Context: an optimization exercise on an open-source flow, tuned for small area. The choices shown serve that exercise and are no tape-out recipe. Only simulation tests tie the RTL to the original design; equivalence was not proved. Not every run is shown, and edits may drop behaviour that the tests do not exercise. No activity file was given, so power comes from the tool's default toggle rates.

Figure 1. Close-up of the layout (run 1).
Region (288, 288) to (308, 308) µm. Cells in grey, sequential cells in the stronger grey; small squares are vias.
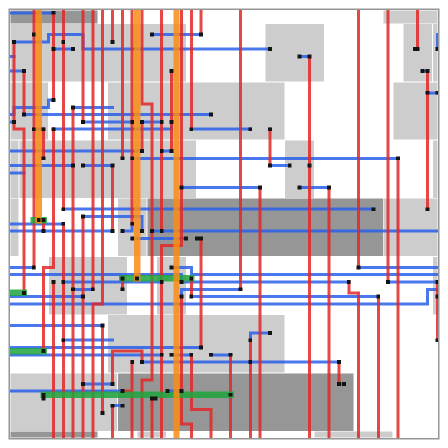
Figure 2. Power grid (run 1).
Drawn at 1 px/µm. Pins as bars on the die edge.
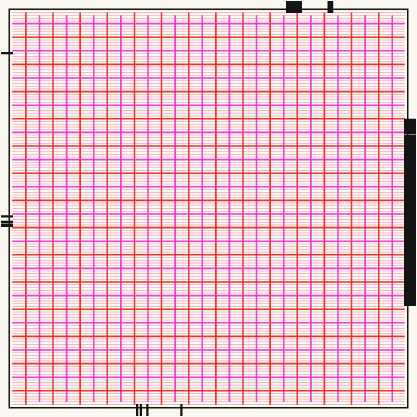
Figure 3. Where the registers sit (run 1).
Drawn at 1 px/µm.
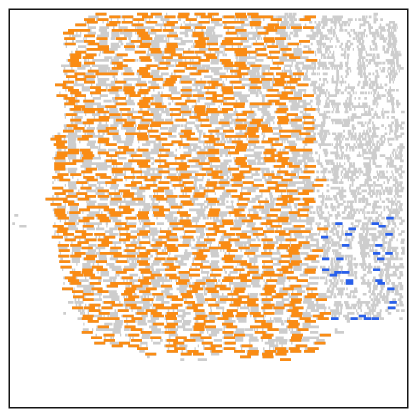
**flow/run.sh**
```bash
#!/bin/bash
# synth_recipe.tcl (not shown) runs the flow's synth.tcl, then flattens the netlist and writes it again
# the make line also repeats each setting of config.mk as NAME=value (left out here)
make -C /OpenROAD-flow-scripts/flow DESIGN_CONFIG=/design/flow/config.mk WORK_HOME=/design/flow/orfs CLKGATE_MAP_FILE= SYNTH_SCRIPT=/design/flow/synth_recipe.tcl finish
```
**flow/config.mk**
```make
export PLATFORM = sky130hd
export DESIGN_NAME = mips_single_cycle
export DESIGN_NICKNAME = mips_single_cycle
export VERILOG_FILES = /design/flow/design.v
export SDC_FILE = /design/flow/constraint.sdc
export NUM_CORES = 4
export LEC_CHECK = 0
export CAP_MARGIN = 20
export CORE_MARGIN = 2
export CORE_UTILIZATION = 40
export SETUP_SLACK_MARGIN = 0.15
export SLEW_MARGIN = 20
```
**flow/constraint.sdc**
```tcl
create_clock -name core_clock -period 10.0 [get_ports {clk}]
set_input_delay 2.0000 -clock core_clock [delete_from_list [all_inputs] [get_ports {clk}]]
set_output_delay 2.0000 -clock core_clock [all_outputs]
set_load 0.01 [all_outputs]
```
**flow/design.v**
```verilog
module adder_32b (a , b, cin, cout, sum);
  input [31:0] a, b;
  input cin;
  output cout;
  output [31:0] sum;
  assign {cout, sum} = a + b + cin;
endmodule
module alu (a, b, ctrl, y, zero);
  input [31:0] a, b;
  input [2:0] ctrl;
  output [31:0] y;
  output zero;
  assign y =  (ctrl == 3'b000) ? (a & b) :
              (ctrl == 3'b001) ? (a | b) : 
              (ctrl == 3'b010) ? (a + b) :
              (ctrl == 3'b110) ? (a - b) : ((a<b) ? 32'd1: 32'd0);
  assign zero = (y == 32'd0) ? 1'b1 : 1'b0;
endmodule
module alu_controller (alu_op, func, operation);
  input [1:0] alu_op;
  input [5:0] func;
  output [2:0] operation;
  reg [2:0] operation;
  always @(alu_op, func)
  begin
    operation = 3'b000;
    if (alu_op == 2'b00)         
      operation = 3'b010;
    else if (alu_op == 2'b01)    
      operation = 3'b110;
    else if (alu_op == 2'b11)    
      operation = 3'b111;        
    else
      begin
        case (func)
          6'b100000: operation = 3'b010;   
          6'b100011: operation = 3'b110;   
          6'b100100: operation = 3'b000;   
          6'b100101: operation = 3'b001;   
          6'b101010: operation = 3'b111;   
          default:   operation = 3'b000;
        endcase
      end
  end
endmodule
module controller ( opcode, func, zero, reg_dst, mem_to_reg, reg_write, 
                    alu_src, mem_read, mem_write, pc_src, operation, J, write_dst
                  );
    input [5:0] opcode;
    input [5:0] func;
    input zero;
    output  write_dst, mem_to_reg, reg_write, alu_src, 
            mem_read, mem_write, pc_src;
    reg     write_dst, mem_to_reg, reg_write, 
            alu_src, mem_read, mem_write; 
    output [2:0] operation;
    output [1:0]J, reg_dst;
    reg [1:0] alu_op, J, reg_dst;     
    reg branch;   
    alu_controller ALU_CTRL(alu_op, func, operation);
    always @(opcode)
    begin
      {reg_dst, alu_src, mem_to_reg, reg_write, mem_read, mem_write, branch, alu_op, J, write_dst} = 12'd0;
      case (opcode)
        6'b000000 : {reg_dst, reg_write, alu_op, write_dst} = 6'b011100;   
        6'b100011 : {alu_src, mem_to_reg, reg_write, mem_read} = 4'b1111; 
        6'b101011 : {alu_src, mem_write} = 2'b11;                                 
        6'b000100 : {branch, alu_op} = 3'b101; 
        6'b001001: {reg_write, alu_src} = 2'b11; 
	6'b000010: J= 2'b01;  
	6'b000110: J= 2'b10;  
	6'b000011:  {reg_dst, write_dst, reg_write, J} = 6'b101110;  
	6'b001010: {reg_write, alu_src, alu_op, mem_to_reg} = 5'b11110;   
      endcase
    end
    assign pc_src = branch & zero;
endmodule
module mux2to1_32b (i0, i1, sel, y);
  input [31:0] i0, i1;
  input sel;
  output [31:0] y;
  assign y = (sel==1'b1) ? i1 : i0;
endmodule
module mux3to1_32b (i0, i1, i2, sel, y);
  input [31:0] i0, i1, i2;
  input [1:0]sel;
  output [31:0] y;
  assign y = (sel==2'b00) ? i0 :
	     (sel==2'b01) ? i1 :
	     (sel==2'b10) ? i2 : 5'bx;
endmodule
module mux3to1_5b (i0, i1, i2, sel, y);
  input [4:0] i0, i1, i2;
  input [1:0]sel;
  output [4:0] y;
  assign y = (sel==2'b00) ? i0 :
	     (sel==2'b01) ? i1 :
	     (sel==2'b10) ? i2 : 5'bx;
endmodule
module reg_32b (d_in, sclr, ld, clk, d_out);
  input [31:0] d_in;
  input sclr, ld, clk;
  output [31:0] d_out;
  reg [31:0] d_out;
  always @(posedge clk)
  begin
    if (sclr==1'b1)
      d_out <= 32'd0;
    else if (ld)
      d_out <= d_in;
  end
endmodule
module reg_file (wr_data, rd_reg1, rd_reg2, wr_reg, reg_write, rst, clk, rd_data1, rd_data2);
  input [31:0] wr_data;
  input [4:0] rd_reg1, rd_reg2, wr_reg;
  input reg_write, rst, clk;
  output [31:0] rd_data1, rd_data2;
  reg [31:0] register_file [0:31];
  integer i;
  assign rd_data1 = (rd_reg1 == 5'b0) ? 32'd0 : register_file[rd_reg1];
  assign rd_data2 = (rd_reg2 == 5'b0) ? 32'd0 : register_file[rd_reg2];
  always @(posedge clk)
    if (rst == 1'b1)
      for (i=0; i<32 ; i=i+1 )
        register_file[i] <= 32'd0;
    else if (reg_write == 1'b1)
      if(wr_reg != 5'd0)
        register_file[wr_reg] <= wr_data;
endmodule
module shl2 (d_in, d_out);
  input [31:0] d_in;
  output [31:0] d_out;
  assign d_out = d_in << 2;
endmodule
module shl2_26 (d_in, d_out);
  input [25:0] d_in;
  output [27:0] d_out;
  assign d_out = d_in << 2;
endmodule
module sign_ext (d_in, d_out);
  input [15:0] d_in;
  output [31:0] d_out;
  assign d_out = {{16{d_in[15]}}, d_in};
endmodule
module datapath ( clk, rst, inst_adr, inst,
                  data_adr, data_out, data_in, 
                  reg_dst, mem_to_reg, alu_src, pc_src, alu_ctrl, reg_write,
                  zero, J, write_dst
                 );
  input  clk, rst;
  output [31:0] inst_adr;
  input  [31:0] inst;
  output [31:0] data_adr;
  output [31:0] data_out;
  input  [31:0] data_in;
  input  write_dst, mem_to_reg, alu_src, pc_src, reg_write;
  input  [2:0] alu_ctrl;
  input  [1:0] J;
  input  [1:0] reg_dst;
  output zero;
  wire [31:0] pc_out;
  wire [31:0] adder1_out;
  wire [31:0] read_data1, read_data2;
  wire [31:0] sgn_ext_out;
  wire [31:0] mux2_out;
  wire [31:0] alu_out;
  wire [31:0] adder2_out;
  wire [31:0] shl2_out;
  wire [31:0] mux3_out;
  wire [31:0] mux4_out;
  wire [31:0] mux33_out;
  wire [27:0] shift;
  wire [31:0] mux44_out;
  wire [4:0]  mux1_out;
  reg_32b PC(mux33_out, rst, 1'b1, clk, pc_out);
  adder_32b ADDER_1 (pc_out , 32'd4, 1'b0, , adder1_out);
  mux3to1_5b MUX_1(inst[20:16], inst[15:11], 5'b11111, reg_dst, mux1_out);
  mux2to1_32b MUX_11(mux4_out, adder1_out, write_dst, mux44_out);
  reg_file  RF(mux44_out, inst[25:21], inst[20:16], mux1_out, reg_write, rst, clk, read_data1, read_data2);
  sign_ext SGN_EXT(inst[15:0], sgn_ext_out);
  mux2to1_32b MUX_2(read_data2, sgn_ext_out, alu_src, mux2_out);
  alu ALU(read_data1, mux2_out, alu_ctrl, alu_out, zero);
  shl2 SHL2(sgn_ext_out, shl2_out);
  adder_32b ADDER_2(adder1_out, shl2_out, 1'b0, , adder2_out);
  mux2to1_32b MUX_3(adder1_out, adder2_out, pc_src, mux3_out);
  shl2_26 SHL22(inst[25:0],shift);
  mux3to1_32b MUX_33(mux3_out, {adder1_out[31:28],shift}, sgn_ext_out, J, mux33_out);
  mux2to1_32b MUX_4(alu_out, data_in, mem_to_reg, mux4_out);
  assign inst_adr = pc_out;
  assign data_adr = alu_out;
  assign data_out = read_data2;
endmodule
module mips_single_cycle (rst, clk, inst_adr, inst, data_adr, data_in, data_out, mem_read, mem_write);
  input rst, clk;
  output [31:0] inst_adr;
  input  [31:0] inst;
  output [31:0] data_adr;
  input  [31:0] data_in;
  output [31:0] data_out;
  output mem_read, mem_write;
  wire write_dst, mem_to_reg, alu_src, pc_src, reg_write, zero;
  wire [2:0] alu_ctrl;
  wire [1:0] reg_dst, J;
  datapath DP(  clk, rst, inst_adr, inst, data_adr, data_out, data_in, 
                reg_dst, mem_to_reg, alu_src, pc_src, alu_ctrl, reg_write, zero, J, write_dst
            );
  controller CU(  inst[31:26], inst[5:0], zero, reg_dst, mem_to_reg, reg_write, 
                  alu_src, mem_read, mem_write, pc_src, alu_ctrl, J, write_dst
                );
endmodule
```
==> notes.md, run 1 <==
- Seq cells post-synth: 1056
- Peak Freq: 102.9 MHz
- Total Wirelength: 237.5 mm
- CTS max path bufs: 3
- Status: timing/DRC/antenna clean
- Largest family of logic cells by synthesized area: multiplexers
- Unrepaired setup endpoints after global routing: yes
- Crit. End Element: primary output
- Startpoint Class: primary input
- Placed Instances: 6885
- # H-tree levels: 3
- VDD IR-drop max: 0.1479 mV
- Worst-margin pin slew: 1073 ps
- Final Cycle Share: 97.15%
- Ys Warns: 4
- Clock skew: 30.17 ps
- Cell family with most CP delay: compound AO/OA/AOI/OAI gates
- Number of global-route vias before repair: 45170
- Syn Std Cell Area: 0.06182 mm²
- DRT iter0 DRCs: 7501
- Worst EP required: 8000 ps
- Most common cell after layout, fill and taps aside: nor2_1
- Cell depth of the worst flop-to-flop path: 20
- Vias: 46080
- Total CTS buffers: 114
- Syn_area_per_cell: 12.84 µm²
- Num rows: 144
- Flop-to-flop setup slack: 2960 ps
- EDFF count, synth: 1024
- CTS Hold Bufs: 0
- Post-synthesis compound-gate area fraction: 6.365%
- First-pass GRT wire length: 334.4 mm
- Reg-to-Reg Start: DP.RF.register_file[15][2]
- Min cycle time layout: 9715 ps
- Clk slew on worst S/H paths: 70 ps
- Largest Register: DP.RF.register_file
- R2R Path End: DP.PC.d_out[29]
- Slew HR: 28.44%
- PwrDens: 179.3 mW/mm²
- Cells after Synth: 4814
- Total of max-cap violations: 0
- Critical Path End: data_adr[29]
- Die footprint: 0.1577 mm²
- Hold endpoint: DP.PC.d_out[1]
- Worst EP arrival: 7710 ps
- Largest regs: DP.RF.register_file x1024, DP.PC.d_out x32
- CP max stage delay: 540 ps
- M1 wire length: 84.49 mm
- WS Path Type: primary input to primary output
- Met3 wire length: 30.64 mm
- Post-cts resize count: 1
- Pwr Total: 12740 µW
- GPL Wtd Cong: 0.9938
- Worst Hold Depth: 3
- Max reg flops: 1024
- Multiplexer area fraction after synthesis: 24.18%
- XOR/XNOR Fraction of Synth Area: 0.8501%
- Antenna viol nets, final: 0
- Area Overhead vs Synth: 15.00%
- Number of vias per cell: 6.486
Back to the opening pictures, Figure 1:
| colour | layer |
|---|---|
| red | metal 2 |
| orange | metal 4 |
| green | metal 3 |
| blue | metal 1 |
cells with their middle in the window: 14
sequential cells in the window: 2
most frequent: mux4_2 (5), edfxtp_1 (2), nor2_1 (2)
netlist names of flops here include: DP.RF.register_file (2)

Back to the opening pictures, Figure 2:
| colour | net |
|---|---|
| magenta | VDD |
| red | VSS |
met1 rails: 145
met5 straps: 28
met4 straps: 28
rows: 144
Core Area: 0.1537 mm²
die width: 397.1 µm

Back to the opening pictures, Figure 3:
| colour | signal | placed flops |
|---|---|---|
| blue | DP.PC.d_out | 32 |
| orange | DP.RF.register_file | 1024 |
fraction of area in registers: 44.16%
Post-Route Utilization: 46.26%
register area: 0.03139 mm²
P_seq: 5080 µW

run 1: synth_stat cells (all sizes together) (18+ instances only):
| cell type | count | area [µm²] |
|---|---|---|
| clkbuf | 369 | 1385 |
| dfxtp | 32 | 640.6 |
| a21o | 56 | 420.4 |
| edfxtp | 1024 | 30750 |
| xor2 | 21 | 183.9 |
| nor4 | 20 | 125.1 |
| and3 | 18 | 112.6 |
| nor3 | 41 | 205.2 |
| nor2 | 1201 | 4508 |
| a211oi | 28 | 215.2 |
| inv | 118 | 442.9 |
| o211ai | 29 | 217.7 |
| o221ai | 23 | 201.4 |
| nand2b | 95 | 594.3 |
| o21ai | 110 | 550.5 |
| mux4 | 640 | 14410 |
| a21oi | 163 | 815.8 |
| nand4 | 22 | 137.6 |
| ha | 126 | 1577 |
| nand2 | 197 | 739.5 |
| nand3 | 54 | 270.3 |
| buf | 75 | 311.5 |
| mux2i | 52 | 520.5 |
| xnor2 | 39 | 341.6 |
run 1: cells by family after synthesis:
family,count (synthesis)
AND/OR/NAND/NOR,1723
flip-flops,1056
multiplexers,693
AO/OA/AOI/OAI,588
buffers and inverters,564
adder cells (fa/ha/maj),129
XOR/XNOR,60
other,1
run 1: tightest hold or removal path, stage by stage (launching register included):
cell,delay [ps]
dfxtp_1,320
nor3b_1,130
a21oi_1,110
nor2_1,50
run 1: layer usage:
| layer | track usage [%] | vias up |
|---|---|---|
| met2 | 46.26 | 3418 |
| met4 | 15.70 | 2 |
| li1 | - | 18590 |
| met3 | 6.680 | 613 |
| met1 | 39.20 | 23450 |
| met5 | 0 | - |
run 1: final cells by class:
class	instances	area (µm²)	area share (%)
Antenna cell	3	7.507	0.01056
Clock buffer	135	2932	4.124
Clock inverter	78	626.9	0.8818
Inverter	120	454.2	0.6389
Multi-Input combinational cell	3225	28960	40.74
Sequential cell	1056	31390	44.16
Tap cell	2044	2557	3.597
Timing Repair Buffer	443	4159	5.850
run 1: metrics by stage:
step / cell area, µm² / setup WS [ps] / hold slack (ps)
after CTS: 70830 / 183.5 / 664.9
final: 71090 / 285.4 / 656.2
after detailed placement: 67270 / 82.66 / 655.1
after global routing: 71080 / 96.68 / 693.3
after global placement: 67260 / 111.6 / 648.4
after floorplan: 61930 / 905.7 / 651.3
run 1: power breakdown:
part	switching, µW	total (µW)	internal [µW]
Sequential	80.4	5080	5000
Combinational	2330	3520	1190
Clock	1860	4140	2280
Total	4280	12700	8470
Figure 4. The clock network (run 1).
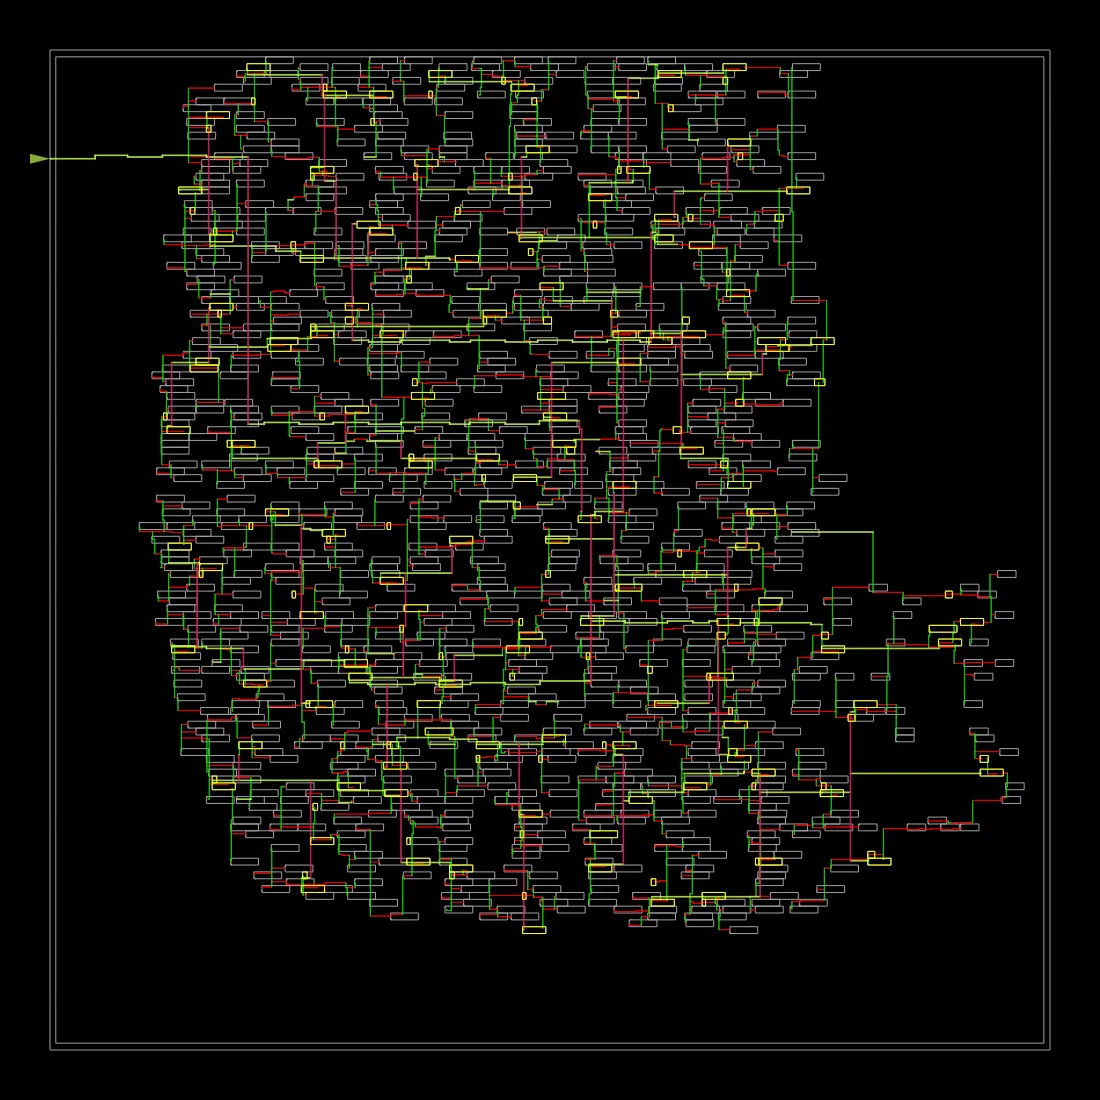

## Run 2: files that changed since run 1, shown whole
removed: flow/run.sh
==> flow/design.v <==
module adder_32b (a, b, ci, y, co, p, g);
  input  [31:0] a, b;
  input  ci;
  output [31:0] y;
  output co;
  output [31:0] p, g;
  assign p = a ^ b;
  wire [31:0] g0 = {a[31:1] & b[31:1], (a[0] & b[0]) | (p[0] & ci)};
  assign g = g0;
  wire [31:0] G [0:5];
  wire [31:0] P [0:5];
  assign G[0] = g0;
  assign P[0] = p;
  genvar l, i;
  generate
    for (l = 1; l <= 5; l = l + 1) begin : up
      for (i = 0; i < 32; i = i + 1) begin : n
        if (((i + 1) % (1 << l)) == 0) begin : c
          assign G[l][i] = G[l-1][i] | (P[l-1][i] & G[l-1][i - (1 << (l-1))]);
          assign P[l][i] = P[l-1][i] & P[l-1][i - (1 << (l-1))];
        end else begin : t
          assign G[l][i] = G[l-1][i];
          assign P[l][i] = P[l-1][i];
        end
      end
    end
  endgenerate
  wire [31:0] C;
  generate
    for (i = 0; i < 32; i = i + 1) begin : d
      if (((i + 1) & i) == 0) begin : full
        assign C[i] = G[5][i];
      end else begin : part
        localparam integer J = (i + 1) & ~i;
        localparam integer L = (J == 1) ? 0 : (J == 2) ? 1 : (J == 4) ? 2 : (J == 8) ? 3 : 4;
        assign C[i] = G[L][i] | (P[L][i] & C[i - J]);
      end
    end
  endgenerate
  assign y = p ^ {C[30:0], ci};
  assign co = C[31];
endmodule
module alu (a, b, sub, logic_op, do_or, do_slt, y_n, sum, eq);
  input  [31:0] a, b;
  input  sub, logic_op, do_or, do_slt;
  output [31:0] y_n, sum;    
  output eq;
  wire [31:0] bx = b ^ {32{sub}};
  wire [31:0] p, g;
  wire co;
  adder_32b ADD (.a(a), .b(bx), .ci(sub), .y(sum), .co(co), .p(p), .g(g));
  assign eq = &p;
  wire c_or  = logic_op & do_or;
  wire c_sum = ~logic_op & ~do_slt;
  wire t0_n;
  genvar i;
  generate
    for (i = 1; i < 32; i = i + 1) begin : r
      aoi3 R (logic_op, g[i], c_or, p[i], c_sum, sum[i], y_n[i]);
    end
  endgenerate
  aoi3 R0 (logic_op, g[0], c_or, p[0], c_sum, sum[0], t0_n);
  assign y_n[0] = t0_n & ~(do_slt & ~co);
endmodule
module aoi3 (a0, b0, a1, b1, a2, b2, y);
  input a0, b0, a1, b1, a2, b2;
  output y;
  assign y = ~((a0 & b0) | (a1 & b1) | (a2 & b2));
endmodule
module nand11 (x, y);
  input [10:0] x;
  output y;
  assign y = ~&x;
endmodule
module rd_bit (d, s, y);
  input  [30:0] d, s;
  output y;
  wire [10:0] t;
  genvar k;
  generate
    for (k = 0; k < 10; k = k + 1) begin : a
      aoi3 A (d[3*k], s[3*k], d[3*k+1], s[3*k+1], d[3*k+2], s[3*k+2], t[k]);
    end
  endgenerate
  assign t[10] = ~(d[30] & s[30]);
  nand11 N (t, y);
endmodule
module reg_file (clk, rst, we, wr_reg, wr_data, rd_reg1, rd_reg2, rd_data1, rd_data2);
  input clk, rst, we;
  input [4:0] wr_reg, rd_reg1, rd_reg2;
  input [31:0] wr_data;
  output [31:0] rd_data1, rd_data2;
  reg  [31:0] rf [1:31];
  wire [30:0] s1, s2;
  wire [30:0] col [0:31];
  genvar i, j;
  generate
    for (i = 1; i < 32; i = i + 1) begin : g
      wire wen = rst | (we & (wr_reg == i));
      always @(posedge clk)
        if (wen) rf[i] <= wr_data;
      assign s1[i-1] = (rd_reg1 == i);
      assign s2[i-1] = (rd_reg2 == i);
      for (j = 0; j < 32; j = j + 1) begin : c
        assign col[j][i-1] = rf[i][j];
      end
    end
    for (j = 0; j < 32; j = j + 1) begin : b
      rd_bit P1 (.d(col[j]), .s(s1), .y(rd_data1[j]));
      rd_bit P2 (.d(col[j]), .s(s2), .y(rd_data2[j]));
    end
  endgenerate
endmodule
module shl2 (pc, imm, pc4, btgt);
  input  [31:0] pc;
  input  [15:0] imm;
  output [31:0] pc4, btgt;
  wire [15:0] lo = pc[17:2];
  wire [13:0] hi = pc[31:18];
  wire [13:0] hi_inc = hi + 14'd1;
  wire [13:0] hi_dec = hi - 14'd1;
  wire [15:0] lo_inc = lo + 16'd1;
  wire lo_all = &lo;
  assign pc4 = {lo_all ? hi_inc : hi, lo_inc, pc[1:0]};
  wire [16:0] c;
  wire [15:0] blo;
  assign c[0] = 1'b1;
  genvar i;
  generate
    for (i = 0; i < 16; i = i + 1) begin : r
      assign blo[i] = lo[i] ^ imm[i] ^ c[i];
      assign c[i+1] = (lo[i] & imm[i]) | (lo[i] & c[i]) | (imm[i] & c[i]);
    end
  endgenerate
  wire s = imm[15];
  wire [13:0] bhi = (s == c[16]) ? hi : (c[16] ? hi_inc : hi_dec);
  assign btgt = {bhi, blo, pc[1:0]};
endmodule
module mips_single_cycle (rst, clk, inst_adr, inst, data_adr, data_in, data_out, mem_read, mem_write);
  input rst, clk;
  output [31:0] inst_adr;
  input  [31:0] inst;
  output [31:0] data_adr;
  input  [31:0] data_in;
  output [31:0] data_out;
  output mem_read, mem_write;
  wire [5:0] op = inst[31:26];
  wire [5:0] fn = inst[5:0];
  wire [4:0] rs = inst[25:21];
  wire [4:0] rt = inst[20:16];
  wire [4:0] rd = inst[15:11];
  wire [31:0] se = {{16{inst[15]}}, inst[15:0]};
  wire is_r    = (op == 6'b000000);
  wire is_lw   = (op == 6'b100011);
  wire is_sw   = (op == 6'b101011);
  wire is_beq  = (op == 6'b000100);
  wire is_addi = (op == 6'b001001);
  wire is_slti = (op == 6'b001010);
  wire is_j    = (op == 6'b000010);
  wire is_jal  = (op == 6'b000011);
  wire is_jr   = (op == 6'b000110);
  wire f_add = (fn == 6'b100000);
  wire f_sub = (fn == 6'b100011);
  wire f_or  = (fn == 6'b100101);
  wire f_slt = (fn == 6'b101010);
  wire do_sub   = is_beq | is_slti | (is_r & (f_sub | f_slt));
  wire do_slt   = is_slti | (is_r & f_slt);
  wire logic_op = is_r & ~(f_add | f_sub | f_slt);
  wire do_or    = f_or;
  wire alu_src  = ~(is_r | is_beq);
  reg  [31:0] pc;
  wire [31:0] a, b_reg;
  wire [31:0] alu_y_n, sum;
  wire eq;
  alu ALU (.a(a), .b(alu_src ? se : b_reg), .sub(do_sub), .logic_op(logic_op),
           .do_or(do_or), .do_slt(do_slt), .y_n(alu_y_n), .sum(sum), .eq(eq));
  wire [31:0] pc4, btgt;
  shl2 NPC (.pc(pc), .imm(inst[15:0]), .pc4(pc4), .btgt(btgt));
  always @(posedge clk)
    if (rst) pc <= 32'd0;
    else if (is_j) pc <= {pc4[31:28], inst[25:0], 2'b00};
    else if (is_jal | is_jr) pc <= se;
    else if (is_beq & eq) pc <= btgt;
    else pc <= pc4;
  wire reg_write = is_r | is_lw | is_addi | is_slti | is_jal;
  wire [4:0] wr_reg = is_jal ? 5'd31 : is_r ? rd : rt;
  wire [31:0] wr_data = rst ? 32'd0 : is_jal ? pc4 : is_lw ? data_in : ~alu_y_n;
  reg_file RF (.clk(clk), .rst(rst), .we(reg_write), .wr_reg(wr_reg), .wr_data(wr_data),
               .rd_reg1(rs), .rd_reg2(rt), .rd_data1(a), .rd_data2(b_reg));
  assign inst_adr  = pc;
  assign data_adr  = sum;
  assign data_out  = b_reg;
  assign mem_read  = is_lw;
  assign mem_write = is_sw;
endmodule
==> flow/flow/run.sh <==
#!/bin/bash
set -euo pipefail
export BUFFER_PORTS_ARGS="-buffer_cell sky130_fd_sc_hd__buf_2"
export CTS_ARGS="-sink_clustering_enable -repair_clock_nets -dont_use_dummy_load"
export FASTROUTE_TCL="$(pwd)/flow/fastroute.tcl"
bash standard.sh > standard.log 2>&1
==> flow/flow/fastroute.tcl <==
# Global routing layers: reserve more of met1/met2 for pin access so that
# the global router moves long wires up to met3/met4.
set_global_routing_layer_adjustment met1 0.6
set_global_routing_layer_adjustment met2 0.4
set_global_routing_layer_adjustment met3 0.2
set_global_routing_layer_adjustment met4 0.2
set_global_routing_layer_adjustment met5 0.2
set_routing_layers -clock met3-met5
set_routing_layers -signal met1-met5
==> flow/standard.sh <==
#!/bin/bash
# synth_recipe.tcl (not shown) runs the flow's synth.tcl, then flattens the netlist and writes it again
# the make line also repeats each setting of config.mk as NAME=value (left out here)
make -C /OpenROAD-flow-scripts/flow DESIGN_CONFIG=/design/flow/config.mk WORK_HOME=/design/flow/orfs CLKGATE_MAP_FILE= SYNTH_SCRIPT=/design/flow/synth_recipe.tcl "${@:-finish}"
==> flow/config.mk <==
export PLATFORM = sky130hd
export DESIGN_NAME = mips_single_cycle
export DESIGN_NICKNAME = mips_single_cycle
export VERILOG_FILES = /design/flow/design.v
export SDC_FILE = /design/flow/constraint.sdc
export NUM_CORES = 4
export LEC_CHECK = 0
export CAP_MARGIN = 20
export CELL_PAD_IN_SITES_DETAIL_PLACEMENT = 1
export CORE_MARGIN = 2
export CORE_UTILIZATION = 45
export PLACE_DENSITY = 0.5
export SETUP_SLACK_MARGIN = 0.0
export SLEW_MARGIN = 20
export SYNTH_HIERARCHICAL = 1
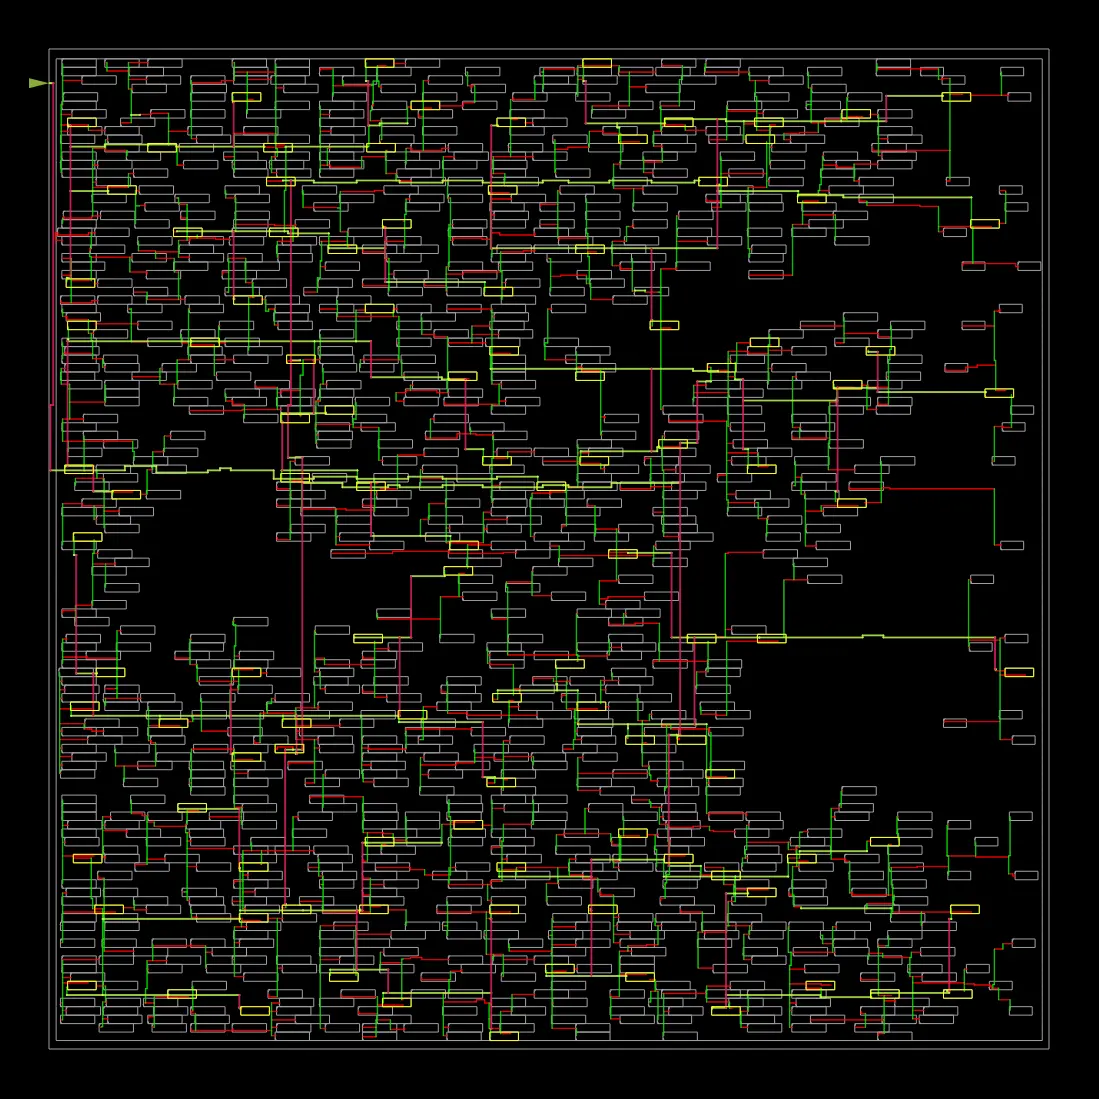
Figure 5: run 2, the clock network.
FF+latch count: 1024
Clk Latency, worst-skew pair: 740 ps
clock skew: 84.27 ps
P_clk: 3440 µW
CLK BUF: 108

==> run 2 against run 1 <==
Effect of this change:
- still clean on timing, DRC and antenna
- clock-buffer cell count decreased by 27
- sequential share of layout area up 14 points
- combinational power decreased by 32%
- first-iteration DRC count is 44% lower
- via count down 24%
- maximum frequency hardly changed
- setup slack got worse by 0.96 ps
- clock skew is 54 ps higher
- flip-flop and latch count decreased by 32
- hold slack worse by 75 ps
- critical path depth decreased by 1
- area after synthesis is 27% lower
==> notes.md, run 2 <==
- EDFF count, synth: 992
- PwrDens: 236.6 mW/mm²
- Max reg flops: 992
- Startpoint Class: primary input
- First-pass GRT wire length: 280.5 mm
- CP max stage delay: 700 ps
- Total Wirelength: 198.4 mm
- Post-synth top cells: 992 x edfxtp_1, 672 x a222oi_1, 146 x nand4_1, 134 x nand2_1, 105 x nor2_1
- Reg-to-Reg Start: pc[2]
- Cell family with most CP delay: compound AO/OA/AOI/OAI gates
- Cell depth of the worst flop-to-flop path: 24
- Most common cell in the netlist: edfxtp_1
- Number of global-route vias before repair: 39600
- Post-cts resize count: 0
- Crit. End Element: primary output
- CTS Hold Bufs: 0
- Gr busiest metal: met1
- Cells after Synth: 2913
- Antenna viol nets, final: 0
- # H-tree levels: 3
- Status: timing/DRC/antenna clean
- DRT iter0 DRCs: 4169
- Ys Warns: 11
- Vias: 34860
- Slew HR: 20.31%
- Peak Freq: 102.9 MHz
- Largest family of logic cells by synthesized area: compound AO/OA/AOI/OAI gates
- WS Path Type: primary input to primary output
- Syn_area_per_cell: 15.56 µm²
- Core Area: 0.1000 mm²
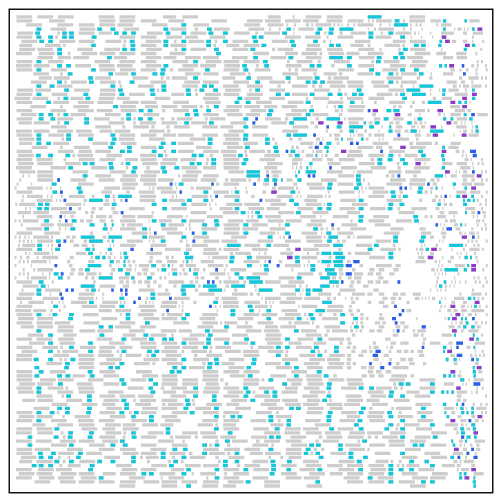
Figure 6: run 2, selected gate families.
Drawn at 1.5 px/µm.
| colour | family | cells | most used |
|---|---|---|---|
| blue | and/or cells | 106 | or3_1 |
| cyan | aoi and oai cells | 853 | a222oi_1 |
| purple | mux cells | 50 | mux2i_1 |

run 2: cell count changes in the layout (fill, tap and decap cells not counted), sizes merged, moves of 55 or more:
cell,delta
ha,-90
a21oi,-142
a222oi,+672
clkdlybuf4s50,-152
clkinv,-55
mux4,-640
nand4,+124
nor2,-1095
inv,-82
nand2,-62
o21ai,-82
or3,+62
run 2: cell type report:
cell class                 instances  area (µm²)
sequential                      1024       30430
clock buffer                     108        2703
multi-input combinational       1773       15640
timing repair buffer             331        2145
fill                            9397       47280
tap                             1298        1624
inverter                          45       168.9
antenna                            7       17.52
run 2: metrics by stage:
stage / hold slack [ps] / power (µW) / worst slack (ps) / cells / util (%)
floorplan: 666.3 / 7648 / 605.6 / 2913 / -
global placement: 557.8 / 8871 / -53.65 / 4468 / 49.89
detailed placement: 570.9 / 9037 / -9.952 / 4468 / 49.90
CTS: 580.1 / 12440 / 457.9 / 4576 / 52.60
global route: 621.0 / 12900 / 52.23 / 4583 / 52.71
finish: 580.7 / 12470 / 284.4 / 4586 / 52.72
run 2: routing by layer:
layer / share of wire [%] / vias to the layer above
met5: 0.095 / -
met4: 9.8 / 12
met3: 18 / 818
met2: 41 / 2906
li1: - / 14140
met1: 31 / 16990
run 2: how the worst max path moves through the flow:
| stage | startpoint | to | slack [ps] | depth (start not counted) |
|---|---|---|---|---|
| after floorplan | inst[19] | RF.rf[10][13] | 610 | 22 |
| after global placement | inst[0] | pc[31] | -50 | 25 |
| after detailed placement | inst[0] | pc[31] | -10 | 25 |
| after CTS | inst[20] | data_adr[25] | 460 | 22 |
| after global routing | inst[17] | data_adr[17] | 50 | 20 |
| final | inst[20] | data_adr[17] | 280 | 18 |
run 2: modules after synthesis, one instance, submodules excluded:
module             cell area (µm²)  flip-flops and latches  copies in the design  cells inside
alu                          395.4                       0                     1            51
shl2                          1366                       0                     1           171
reg_file                     30620                     992                     1          1136
adder_32b                     1411                       0                     1           154
rd_bit                       3.754                       0                    64             1
nand11                       23.77                       0                    64             4
mips_single_cycle             3059                      32                     1           409
aoi3                         10.01                       0                   672             1
run 2: cells by family after synthesis:
logic type | after synthesis
compound gates | 896
simple gates | 668
fa+ha+maj | 68
buf+inv | 116
flops | 1024
mux | 50
xor+xnor | 91
run 2: where the power goes:
| group | switching, µW | internal (µW) |
|---|---|---|
| clock | 1570 | 1870 |
| combinational | 1710 | 701 |
| sequential | 500 | 6120 |
Figure 7. Close-up of the layout (run 2).
Region (231, 231) to (251, 251) µm. Cells in grey, sequential cells in the stronger grey; small squares are vias.
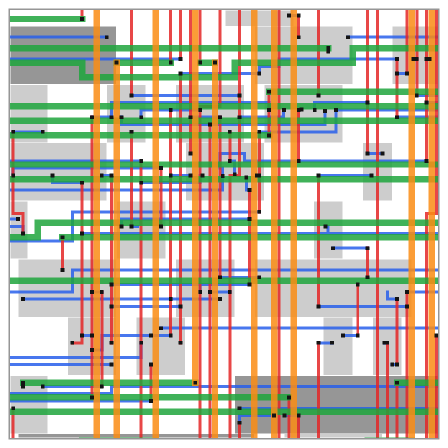

==> inputs of run 3 (changes only) <==
==> flow/flow/run.sh (replaced) <==
#!/bin/bash
set -euo pipefail
export BUFFER_PORTS_ARGS="-buffer_cell sky130_fd_sc_hd__buf_2"
export CTS_ARGS="-sink_clustering_enable -repair_clock_nets -dont_use_dummy_load -buf_list {sky130_fd_sc_hd__clkbuf_16} -sink_clustering_size 18 -sink_clustering_max_diameter 60"
export FASTROUTE_TCL="$(pwd)/flow/fastroute.tcl"
bash standard.sh > standard.log 2>&1
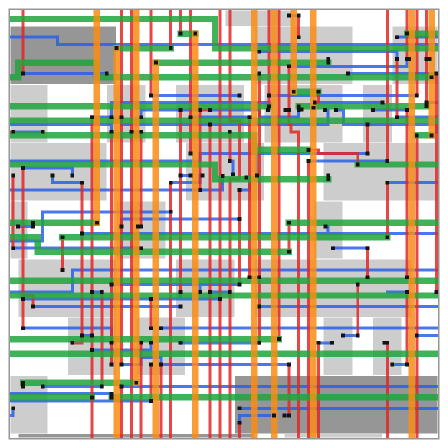
Figure 8: run 3, close-up of the layout.
Region (231, 231) to (251, 251) µm. Cells in grey, sequential cells in the stronger grey; small squares are vias.

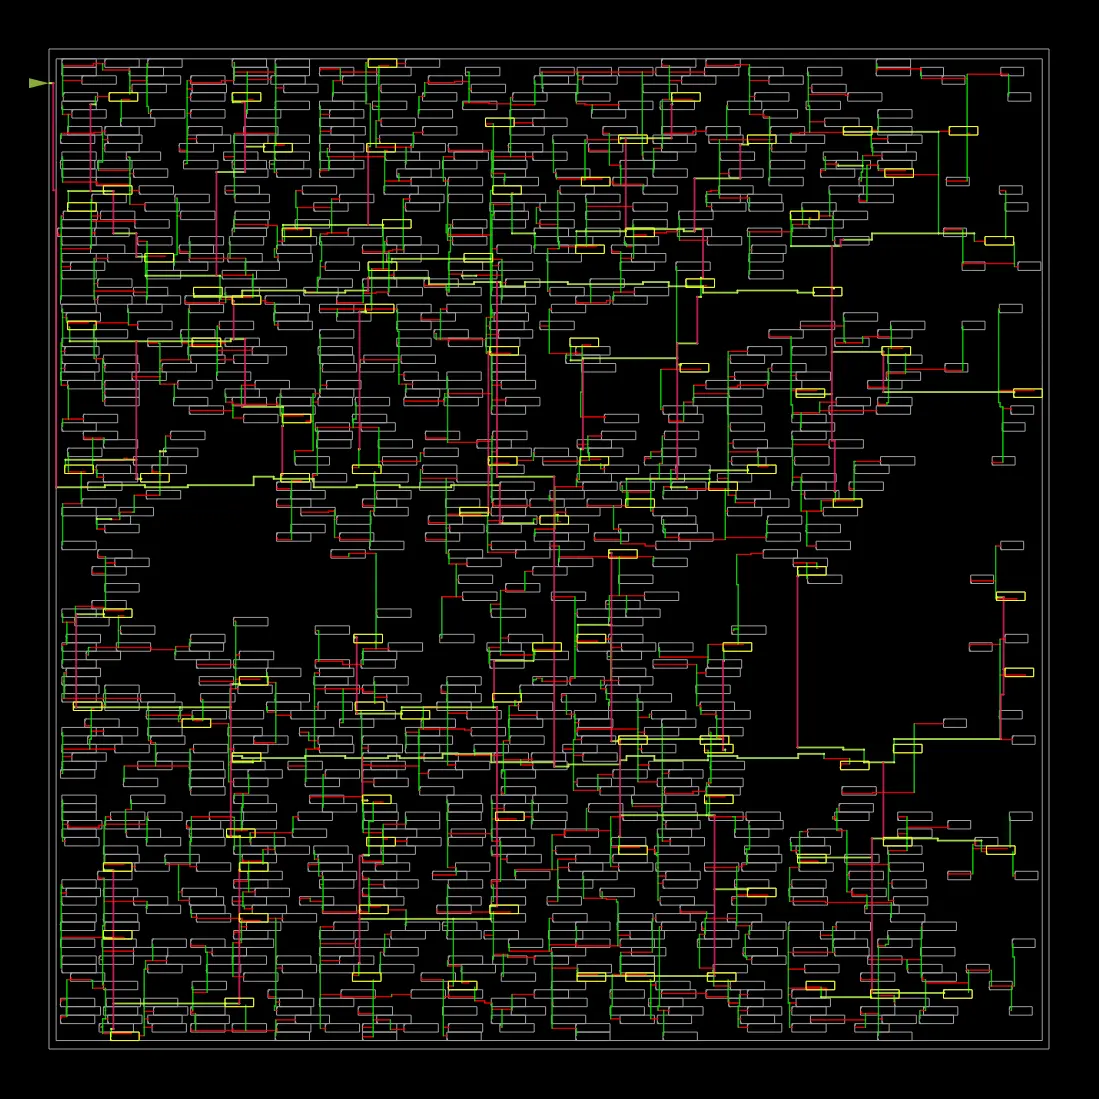
Figure 9: run 3, the clock network.
clock skew: 87.52 ps
Clk Latency, worst-skew pair: 720 ps

==> run 3 against run 2 <==
Effect of this change:
- still clean on timing, DRC and antenna
- clock power shrank 6.7%
- combinational power is essentially flat
- final area shrank 0.54%
- setup slack lost 79 ps
- hold slack lost 3.2 ps
- register-to-register slack lost 100 ps
- flip-flop and latch count is the same
==> notes.md, run 3 <==
- Number of global-route vias before repair: 39350
- Post-synth top cells: 992 x edfxtp_1, 672 x a222oi_1, 146 x nand4_1, 134 x nand2_1, 105 x nor2_1
- Die footprint: 0.1033 mm²
- Largest regs: RF.rf x992, pc x32
- CTS max path bufs: 3
- Worst path depth: 19
- Largest family of logic cells by synthesized area: compound AO/OA/AOI/OAI gates
- Post-place setup slack: -9.952 ps
- XOR/XNOR Fraction of Synth Area: 1.758%
- Multiplexer area fraction after synthesis: 1.148%
- Die width: 321.4 µm
- GPL Wtd Cong: 1.056
- Hold WS: 577.4 ps
- Largest Register: RF.rf
- Register area: 0.03043 mm²
- First-pass GRT wire length: 280.1 mm
- Area Overhead vs Synth: 15.67%
- Reg-to-Reg Start: pc[2]
- Syn_area_per_cell: 15.56 µm²
- Design area: 0.05244 mm²
- Seq cells post-synth: 1024
- Most common cell after layout, fill and taps aside: edfxtp_1
- Post-DP Area: 0.04990 mm²
- Worst-margin pin slew: 1187 ps
- Post-Route Utilization: 52.44%
- Max reg flops: 992
- Status: timing/DRC/antenna clean
- Core Area: 0.1000 mm²
- Post-synth top area cell: edfxtp_1
- Peak Freq: 102.1 MHz
- # H-tree levels: 3
-- run 3: cell count changes in the layout (fill, tap and decap cells not counted), sizes merged --
cell | before | now
clkbuf | 108 | 98
buf | 331 | 330
-- run 3: where the power goes --
group          switching, µW  leakage (µW)  internal, µW
Combinational           1710       0.00656           700
Clock                   1500       0.00121          1710
Sequential               498        0.0104          6120
-- run 3: how the worst min path moves through the flow --
stage / start / end / depth (start not counted)
2_1_floorplan: pc[2] / pc[2] / 3
3_3_place_gp: pc[0] / pc[0] / 2
3_5_place_dp: pc[1] / pc[1] / 2
4_1_cts: pc[1] / pc[1] / 2
5_1_grt: pc[1] / pc[1] / 2
6_report: pc[1] / pc[1] / 2
-- run 3: routing by layer --
layer / wire, µm / part of all wire [%] / track usage (%)
met5: 203 / 0.10 / 3.073
met2: 81190 / 41 / 69.74
met1: 60900 / 31 / 71.24
met3: 35840 / 18 / 34.70
met4: 19650 / 9.9 / 35.36
-- run 3: worst register-to-register path: stages, from the launching register on --
cell and delay [ps]:
dfxtp_1 400, inv_1 170, ha_1 160, inv_1 50, fa_1 430, fa_1 400, fa_1 390, fa_1 400
fa_1 390, fa_1 410, fa_1 400, fa_1 430, fa_1 400, fa_1 400, fa_1 400, fa_1 420
fa_1 410, fa_1 390, fa_1 510, or4b_4 570, nor4b_1 280, a31oi_1 90, xnor2_1 150, mux2i_1 140
o22ai_1 90
-- run 3: what timing repair did --
action / in CTS / in global routing
resized for setup: 0 / 1
hold buffers: 0 / 0
setup endpoints to repair: 0 / 1
-- run 3: Yosys stat by module, one instance, submodules excluded --
module / times used / cells / cell area (µm²)
reg_file: 1 / 1136 / 30620
mips_single_cycle: 1 / 409 / 3059
adder_32b: 1 / 154 / 1411
shl2: 1 / 171 / 1366
alu: 1 / 51 / 395.4
nand11: 64 / 4 / 23.77
aoi3: 672 / 1 / 10.01
rd_bit: 64 / 1 / 3.754
-- run 3: area by class of cell --
class,count,area share (%)
diodes,7,0.03340
clock buffers,98,4.677
inverters,45,0.3221
multi-input cells,1773,29.81
flip-flops and latches,1024,58.03
well taps,1298,3.097
repair buffers,330,4.037
-- run 3: logic make-up after synthesis --
kind of cell	count (synthesis)
flops	1024
fa+ha+maj	68
compound gates	896
mux	50
simple gates	668
xor+xnor	91
buf+inv	116
Figure 10. Where the registers sit (run 3).
Drawn at 1 px/µm.
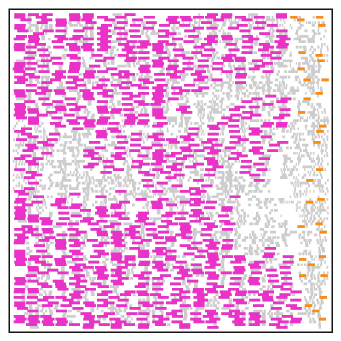

==> inputs of run 4 (changes only) <==
==> flow/flow/run.sh (replaced) <==
#!/bin/bash
set -euo pipefail
export BUFFER_PORTS_ARGS="-buffer_cell sky130_fd_sc_hd__buf_2"
export CTS_ARGS="-sink_clustering_enable -repair_clock_nets -dont_use_dummy_load -buf_list {sky130_fd_sc_hd__clkbuf_16} -sink_clustering_size 24 -sink_clustering_max_diameter 100"
export FASTROUTE_TCL="$(pwd)/flow/fastroute.tcl"
bash standard.sh > standard.log 2>&1
--- a/flow/config.mk
+++ b/flow/config.mk
@@ -7,3 +7,3 @@
 export LEC_CHECK = 0
-export CAP_MARGIN = 20
+export CAP_MARGIN = 5
 export CELL_PAD_IN_SITES_DETAIL_PLACEMENT = 1
@@ -13,3 +13,3 @@
 export SETUP_SLACK_MARGIN = 0.0
-export SLEW_MARGIN = 20
+export SLEW_MARGIN = 5
 export SYNTH_HIERARCHICAL = 1
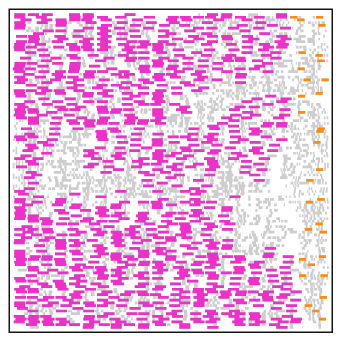
Figure 11: run 4, where the registers sit.
Drawn at 1 px/µm.
| colour | signal | placed flops | where |
|---|---|---|---|
| magenta | RF.rf | 992 | widely spread |
| orange | pc | 32 | a column on the right |
P_seq: 6610 µW
register area: 0.03043 mm²

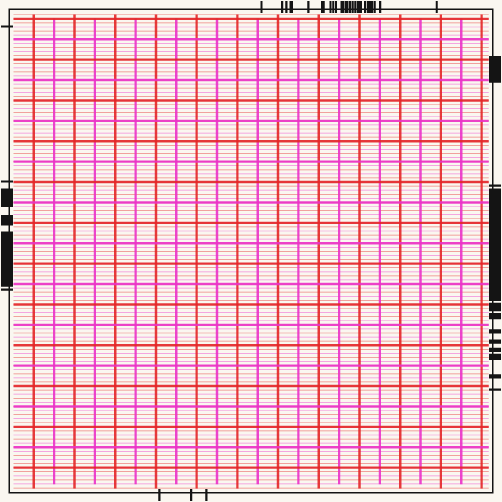
Figure 12: run 4, power grid.
Drawn at 1.5 px/µm. Pins as bars on the die edge.
| colour | net |
|---|---|
| red | VSS |
| magenta | VDD |
rows: 116
met5 straps: 23
met4 straps: 23
signal pins: 164
VDD IR-drop max: 0.1654 mV
Core Area: 0.1000 mm²
Die Y: 321.4 µm
die width: 321.4 µm

==> run 4 against run 3 <==
Effect of this change:
- area after synthesis is the same
- die area is the same
- sequential share of layout area grew 1.4 points
- clock skew shrank 0.80 ps
==> notes.md, run 4 <==
- Clk slew on worst S/H paths: 50 ps
- Worst EP required: 8000 ps
- First-pass GRT wire length: 277.3 mm
- PwrDens: 219.8 mW/mm²
- Slew HR: 12.12%
- Status: timing/DRC/antenna clean
- Clk Latency, worst-skew pair: 710 ps
- Largest regs: RF.rf x992, pc x32
- Cell family with most CP delay: compound AO/OA/AOI/OAI gates
- Number of global-route vias before repair: 38610
- Worst EP arrival: 7740 ps
- Worst-margin pin slew: 1317 ps
- Syn_area_per_cell: 15.56 µm²
- Synth area leaders: edfxtp_1 66%, a222oi_1 15%, nand4_1 2.0%, dfxtp_1 1.4%, fa_1 1.4%
- Most common cell in the netlist: edfxtp_1
- Vias: 34410
- Post-Route Utilization: 51.20%
- Post-synth top area cell: edfxtp_1
- Cells after Synth: 2913
- Ys Warns: 11
- CTS max path bufs: 3
- Num rows: 116
- Clock skew: 86.72 ps
- EDFF count, synth: 992
- Area Overhead vs Synth: 12.94%
- # H-tree levels: 2
- Min cycle time layout: 9742 ps
- Total of max-cap violations: 0
- Flop-to-flop setup slack: 1580 ps
- Antenna viol nets, final: 0
- Startpoint Class: primary input
- Design area: 0.05120 mm²
- Post-synth top cells: 992 x edfxtp_1, 672 x a222oi_1, 146 x nand4_1, 134 x nand2_1, 105 x nor2_1
- CP max stage delay: 500 ps
- GPL Wtd Cong: 1.056
- Top layer in use: met5
- Max reg flops: 992
- Largest Register: RF.rf
- Final Cycle Share: 97.42%
- Unrepaired setup endpoints after global routing: no
- Peak Freq: 102.6 MHz
- Total CTS buffers: 51
run 4: cell counts after synthesis:
Identical to the previous run, type by type.
run 4: kinds of logic (layout without fill, tap and decap cells):
group | Yosys count | count (layout) | share of synthesized area, %
adder cells (fa/ha/maj) | 68 | 68 | 2.407
AND/OR/NAND/NOR | 668 | 668 | 7.948
buffers and inverters | 116 | 424 | 1.148
XOR/XNOR | 91 | 91 | 1.758
other | 0 | 6 | 0
multiplexers | 50 | 50 | 1.148
flip-flops | 1024 | 1024 | 67.12
AO/OA/AOI/OAI | 896 | 896 | 18.47
run 4: cell type report:
class	count	area, µm²	share of cell area (%)
repair buffers	328	2069	4.042
well taps	1298	1624	3.172
multi-input cells	1773	15620	30.50
clock buffers	51	1276	2.493
flip-flops and latches	1024	30430	59.43
inverters	45	168.9	0.3299
diodes	6	15.01	0.02932
run 4: layer usage:
| layer | vias up | global-route usage [%] |
|---|---|---|
| li1 | 14020 | - |
| met1 | 16800 | 70.57 |
| met2 | 2826 | 69.99 |
| met3 | 768 | 34.55 |
| met4 | 2 | 33.74 |
| met5 | - | 0.8983 |
run 4: tightest hold or removal path, delay by kind of cell (launching register included):
kind / cells / cell delay [ps]
compound gates: 1 / 80
flops: 1 / 330
mux: 1 / 120
run 4: metrics by stage:
stage	hold WS (ps)	worst slack, ps	std cells
6_report	578.8	258.0	4525
5_1_grt	621.0	26.62	4521
4_1_cts	580.0	452.1	4519
3_5_place_dp	570.9	-32.00	4468
3_3_place_gp	557.8	-53.65	4468
2_1_floorplan	666.3	605.6	2913
run 4: path summary, 6_finish.rpt:
kind,startpoint,end,depth (start not counted)
setup reg to reg,pc[2],pc[24],24
setup / recovery,inst[17],data_adr[25],21
hold reg to reg,pc[1],pc[1],2
hold / removal,pc[1],pc[1],2
run 4: modules after synthesis, one instance, submodules excluded:
module	cells	copies in the design	cell area, µm²
nand11	4	64	23.77
mips_single_cycle	409	1	3059
rd_bit	1	64	3.754
reg_file	1136	1	30620
adder_32b	154	1	1411
aoi3	1	672	10.01
alu	51	1	395.4
shl2	171	1	1366
run 4: timing repair:
action	CTS	global route
setup endpoints to repair	0	1
hold buffers	0	0
resized for setup	0	3
run 4: power by group:
group	internal (µW)	total (µW)	switching [µW]
registers	6110	6610	498
logic	699	2400	1700
clock network	908	2250	1340
total	7720	11300	3540
Figure 13. The clock network (run 4).
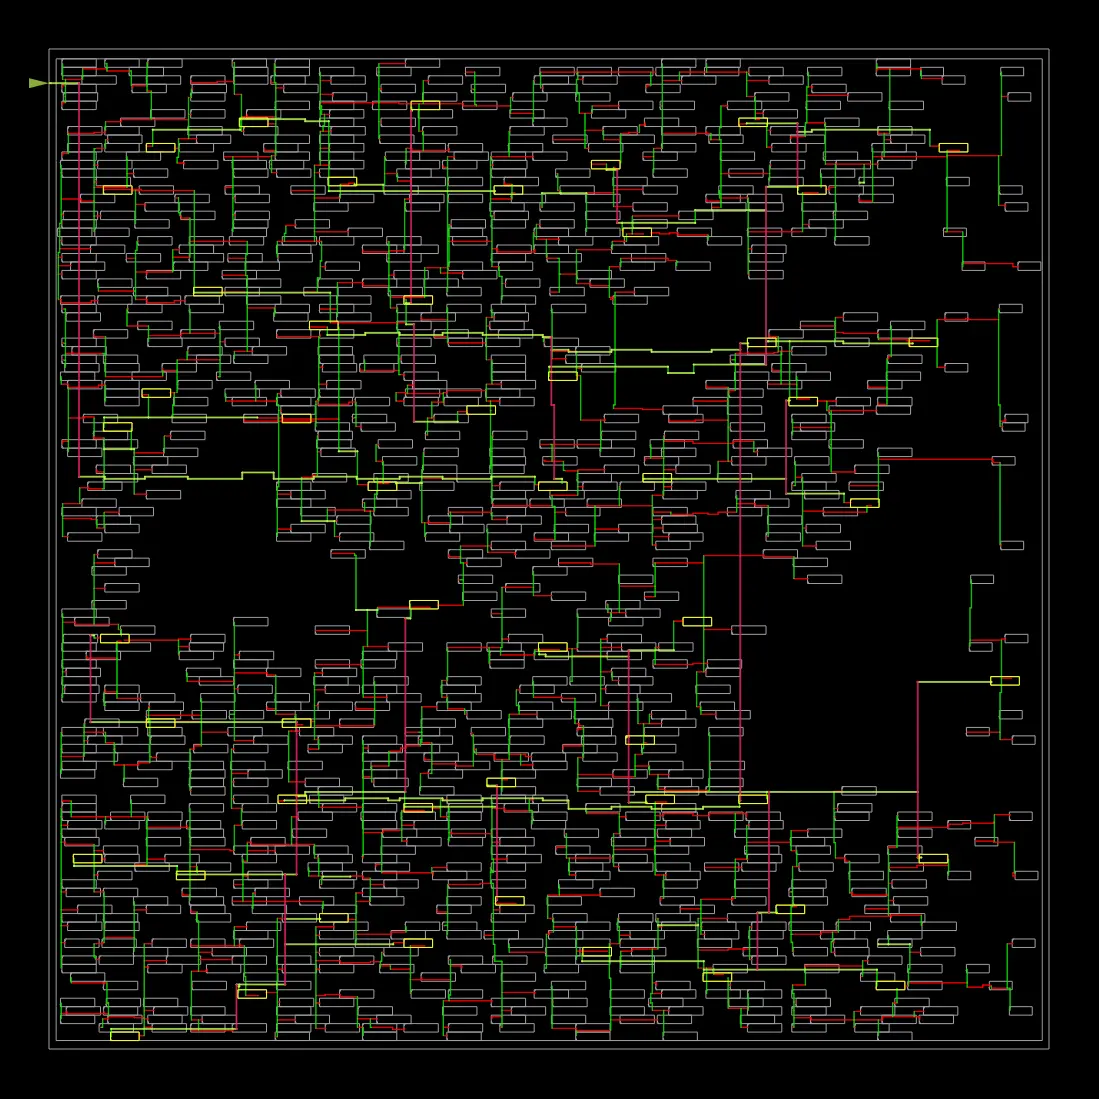

==> inputs of run 5 (changes only) <==
--- a/flow/design.v
+++ b/flow/design.v
@@ -186,3 +186,10 @@
   wire [4:0] wr_reg = is_jal ? 5'd31 : is_r ? rd : rt;
-  wire [31:0] wr_data = rst ? 32'd0 : is_jal ? pc4 : is_lw ? data_in : ~alu_y_n;
+  wire [31:0] wr_data_n = rst ? 32'hffffffff : is_jal ? ~pc4 : is_lw ? ~data_in : alu_y_n;
+  wire [31:0] wr_data;
+  genvar k;
+  generate
+    for (k = 0; k < 32; k = k + 1) begin : wd
+      inv_cell I (.a(wr_data_n[k]), .y(wr_data[k]));
+    end
+  endgenerate
   reg_file RF (.clk(clk), .rst(rst), .we(reg_write), .wr_reg(wr_reg), .wr_data(wr_data),
@@ -195 +202,6 @@
 endmodule
+module inv_cell (a, y);
+  input a;
+  output y;
+  assign y = ~a;
+endmodule
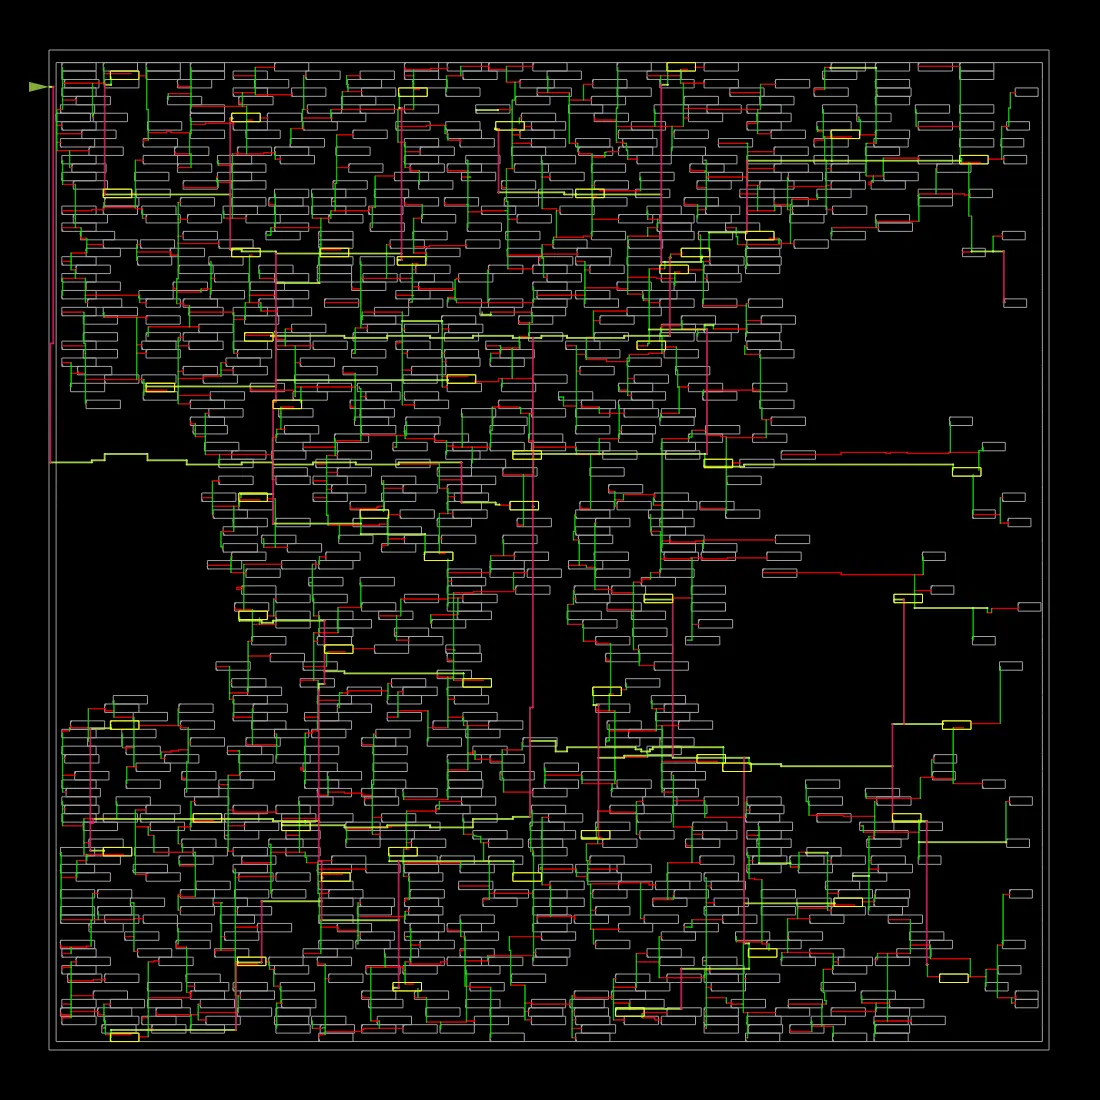
Figure 14: run 5, the clock network.
CLK BUF: 52
clock skew: 62.48 ps
P_clk: 2280 µW

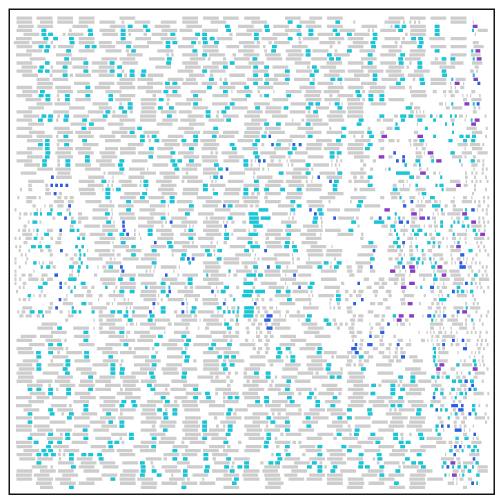
Figure 15: run 5, selected gate families.
Drawn at 1.5 px/µm.
most common cell after layout, fill and taps aside: edfxtp_1
multi-input combinational area share: 29.78%
fin cells: 4607

==> run 5 against run 4 <==
Effect of this change:
- cell count is 1.8% higher
- clock-buffer cell count grew 1
- setup slack improved by 110 ps
- non-clock buffer count decreased by 17
==> notes.md, run 5 <==
- Status: timing/DRC/antenna clean
- Post-cts resize count: 0
- Largest Register: RF.rf
- Post-place setup slack: -130.8 ps
- Final setup margin: 363.8 ps
- Cells after Synth: 2963
- Clk slew on worst S/H paths: 50 ps
- Fillers: 9638
- Synth area leaders: edfxtp_1 65%, a222oi_1 15%, nand4_1 2.0%, dfxtp_1 1.4%, fa_1 1.4%
- WS Path Type: primary input to primary output
- DRT iter0 DRCs: 4417
- Core Area: 0.1003 mm²
- Flop-to-flop setup slack: 1210 ps
- Unrepaired setup endpoints after global routing: no
- Worst EP required: 8000 ps
- CTS max path bufs: 3
- Num rows: 116
- Post-synth top cells: 992 x edfxtp_1, 672 x a222oi_1, 148 x nand4_1, 120 x nor2_1, 97 x nand2_1
- GPL Wtd Cong: 1.071
- Total of max-cap violations: 0
- Vias: 34820
- Peak Freq: 103.8 MHz
- Hold WS: 580.9 ps
- Syn Std Cell Area: 0.04559 mm²
- Placed Instances: 4552
- Total CTS buffers: 52
- Clk Latency, worst-skew pair: 700 ps
- Ys Warns: 11
- Worst EP arrival: 7640 ps
- Slew HR: 14.33%
- PwrDens: 222.4 mW/mm²
- Most common cell in the netlist: edfxtp_1
- Number of global-route vias before repair: 38780
- EDFF count, synth: 992
- Number of vias per cell: 7.558
- Area Overhead vs Synth: 11.57%
- Min cycle time layout: 9636 ps
- Die footprint: 0.1039 mm²
- Total Wirelength: 198.7 mm
- Largest regs: RF.rf x992, pc x32
- Final Cycle Share: 96.36%
- # H-tree levels: 2
- Die Y: 322.3 µm
## run 5: changes by cell type after synthesis, moves of 13 or more
cell	previous run	this run
a211o_1	1	34
a211oi_1	0	13
nand2b_1	44	10
a31oi_1	3	35
a22oi_1	15	2
nor2_1	105	120
inv_1	44	77
o221ai_1	0	13
a21oi_1	20	64
o22ai_1	29	3
nand2_1	134	97
a311oi_1	33	0
## run 5: stage by stage
stage                     utilization [%]  setup TNS (ps)  total power [µW]
after CTS                           50.70               0             11280
after global placement              49.41          -189.9              8888
after detailed placement            49.41          -375.4              9056
after floorplan                         -               0              7683
after global routing                50.72               0             11730
final                               50.72               0             11320
## run 5: area by class of cell
cell class	count	area (µm²)	share of cell area, %
flip-flops and latches	1024	30430	59.82
multi-input cells	1782	15150	29.78
repair buffers	311	1989	3.911
well taps	1357	1698	3.338
clock buffers	52	1301	2.558
inverters	78	292.8	0.5756
diodes	3	7.507	0.01476
## run 5: final timing paths
path / start / to
max: inst[19] / data_adr[31]
max reg2reg: pc[2] / pc[23]
min: pc[1] / pc[1]
min reg2reg: pc[1] / pc[1]
## run 5: worst max-delay path, stage by stage
cell and delay, ps:
buf_2 170, nand2b_1 380, buf_4 260, nor2_4 140
buf_4 310, a222oi_1 430, nand4_1 350, or3_1 560
mux2_2 320, xor2_1 150, ha_1 380, a21oi_1 270
o21ai_0 130, a21oi_1 280, o22ai_4 230, a21oi_2 270
a21oi_1 110, fa_1 400, xor2_1 270, buf_2 180
## run 5: per-layer routing
layer,GRT usage [%],routed length (µm),part of all wire [%]
met5,6.389,989,0.50
met4,32.36,17790,9.0
met3,33.67,35010,18
met2,71.78,83870,42
met1,70.93,61020,31
## run 5: cell families after synthesis
kind of cell,after synthesis,share of synthesized area (%)
flops,1024,66.74
mux,39,0.8946
simple gates,621,7.484
buf+inv,157,1.501
fa+ha+maj,68,2.393
compound gates,963,19.24
xor+xnor,91,1.748
## run 5: modules after synthesis, one instance, submodules excluded, a selection
module | cells inside | cell area (µm²)
aoi3 | 1 | 10.01
reg_file | 1136 | 30620
adder_32b | 154 | 1411
nand11 | 4 | 23.77
mips_single_cycle | 427 | 3196
shl2 | 171 | 1366
alu | 51 | 395.4
## run 5: report_power, final
part	switching (µW)	internal, µW	total (µW)
registers	500	6120	6620
clock network	1350	925	2280
logic	1790	628	2410
Figure 16. Where the registers sit (run 5).
Drawn at 1 px/µm.
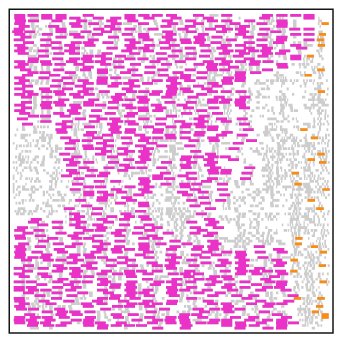

==> inputs of run 6 (changes only) <==
==> flow/flow/run.sh (replaced) <==
#!/bin/bash
set -euo pipefail
export BUFFER_PORTS_ARGS="-buffer_cell sky130_fd_sc_hd__buf_1"
export CTS_ARGS="-sink_clustering_enable -repair_clock_nets -dont_use_dummy_load -buf_list {sky130_fd_sc_hd__clkbuf_16} -sink_clustering_size 24 -sink_clustering_max_diameter 100"
export FASTROUTE_TCL="$(pwd)/flow/fastroute.tcl"
bash standard.sh > standard.log 2>&1
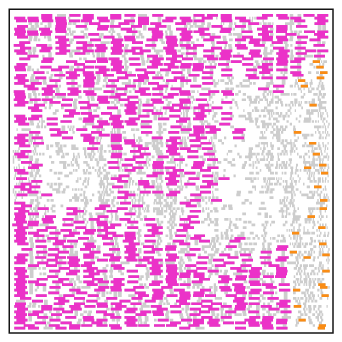
Figure 17: run 6, where the registers sit.
Drawn at 1 px/µm.
| colour | signal | placed flops | where |
|---|---|---|---|
| orange | pc | 32 | a column on the right |
| magenta | RF.rf | 992 | widely spread |

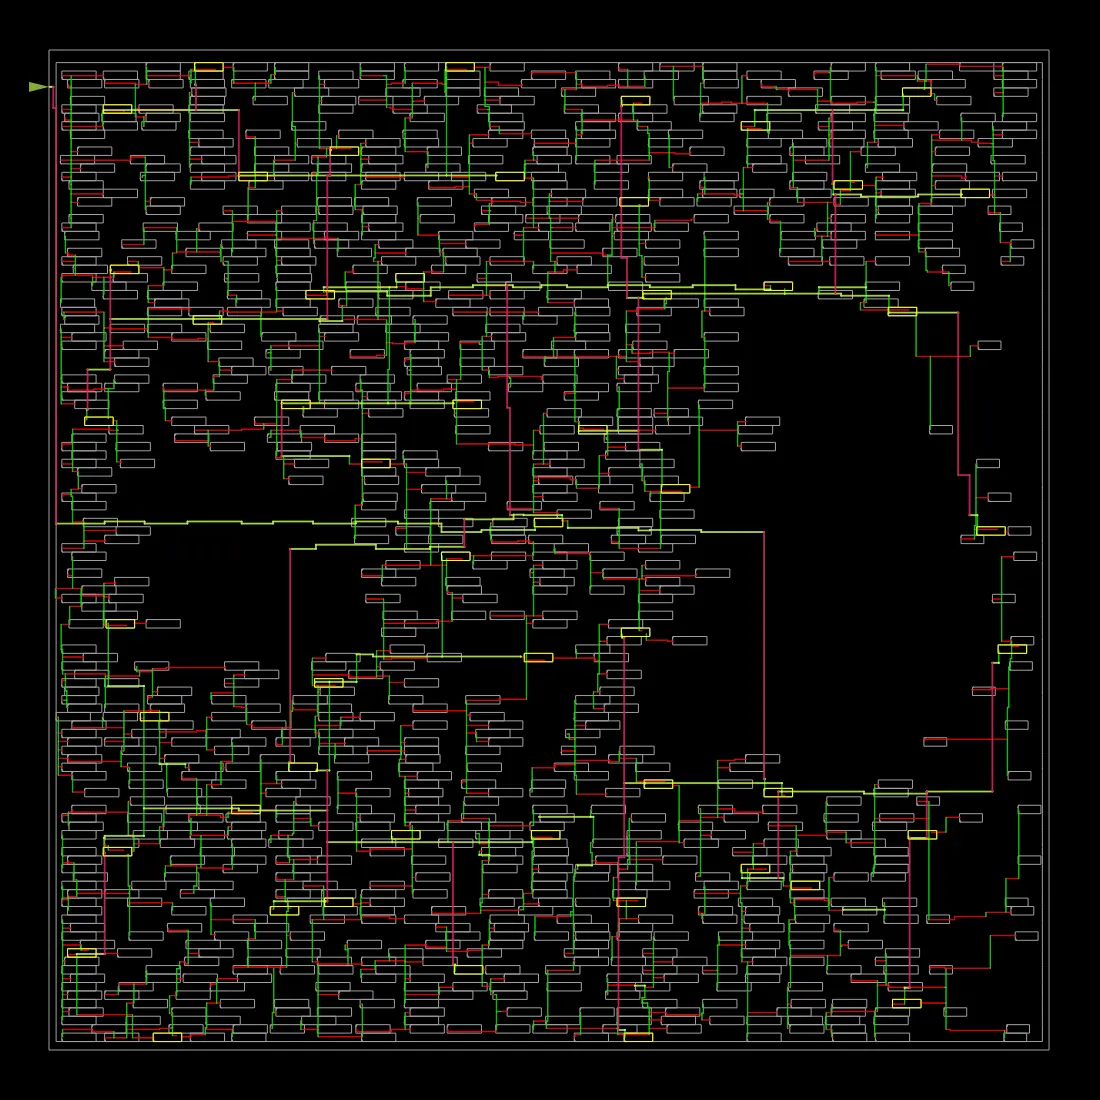
Figure 18: run 6, the clock network.
total CTS buffers: 52
clock net sink count: 1024
Clk Latency, worst-skew pair: 730 ps
clock skew: 104.5 ps
P_clk: 2250 µW

==> run 6 against run 5 <==
Effect of this change:
- still clean
- critical path depth unchanged
- via count down 0.28%
- wire length is 0.34% higher
- register-to-register slack better by 160 ps
- combinational power about the same
- power is 0.52% lower
- area after synthesis is the same
- setup slack got worse by 150 ps
- final area shrank 0.19%
- global-route usage grew 0.11 points
- hold slack improved by 19 ps
- first-iteration DRC count up 1.9%
==> notes.md, run 6 <==
- Syn Std Cell Area: 0.04559 mm²
- Crit-path most repeated cell: a21oi_1
- GPL Wtd Cong: 1.002
- Final Cycle Share: 97.86%
- Total Wirelength: 199.3 mm
- VDD IR-drop max: 0.1446 mV
- TNS Setup: 0 ps
- Ys Warns: 11
- Max reg flops: 992
- EDFF count, synth: 992
- Slew HR: 14.00%
- Most common cell after layout, fill and taps aside: edfxtp_1
- CP Cell Sequence: buf_1, nand2_1, nor3_2, buf_4, buf_4, a222oi_1, nand4_1, or3_1, a21o_1, xor2_1, ha_1, a21oi_1, o21ai_0, a21oi_1, o22ai_4, a21oi_2, a21oi_1, fa_1, xor2_2, buf_1
- Sequential Power Share: 58.9%
- Clk slew on worst S/H paths: 40 ps
- Die Y: 322.3 µm
- # H-tree levels: 2
- Post-cts resize count: 0
- WS Path Type: primary input to primary output
- Startpoint Class: primary input
- Comb power frac: 21.1%
- Seq cells post-synth: 1024
- Synth area leaders: edfxtp_1 65%, a222oi_1 15%, nand4_1 2.0%, dfxtp_1 1.4%, fa_1 1.4%
- Largest Register: RF.rf
- Cell family with most CP delay: simple AND/OR/NAND/NOR gates
- Die footprint: 0.1039 mm²
- Pwr Total: 11260 µW
- Number of global-route vias before repair: 38720
- Most common cell in the netlist: edfxtp_1
- PwrDens: 221.7 mW/mm²
- Antenna viol nets, final: 0
- Power Internal: 7640 µW
- Crit. End Element: primary output
- Num rows: 116
- Switching power: 3616 µW
- Unrepaired setup endpoints after global routing: no
- Peak Freq: 102.2 MHz
- Worst EP required: 8000 ps
- Syn_area_per_cell: 15.39 µm²
- Sw Share: 32.12%
- Slowest stage cell, crit path: nor3_2
- Post-synth top area cell: edfxtp_1
- Die width: 322.3 µm
- Share of the synthesized area in the top cell type: 65.34%
- Status: timing/DRC/antenna clean
- Hold WS: 600.2 ps
- Core Area: 0.1003 mm²
- CP max stage delay: 600 ps
- Clock Power Share: 20.0%
- DRT iter0 DRCs: 4500
- CTS Hold Bufs: 0
- CTS max path bufs: 3
- Worst-margin pin slew: 1289 ps
- Fin cells: 4613
==> run 6: cell counts after synthesis <==
Identical to the previous run, type by type.
==> run 6: cell families (layout without fill, tap and decap cells) <==
group	count (synthesis)	in the layout	synth area share, %
flops	1024	1024	66.74
fa+ha+maj	68	68	2.393
other cells	0	6	0
xor+xnor	91	91	1.748
mux	39	39	0.8946
simple gates	621	621	7.484
buf+inv	157	444	1.501
compound gates	963	963	19.24
==> run 6: path summary, 6_finish.rpt <==
path / start / to / slack [ps] / cells after the start
worst max-delay path: inst[19] / data_adr[31] / 210 / 20
worst min-delay path: pc[1] / pc[1] / 600 / 2
worst max register to register: pc[2] / pc[31] / 1370 / 25
worst min register to register: pc[1] / pc[1] / 600 / 2
==> run 6: final cells by class <==
| class | count | area, µm² |
|---|---|---|
| Timing Repair Buffer | 314 | 1902 |
| Fill cell | 9608 | 49520 |
| Sequential cell | 1024 | 30430 |
| Inverter | 78 | 292.8 |
| Tap cell | 1357 | 1698 |
| Clock buffer | 52 | 1301 |
| Antenna cell | 6 | 15.01 |
| Multi-Input combinational cell | 1782 | 15130 |
==> run 6: through the flow <==
step | setup WS [ps] | utilization, % | cell area [µm²]
finish | 213.8 | 50.62 | 50770
global route | 74.16 | 50.61 | 50760
CTS | 332.3 | 50.59 | 50740
detailed placement | -134.6 | 49.29 | 49430
global placement | -30.44 | 49.29 | 49430
floorplan | 482.5 | - | 45590
==> run 6: power by group through the flow <==
stage | registers, µW | clock network, µW | logic [µW]
after CTS | 6610 | 2290 | 2310
after detailed placement | 6710 | 0 | 2300
after floorplan | 6530 | 0 | 1150
after global placement | 6610 | 0 | 2230
after global routing | 6740 | 2400 | 2520
final | 6630 | 2250 | 2380
==> run 6: modules after synthesis, one instance, submodules excluded <==
| module | flip-flops and latches | copies in the design |
|---|---|---|
| nand11 | 0 | 64 |
| rd_bit | 0 | 64 |
| mips_single_cycle | 32 | 1 |
| adder_32b | 0 | 1 |
| shl2 | 0 | 1 |
| aoi3 | 0 | 672 |
| alu | 0 | 1 |
| inv_cell | 0 | 32 |
| reg_file | 992 | 1 |
==> run 6: routing by layer <==
layer / GRT usage, % / share of wire [%] / vias up / routed length [µm]
met4: 33.68 / 9.4 / 14 / 18830
met1: 71.38 / 30 / 16850 / 60690
li1: - / - / 14130 / -
met2: 71.01 / 41 / 2979 / 82600
met5: 1.898 / 0.11 / - / 225
met3: 34.29 / 19 / 750 / 37000
Figure 19. Selected gate families (run 6).
Drawn at 1.5 px/µm.
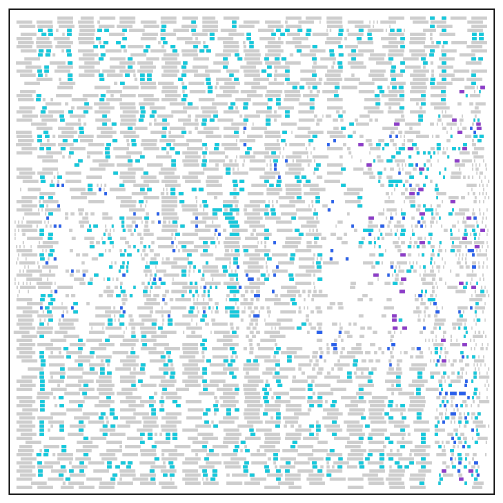

==> inputs of run 7 (changes only) <==
==> flow/flow/run.sh (replaced) <==
#!/bin/bash
set -euo pipefail
export BUFFER_PORTS_ARGS="-buffer_cell sky130_fd_sc_hd__buf_1"
export CTS_ARGS="-sink_clustering_enable -repair_clock_nets -dont_use_dummy_load -buf_list {sky130_fd_sc_hd__clkbuf_16} -sink_clustering_size 24 -sink_clustering_max_diameter 100 -root_buf sky130_fd_sc_hd__clkbuf_8 -tree_buf sky130_fd_sc_hd__clkbuf_8"
export FASTROUTE_TCL="$(pwd)/flow/fastroute.tcl"
bash standard.sh > standard.log 2>&1
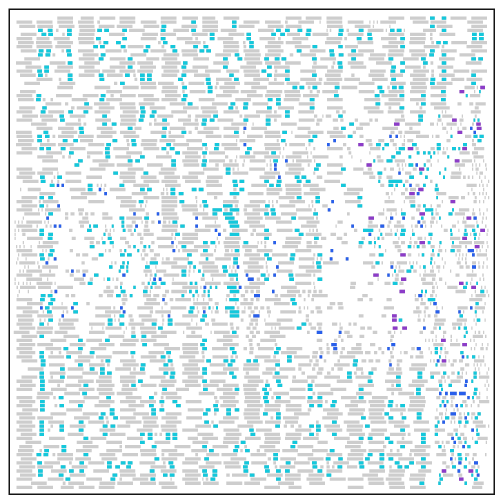
Figure 20: run 7, selected gate families.
Drawn at 1.5 px/µm.
| colour | family | cells | most used |
|---|---|---|---|
| cyan | aoi and oai cells | 887 | a222oi_1 |
| purple | mux cells | 39 | mux2i_1 |
| blue | and/or cells | 117 | or3_1 |
fin cells: 4617
multi-input combinational area share: 29.83%

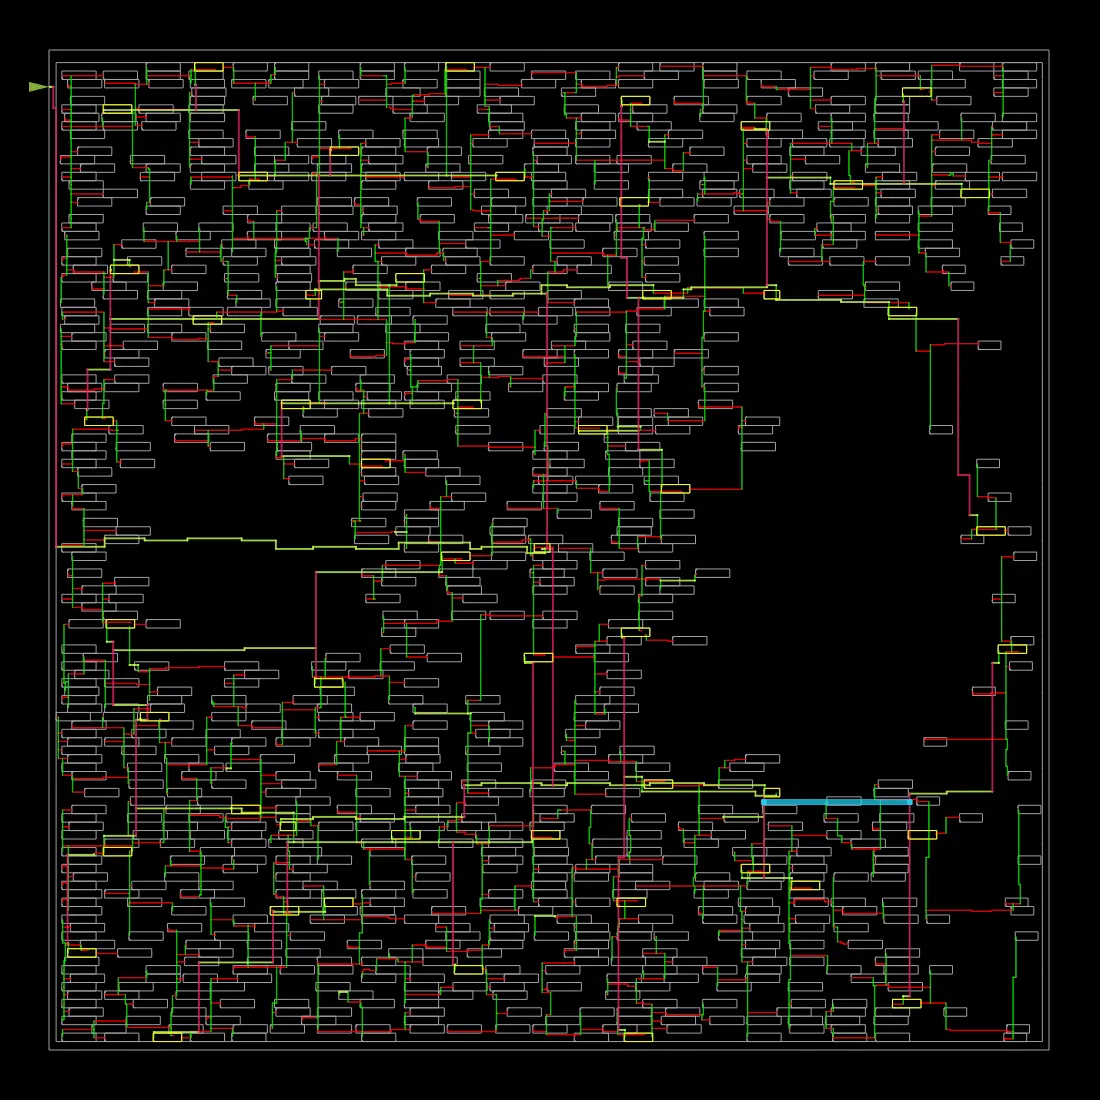
Figure 21: run 7, the clock network.
clock skew: 163.3 ps
P_clk: 2190 µW
Clk Latency, worst-skew pair: 920 ps

==> run 7 against run 6 <==
Effect of this change:
- still clean on timing, DRC and antenna
- wire length hardly changed
- power shrank 0.53%
- first-iteration DRC count shrank 1.6%
- utilization about the same
- final area is essentially flat
- largest cell class unchanged
==> notes.md, run 7 <==
- Status: timing/DRC/antenna clean
- Largest regs: RF.rf x992, pc x32
- Post-synth top area cell: edfxtp_1
- Most common cell after layout, fill and taps aside: edfxtp_1
- CTS Hold Bufs: 0
- Die Y: 322.3 µm
- Startpoint Class: primary input
- Die width: 322.3 µm
- Largest Register: RF.rf
- Unrepaired setup endpoints after global routing: no
- Crit-path most repeated cell: a21oi_1
- WP buf/inv: 4
- CTS max path bufs: 3
- Post-place setup slack: -134.6 ps
- CP max stage delay: 540 ps
- GPL Wtd Cong: 1.002
- CP Cell Sequence: buf_1, nand2_1, nor3_2, buf_4, buf_4, a222oi_1, nand4_1, or3_1, a21o_1, xor2_1, ha_1, a21oi_1, o21ai_0, a21oi_1, o22ai_4, a21oi_2, a21oi_1, fa_1, xor2_2, buf_1
- Crit. End Element: primary output
- Final Cycle Share: 97.12%
- Worst-margin pin slew: 1274 ps
- Number of vias per cell: 7.543
- Post-synth top cells: 992 x edfxtp_1, 672 x a222oi_1, 148 x nand4_1, 120 x nor2_1, 97 x nand2_1
- Max reg flops: 992
- Ys Warns: 11
- Clk slew on worst S/H paths: 40 ps
- Area Overhead vs Synth: 11.25%
- Final setup margin: 288.4 ps
- Syn_area_per_cell: 15.39 µm²
- VDD IR-drop max: 0.1453 mV
- Post-Route Utilization: 50.58%
- PwrDens: 220.7 mW/mm²
- Peak Freq: 103.0 MHz
- Antenna viol nets, final: 0
- Slowest stage cell, crit path: nor3_2
- Clock net sink count: 1024
- Synth area leaders: edfxtp_1 65%, a222oi_1 15%, nand4_1 2.0%, dfxtp_1 1.4%, fa_1 1.4%
- WS Path Type: primary input to primary output
- Placed Instances: 4555
- EDFF count, synth: 992
- Share of the synthesized area in the top cell type: 65.34%
- Fillers: 9610
- First-pass GRT wire length: 280.8 mm
- Cell family with most CP delay: simple AND/OR/NAND/NOR gates
run 7: layout make-up:
type | instances | area, µm² | share of cell area [%]
tap | 1357 | 1698 | 3.347
clock buffer | 52 | 1245 | 2.454
inverter | 78 | 292.8 | 0.5772
sequential | 1024 | 30430 | 59.99
multi-input combinational | 1782 | 15130 | 29.83
timing repair buffer | 314 | 1902 | 3.749
antenna | 10 | 25.02 | 0.04934
run 7: what timing repair did:
item	in CTS	in global routing
resized for setup	0	3
endpoints found under the hold margin	0	0
setup endpoints to repair	0	3
run 7: Yosys stat by module (local to each module, per instance), excerpt:
module,cell area [µm²],flops+latches
alu,395.4,0
aoi3,10.01,0
inv_cell,3.754,0
mips_single_cycle,3196,32
nand11,23.77,0
rd_bit,3.754,0
reg_file,30620,992
run 7: logic make-up (layout without fill, tap and decap cells):
kind of cell / Yosys count / count (layout) / synth area share, %
other: 0 / 10 / 0
AND/OR/NAND/NOR: 621 / 621 / 7.484
flip-flops: 1024 / 1024 / 66.74
multiplexers: 39 / 39 / 0.8946
adder cells (fa/ha/maj): 68 / 68 / 2.393
buffers and inverters: 157 / 444 / 1.501
AO/OA/AOI/OAI: 963 / 963 / 19.24
XOR/XNOR: 91 / 91 / 1.748
run 7: tightest hold or removal path, delay by kind of cell, from the launching register on:
family             cells  cell delay, ps
DFF                    1             330
muxes                  1             130
AOI/OAI and AO/OA      1              80
run 7: final timing paths:
check | startpoint | end | slack (ps) | depth (start not counted)
hold reg to reg | pc[1] | pc[1] | 600 | 2
setup / recovery | inst[18] | data_adr[31] | 290 | 20
hold / removal | pc[1] | pc[1] | 600 | 2
setup reg to reg | pc[2] | pc[31] | 1330 | 25
run 7: per-layer routing:
layer	wire, µm	up-vias	global-route usage [%]
met5	439	-	3.565
met4	19110	18	33.89
met3	36940	755	34.18
met2	82190	2921	70.73
met1	60690	17000	71.73
li1	-	14140	-
run 7: metrics by stage:
stage | hold WS, ps | cell area (µm²) | setup TNS (ps)
2_1_floorplan | 676.2 | 45590 | 0
3_3_place_gp | 564.7 | 49430 | -30.44
3_5_place_dp | 596.3 | 49430 | -239.0
4_1_cts | 602.2 | 50680 | 0
5_1_grt | 615.4 | 50710 | 0
6_report | 600.8 | 50720 | 0
run 7: report_power, final:
part	switching, µW	leakage [µW]	internal [µW]
logic	1790	0.00636	589
registers	501	0.0104	6130
clock network	1330	0.000615	870
total	3610	0.0174	7580
Figure 22. Where the registers sit (run 7).
Drawn at 1 px/µm.
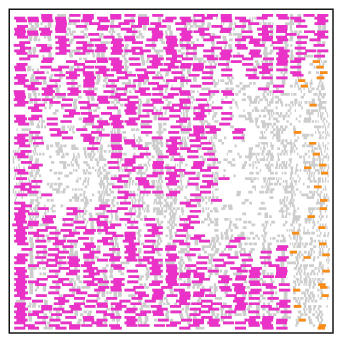

==> inputs of run 8 (changes only) <==
==> flow/flow/run.sh (replaced) <==
#!/bin/bash
set -euo pipefail
export BUFFER_PORTS_ARGS="-buffer_cell sky130_fd_sc_hd__buf_1"
export CTS_ARGS="-sink_clustering_enable -repair_clock_nets -dont_use_dummy_load -buf_list {sky130_fd_sc_hd__clkbuf_16} -sink_clustering_size 28 -sink_clustering_max_diameter 100 -root_buf sky130_fd_sc_hd__clkbuf_8 -tree_buf sky130_fd_sc_hd__clkbuf_8"
export FASTROUTE_TCL="$(pwd)/flow/fastroute.tcl"
bash standard.sh > standard.log 2>&1
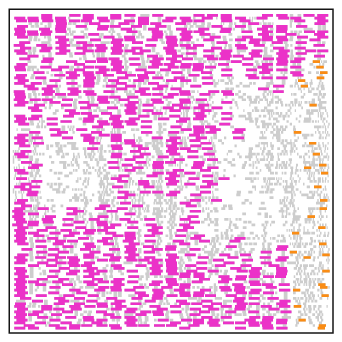
Figure 23: run 8, where the registers sit.
Drawn at 1 px/µm.
Post-Route Utilization: 50.44%
P_seq: 6620 µW

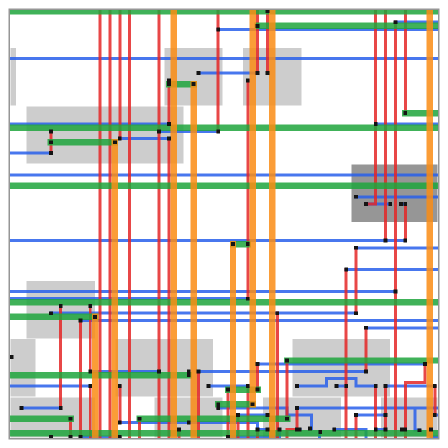
Figure 24: run 8, close-up of the layout.
Region (232, 232) to (252, 252) µm. Cells in grey, sequential cells in the stronger grey; small squares are vias.

==> run 8 against run 7 <==
Effect of this change:
- largest cell class unchanged
- hold slack lost 1.1 ps
- clock power is 5% lower
- flip-flop and latch count unchanged
- non-clock buffer count stayed put
- register-to-register slack is essentially flat
==> notes.md, run 8 <==
- Antenna viol nets, final: 0
- Die Y: 322.3 µm
- Die footprint: 0.1039 mm²
- Met2 Track Usage GR: 70.37%
- Reg-to-Reg Start: pc[2]
- Fillers: 9611
- Max reg flops: 992
- Post-synth top area cell: edfxtp_1
- Synth area leaders: edfxtp_1 65%, a222oi_1 15%, nand4_1 2.0%, dfxtp_1 1.4%, fa_1 1.4%
- Gr busiest metal: met1
- TNS Setup: 0 ps
- Share of the synthesized area in the top cell type: 65.34%
- Post-place setup slack: -134.6 ps
- Slew HR: 14.17%
- Largest regs: RF.rf x992, pc x32
- CTS max path bufs: 3
- Post-synth top cells: 992 x edfxtp_1, 672 x a222oi_1, 148 x nand4_1, 120 x nor2_1, 97 x nand2_1
- Status: timing/DRC/antenna clean
- Worst-margin pin slew: 1286 ps
- DRT iter0 DRCs: 4395
- # H-tree levels: 2
- Flop-to-flop setup slack: 1340 ps
- Number of global-route vias before repair: 38630
- Total Wirelength: 198.8 mm
- Largest Register: RF.rf
- Worst EP arrival: 7790 ps
- Hold WS: 599.6 ps
- Area Overhead vs Synth: 10.96%
- GPL Wtd Cong: 1.002
- Core Area: 0.1003 mm²
- Unrepaired setup endpoints after global routing: no
- Min cycle time layout: 9785 ps
- M3 GR Usage: 33.50%
- Worst Hold Depth: 2
- Clock skew: 110.4 ps
- R2R Path End: pc[31]
- Seq cells post-synth: 1024
- Clock net sink count: 1024
- Num rows: 116
- Fin cells: 4609
- Cell depth of the worst flop-to-flop path: 25
- Clk Latency, worst-skew pair: 860 ps
- Die width: 322.3 µm
- Total CTS buffers: 47
- Worst hold start: pc[1]
- Worst EP required: 8000 ps
## run 8: how the worst max path moves through the flow
stage | start | endpoint
6_report | inst[18] | data_adr[31]
4_1_cts | inst[16] | data_adr[31]
5_1_grt | inst[17] | data_adr[31]
2_1_floorplan | inst[0] | pc[31]
3_3_place_gp | inst[0] | pc[31]
3_5_place_dp | inst[0] | pc[31]
## run 8: area by class of cell
cell class	count	area (µm²)	share of cell area (%)
Clock buffer	47	1120	2.214
Tap cell	1357	1698	3.356
Antenna cell	7	17.52	0.03463
Timing Repair Buffer	314	1902	3.759
Multi-Input combinational cell	1782	15130	29.91
Sequential cell	1024	30430	60.15
Inverter	78	292.8	0.5787
## run 8: timing repair
action,CTS,global route
hold endpoints to repair,0,0
setup endpoints to repair,0,6
resized for setup,0,3
## run 8: where the power goes
| part | switching, µW | internal, µW | total, µW |
|---|---|---|---|
| Clock | 1300 | 787 | 2090 |
| Sequential | 500 | 6120 | 6620 |
| Combinational | 1780 | 589 | 2370 |
## run 8: kinds of logic (layout without fill, tap and decap cells)
family	Yosys count	count (layout)	synth area share (%)
compound gates	963	963	19.24
xor+xnor	91	91	1.748
fa+ha+maj	68	68	2.393
buf+inv	157	439	1.501
flops	1024	1024	66.74
mux	39	39	0.8946
other cells	0	7	0
simple gates	621	621	7.484
## run 8: per-stage QoR
| stage | area (µm²) | utilization, % |
|---|---|---|
| floorplan | 45590 | - |
| global placement | 49430 | 49.29 |
| detailed placement | 49430 | 49.29 |
| CTS | 50550 | 50.41 |
| global route | 50580 | 50.44 |
| finish | 50590 | 50.44 |
## run 8: routing by layer
metal,vias to the layer above,share of wire (%)
met4,12,9.6
met1,17010,31
met2,2937,41
met3,730,18
met5,-,0.12
li1,14120,-
## run 8: Yosys stat by module, one instance, submodules excluded
module	times used	cells inside
inv_cell	32	1
nand11	64	4
alu	1	51
shl2	1	171
mips_single_cycle	1	427
aoi3	672	1
rd_bit	64	1
reg_file	1	1136
adder_32b	1	154
## run 8: critical path, stage by stage
cell and delay [ps]:
buf_1 310, nand2_1 420, nor3_2 600, buf_4 510, buf_4 300, a222oi_1 120, nand4_1 240, or3_1 170
a21o_1 140, xor2_1 420, ha_1 400, a21oi_1 170, o21ai_0 100, a21oi_1 280, o22ai_4 210, a21oi_2 250
a21oi_1 120, fa_1 420, xor2_2 340, buf_1 200
Figure 25. The clock network (run 8).
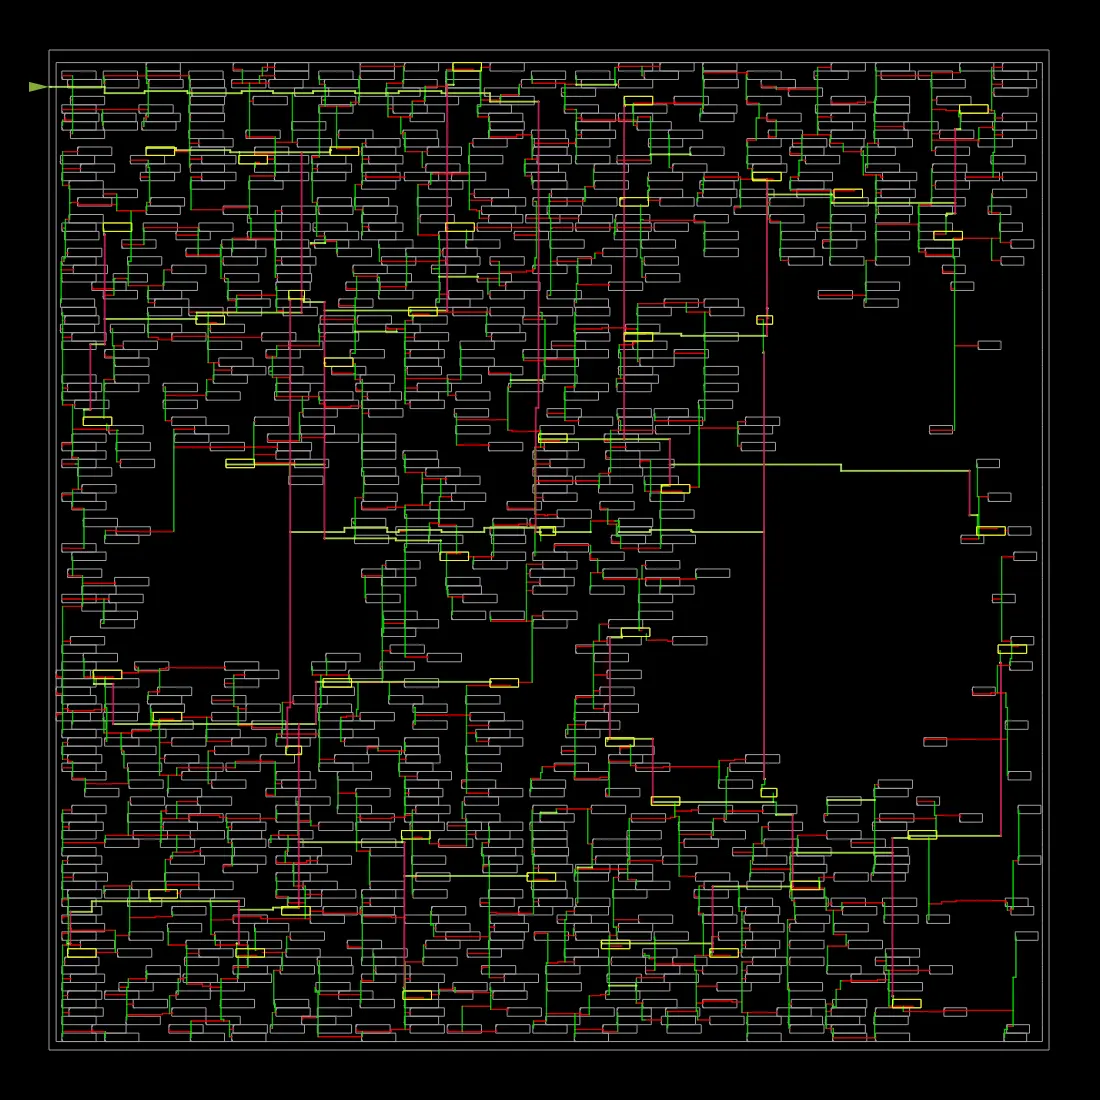

==> inputs of run 9 (changes only) <==
==> flow/flow/run.sh (replaced) <==
#!/bin/bash
set -euo pipefail
export BUFFER_PORTS_ARGS="-buffer_cell sky130_fd_sc_hd__buf_1"
export CTS_ARGS="-sink_clustering_enable -repair_clock_nets -dont_use_dummy_load -buf_list {sky130_fd_sc_hd__clkbuf_16} -sink_clustering_size 26 -sink_clustering_max_diameter 100 -root_buf sky130_fd_sc_hd__clkbuf_8 -tree_buf sky130_fd_sc_hd__clkbuf_8"
export FASTROUTE_TCL="$(pwd)/flow/fastroute.tcl"
bash standard.sh > standard.log 2>&1
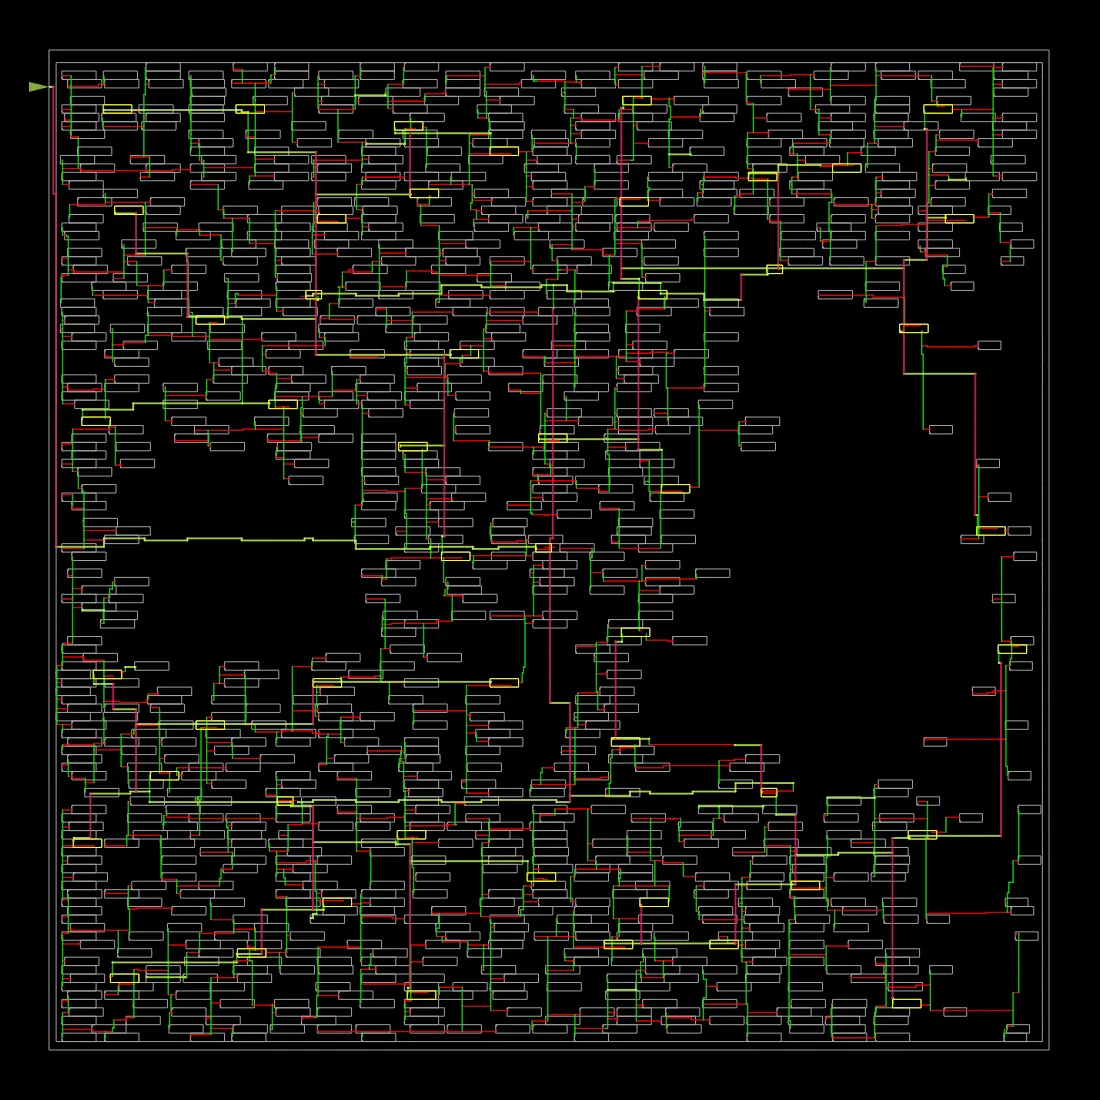
Figure 26: run 9, the clock network.
CLK BUF: 50
clock skew: 131.7 ps

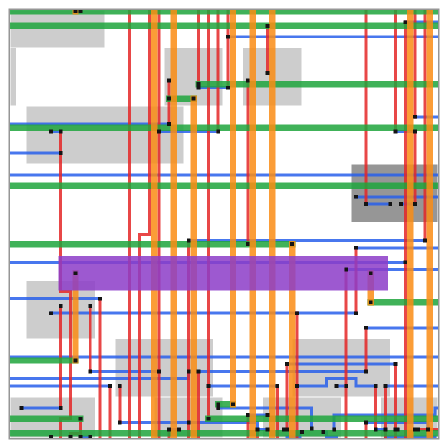
Figure 27: run 9, close-up of the layout.
Region (232, 232) to (252, 252) µm. Cells in grey, sequential cells in the stronger grey; small squares are vias.

==> run 9 against run 8 <==
Effect of this change:
- combinational power is essentially flat
- setup slack lost 83 ps
- clock skew grew 21 ps
- highest routed layer unchanged
- flip-flop and latch count is the same
- cell count is essentially flat
- critical path depth is the same
- critical path type unchanged
- synthesized cell count is the same
==> notes.md, run 9 <==
- Flop-to-flop setup slack: 1330 ps
- Cell depth of the worst flop-to-flop path: 25
- CP Cell Sequence: buf_1, nand2_1, nor3_2, buf_4, buf_4, a222oi_1, nand4_1, or3_1, a21o_1, xor2_1, ha_1, a21oi_1, o21ai_0, a21oi_1, o22ai_4, a21oi_2, a21oi_1, fa_1, xor2_2, buf_1
- Syn Std Cell Area: 0.04559 mm²
- Slowest stage cell, crit path: nor3_2
- Placed Instances: 4555
- Final setup margin: 131.8 ps
- # H-tree levels: 2
- Post-synth top area cell: edfxtp_1
- Synth area leaders: edfxtp_1 65%, a222oi_1 15%, nand4_1 2.0%, dfxtp_1 1.4%, fa_1 1.4%
- Die footprint: 0.1039 mm²
- Reg-to-Reg Start: pc[2]
- GPL Wtd Cong: 1.002
- Pwr Total: 11170 µW
- Number of vias per cell: 7.533
- PwrDens: 220.3 mW/mm²
- CP max stage delay: 640 ps
- WS Path Type: primary input to primary output
- Status: timing/DRC/antenna clean
- R2R Path End: pc[31]
- Antenna viol nets, final: 0
- Min cycle time layout: 9868 ps
- Worst hold start: pc[1]
- Post-Route Utilization: 50.53%
- EDFF count, synth: 992
- CTS max path bufs: 3
- Post-DP Area: 0.04943 mm²
run 9: logic make-up (layout without fill, tap and decap cells):
| group | count (synthesis) | after routing | synth area share (%) |
|---|---|---|---|
| DFF | 1024 | 1024 | 66.74 |
| AOI/OAI and AO/OA | 963 | 963 | 19.24 |
| and+or+nand+nor | 621 | 621 | 7.484 |
| buffers and inverters | 157 | 442 | 1.501 |
| xor gates and xnor gates | 91 | 91 | 1.748 |
| adders and majority gates | 68 | 68 | 2.393 |
| muxes | 39 | 39 | 0.8946 |
| other | 0 | 6 | 0 |
run 9: where the power goes:
group	total (µW)	switching, µW	internal [µW]
Clock	2170	1330	837
Sequential	6630	503	6130
Combinational	2370	1780	590
run 9: how the worst max path moves through the flow:
| stage | from | to | slack, ps | cells past startpoint |
|---|---|---|---|---|
| after CTS | inst[16] | data_adr[31] | 330 | 22 |
| final | inst[18] | data_adr[31] | 130 | 20 |
| after global routing | inst[19] | data_adr[31] | 10 | 20 |
| after floorplan | inst[0] | pc[31] | 480 | 26 |
| after detailed placement | inst[0] | pc[31] | -130 | 26 |
| after global placement | inst[0] | pc[31] | -30 | 26 |
run 9: layout make-up:
| cell class | instances | area share, % |
|---|---|---|
| repair buffers | 314 | 3.755 |
| inverters | 78 | 0.5777 |
| flip-flops and latches | 1024 | 60.05 |
| well taps | 1357 | 3.350 |
| clock buffers | 50 | 2.358 |
| multi-input cells | 1782 | 29.88 |
| diodes | 6 | 0.02963 |
run 9: repair_timing:
| action | 4_1_cts | 5_1_grt |
|---|---|---|
| setup buffers | 0 | 0 |
| setup endpoints to repair | 0 | 12 |
| gates resized for setup | 0 | 7 |
run 9: per-layer routing:
metal / vias to the layer above / wire, µm / global-route usage [%]
li1: 14130 / - / -
met1: 16860 / 61020 / 71.56
met2: 2935 / 81250 / 69.98
met3: 799 / 36400 / 33.79
met4: 18 / 20100 / 35.14
met5: - / 672 / 5.324
run 9: Yosys stat by module, one instance, submodules excluded:
module             flip-flops and latches  cell area (µm²)
inv_cell                                0            3.754
rd_bit                                  0            3.754
mips_single_cycle                      32             3196
aoi3                                    0            10.01
nand11                                  0            23.77
alu                                     0            395.4
reg_file                              992            30620
adder_32b                               0             1411
shl2                                    0             1366
Figure 28. Power grid (run 9).
Drawn at 1.5 px/µm. Pins as bars on the die edge.
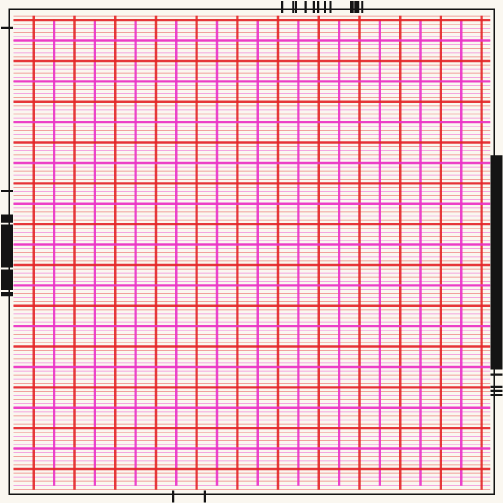

==> inputs of run 10 (changes only) <==
--- a/flow/design.v
+++ b/flow/design.v
@@ -87,2 +87,12 @@
 endmodule
+module dec31 (a, s);
+  input  [4:0] a;
+  output [30:0] s;
+  genvar i;
+  generate
+    for (i = 1; i < 32; i = i + 1) begin : d
+      assign s[i-1] = (a == i);
+    end
+  endgenerate
+endmodule
 module reg_file (clk, rst, we, wr_reg, wr_data, rd_reg1, rd_reg2, rd_data1, rd_data2);
@@ -93,3 +103,7 @@
   reg  [31:0] rf [1:31];
-  wire [30:0] s1, s2;
+  wire [30:0] s1a, s1b, s2a, s2b;
+  dec31 D1A (rd_reg1, s1a);
+  dec31 D1B (rd_reg1, s1b);
+  dec31 D2A (rd_reg2, s2a);
+  dec31 D2B (rd_reg2, s2b);
   wire [30:0] col [0:31];
@@ -101,4 +115,2 @@
         if (wen) rf[i] <= wr_data;
-      assign s1[i-1] = (rd_reg1 == i);
-      assign s2[i-1] = (rd_reg2 == i);
       for (j = 0; j < 32; j = j + 1) begin : c
@@ -108,4 +120,4 @@
     for (j = 0; j < 32; j = j + 1) begin : b
-      rd_bit P1 (.d(col[j]), .s(s1), .y(rd_data1[j]));
-      rd_bit P2 (.d(col[j]), .s(s2), .y(rd_data2[j]));
+      rd_bit P1 (.d(col[j]), .s(j < 16 ? s1a : s1b), .y(rd_data1[j]));
+      rd_bit P2 (.d(col[j]), .s(j < 16 ? s2a : s2b), .y(rd_data2[j]));
     end
==> flow/flow/run.sh (replaced) <==
#!/bin/bash
set -euo pipefail
export BUFFER_PORTS_ARGS="-buffer_cell sky130_fd_sc_hd__buf_2"
export CTS_ARGS="-sink_clustering_enable -repair_clock_nets -dont_use_dummy_load -buf_list {sky130_fd_sc_hd__clkbuf_16} -sink_clustering_size 24 -sink_clustering_max_diameter 100"
export FASTROUTE_TCL="$(pwd)/flow/fastroute.tcl"
bash standard.sh > standard.log 2>&1
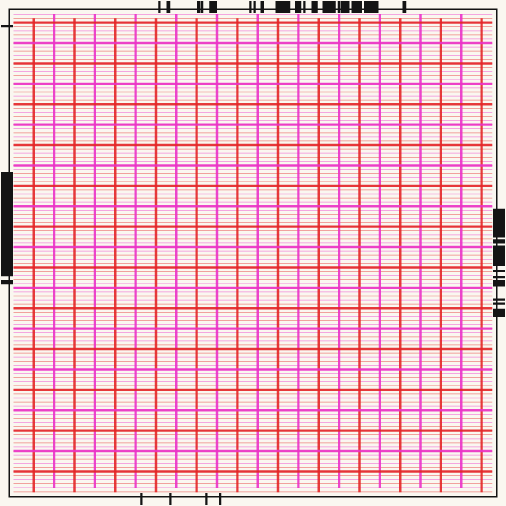
Figure 29: run 10, power grid.
Drawn at 1.5 px/µm. Pins as bars on the die edge.
Core Area: 0.1016 mm²
die width: 324.0 µm
VDD IR-drop max: 0.1825 mV

==> run 10 against run 9 <==
Effect of this change:
- still clean
- via count is 2.0% higher
- final area is 0.75% higher
- clock-buffer cell count is 1 higher
- clock skew is 19 ps lower
- critical path depth is 2 lower
- cell count is 3.0% higher
- power is 0.93% higher
- first-iteration DRC count is 3.4% lower
- utilization is 0.28 points lower
- wire length is 1.5% lower
- critical path type unchanged
- largest cell class unchanged
==> notes.md, run 10 <==
- Antenna viol nets, final: 0
- Seq cells post-synth: 1024
- Post-synth top area cell: edfxtp_1
- Worst EP required: 8000 ps
- Worst EP arrival: 7630 ps
- Leak Pwr: 0.01808 µW
- Share of the synthesized area in the top cell type: 64.67%
- Num rows: 117
- Post-place setup slack: -97.52 ps
- Clock skew: 113.1 ps
- Number of vias per cell: 7.457
- Cell depth of the worst flop-to-flop path: 25
- Synth area leaders: edfxtp_1 65%, a222oi_1 15%, nand4_1 2.0%, nor2_1 1.6%, dfxtp_1 1.4%
- Vias: 35420
- Hold Vio Cnt, Final: 0
- Total of max-cap violations: 0
- Clk slew on worst S/H paths: 70 ps
- First-pass GRT wire length: 278.9 mm
- Hold WS: 582.1 ps
- Number of setup buffers added after CTS: 0
- Reg-to-Reg Start: pc[2]
- R2R Path End: pc[31]
- Status: timing/DRC/antenna clean
- Number of global-route vias before repair: 40230
- # H-tree levels: 2
- WS Path Type: primary input to primary output
- Worst-margin pin slew: 1321 ps
- Post-synth top cells: 992 x edfxtp_1, 672 x a222oi_1, 193 x nor2_1, 148 x nand4_1, 100 x nand2_1
- TNS Setup: 0 ps
- Largest regs: RF.rf x992, pc x32
- Most common cell in the netlist: edfxtp_1
- Total CTS buffers: 51
- Startpoint Class: primary input
- Critical Path End: data_adr[21]
- Clk Latency, worst-skew pair: 730 ps
- PwrDens: 220.7 mW/mm²
- Crit path launch: inst[20]
- Largest Register: RF.rf
- CTS max path bufs: 3
- Slew HR: 11.95%
- Clock net sink count: 1024
- Cells after Synth: 3064
- Ys Warns: 11
- Crit. End Element: primary output
- GPL Wtd Cong: 1.038
- Total Wirelength: 196.4 mm
- Min cycle time layout: 9625 ps
- Share of cells above drive strength 1: 14.65%
- Area Overhead vs Synth: 10.83%
- Syn_area_per_cell: 15.03 µm²
- Final setup margin: 374.7 ps
- Flop-to-flop setup slack: 1410 ps
- Die footprint: 0.1049 mm²
- Final Cycle Share: 96.25%
- Post-Route Utilization: 50.25%
- Max reg flops: 992
- EDFF count, synth: 992
- Unrepaired setup endpoints after global routing: no
- Peak Freq: 103.9 MHz
- DRT iter0 DRCs: 4344
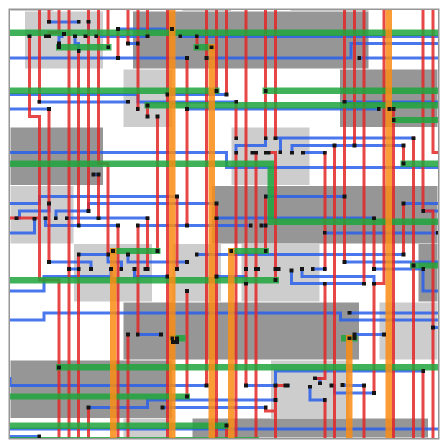
Figure 30: run 10, close-up of the layout.
Region (233, 233) to (253, 253) µm. Cells in grey, sequential cells in the stronger grey; small squares are vias.

## run 10: layout make-up
type / instances / area (µm²)
Clock buffer: 51 / 1276
Inverter: 80 / 300.3
Tap cell: 1368 / 1712
Fill cell: 9976 / 50540
Sequential cell: 1024 / 30430
Multi-Input combinational cell: 1872 / 15170
Timing Repair Buffer: 338 / 2130
Antenna cell: 16 / 40.04
## run 10: routing by layer
layer / up-vias / GRT usage [%] / wire length (µm)
met5: - / 1.204 / 210
met4: 18 / 37.95 / 21240
met3: 906 / 30.56 / 32390
met2: 2734 / 71.00 / 83450
met1: 17290 / 68.40 / 59140
li1: 14470 / - / -
## run 10: stage by stage
stage	instance area [µm²]	instances	power, µW
floorplan	46070	3064	7697
global placement	49700	4682	8870
detailed placement	49700	4682	9032
CTS	50980	4733	11220
global route	51040	4745	11670
finish	51050	4749	11270
## run 10: worst max-delay path, stage by stage
cell and delay (ps):
buf_2 360, or2_2 320, nor2_1 230, buf_4 280
a222oi_1 390, nand4_1 430, or3_1 570, mux2_2 300
xor2_1 140, ha_1 400, a21oi_1 250, o21ai_0 120
a21oi_1 320, o22ai_4 200, o21a_1 230, fa_1 370
xor2_1 460, buf_2 230
## run 10: cells by family after synthesis
kind of cell,share of synthesized area [%]
simple gates,8.387
buf+inv,1.619
xor+xnor,1.730
fa+ha+maj,2.368
compound gates,18.95
mux,0.8855
flops,66.06
## run 10: where the power goes
part           switching [µW]  internal (µW)  total (µW)  leakage [µW]
sequential                513           6130        6650        0.0104
clock                    1340            908        2250      0.000629
combinational            1770            602        2380       0.00708
## run 10: what timing repair did
action,in CTS,in global routing
resized for setup,0,6
endpoints found under the setup margin,0,7
hold buffers,0,0
## run 10: how the worst min path moves through the flow
stage	slack, ps	from	cells after the start	endpoint
global placement	560	pc[1]	2	pc[1]
finish	580	pc[1]	2	pc[1]
detailed placement	570	pc[1]	2	pc[1]
CTS	580	pc[1]	2	pc[1]
floorplan	680	pc[2]	3	pc[2]
global route	620	pc[1]	2	pc[1]
## run 10: Yosys stat by module, one instance, submodules excluded, excerpt
module / cell area, µm² / cells / flip-flops and latches / times used
inv_cell: 3.754 / 1 / 0 / 32
alu: 395.4 / 51 / 0 / 1
rd_bit: 3.754 / 1 / 0 / 64
shl2: 1380 / 173 / 0 / 1
reg_file: 30200 / 1051 / 992 / 1
nand11: 23.77 / 4 / 0 / 64
aoi3: 10.01 / 1 / 0 / 672

==> separate check: timing with driven ports <==
Ports are ideal in the flow. The routed layouts listed here were re-timed in OpenROAD.
Step 1: set_driving_cell puts a clkbuf_16 on clk and a buf_2 on each other input, an assumption about the parent block.
Step 2 moves the port delays by t, midway between the first and last clock arrival at a register: inputs arrive t later, outputs are due t later. That takes back most of the time a late clock gives input paths.
Three values: no drivers, after step 1, after step 2; two values: the first two.
run | t (ns) | setup slack, ns | slew at the worst register clock pin (ns)
run 1 | 0.805 | 0.285 / 0.156 / 0.156 | 0.08 / 0.08
run 2 | 0.763 | 0.284 / 0.256 / 0.006 | 0.06 / 0.06
run 3 | 0.749 | 0.206 / 0.185 / -0.066 | 0.08 / 0.08
run 4 | 0.742 | 0.258 / 0.236 / -0.054 | 0.10 / 0.10
run 5 | 0.738 | 0.364 / 0.340 / -0.196 | 0.11 / 0.11
run 6 | 0.752 | 0.214 / 0.187 / -0.167 | 0.10 / 0.10
run 7 | 0.915 | 0.288 / 0.259 / -0.206 | 0.10 / 0.10
run 8 | 0.876 | 0.215 / 0.186 / -0.184 | 0.11 / 0.11
run 9 | 0.914 | 0.132 / 0.104 / -0.186 | 0.11 / 0.11
run 10 | 0.750 | 0.375 / 0.298 / -0.136 | 0.10 / 0.10
With both steps, setup timing fails in 8 of these runs, where it was met with ideal ports. The setup slack of run 5, which loses most, moves by -0.024 ns with the drivers and by -0.560 ns with both steps.
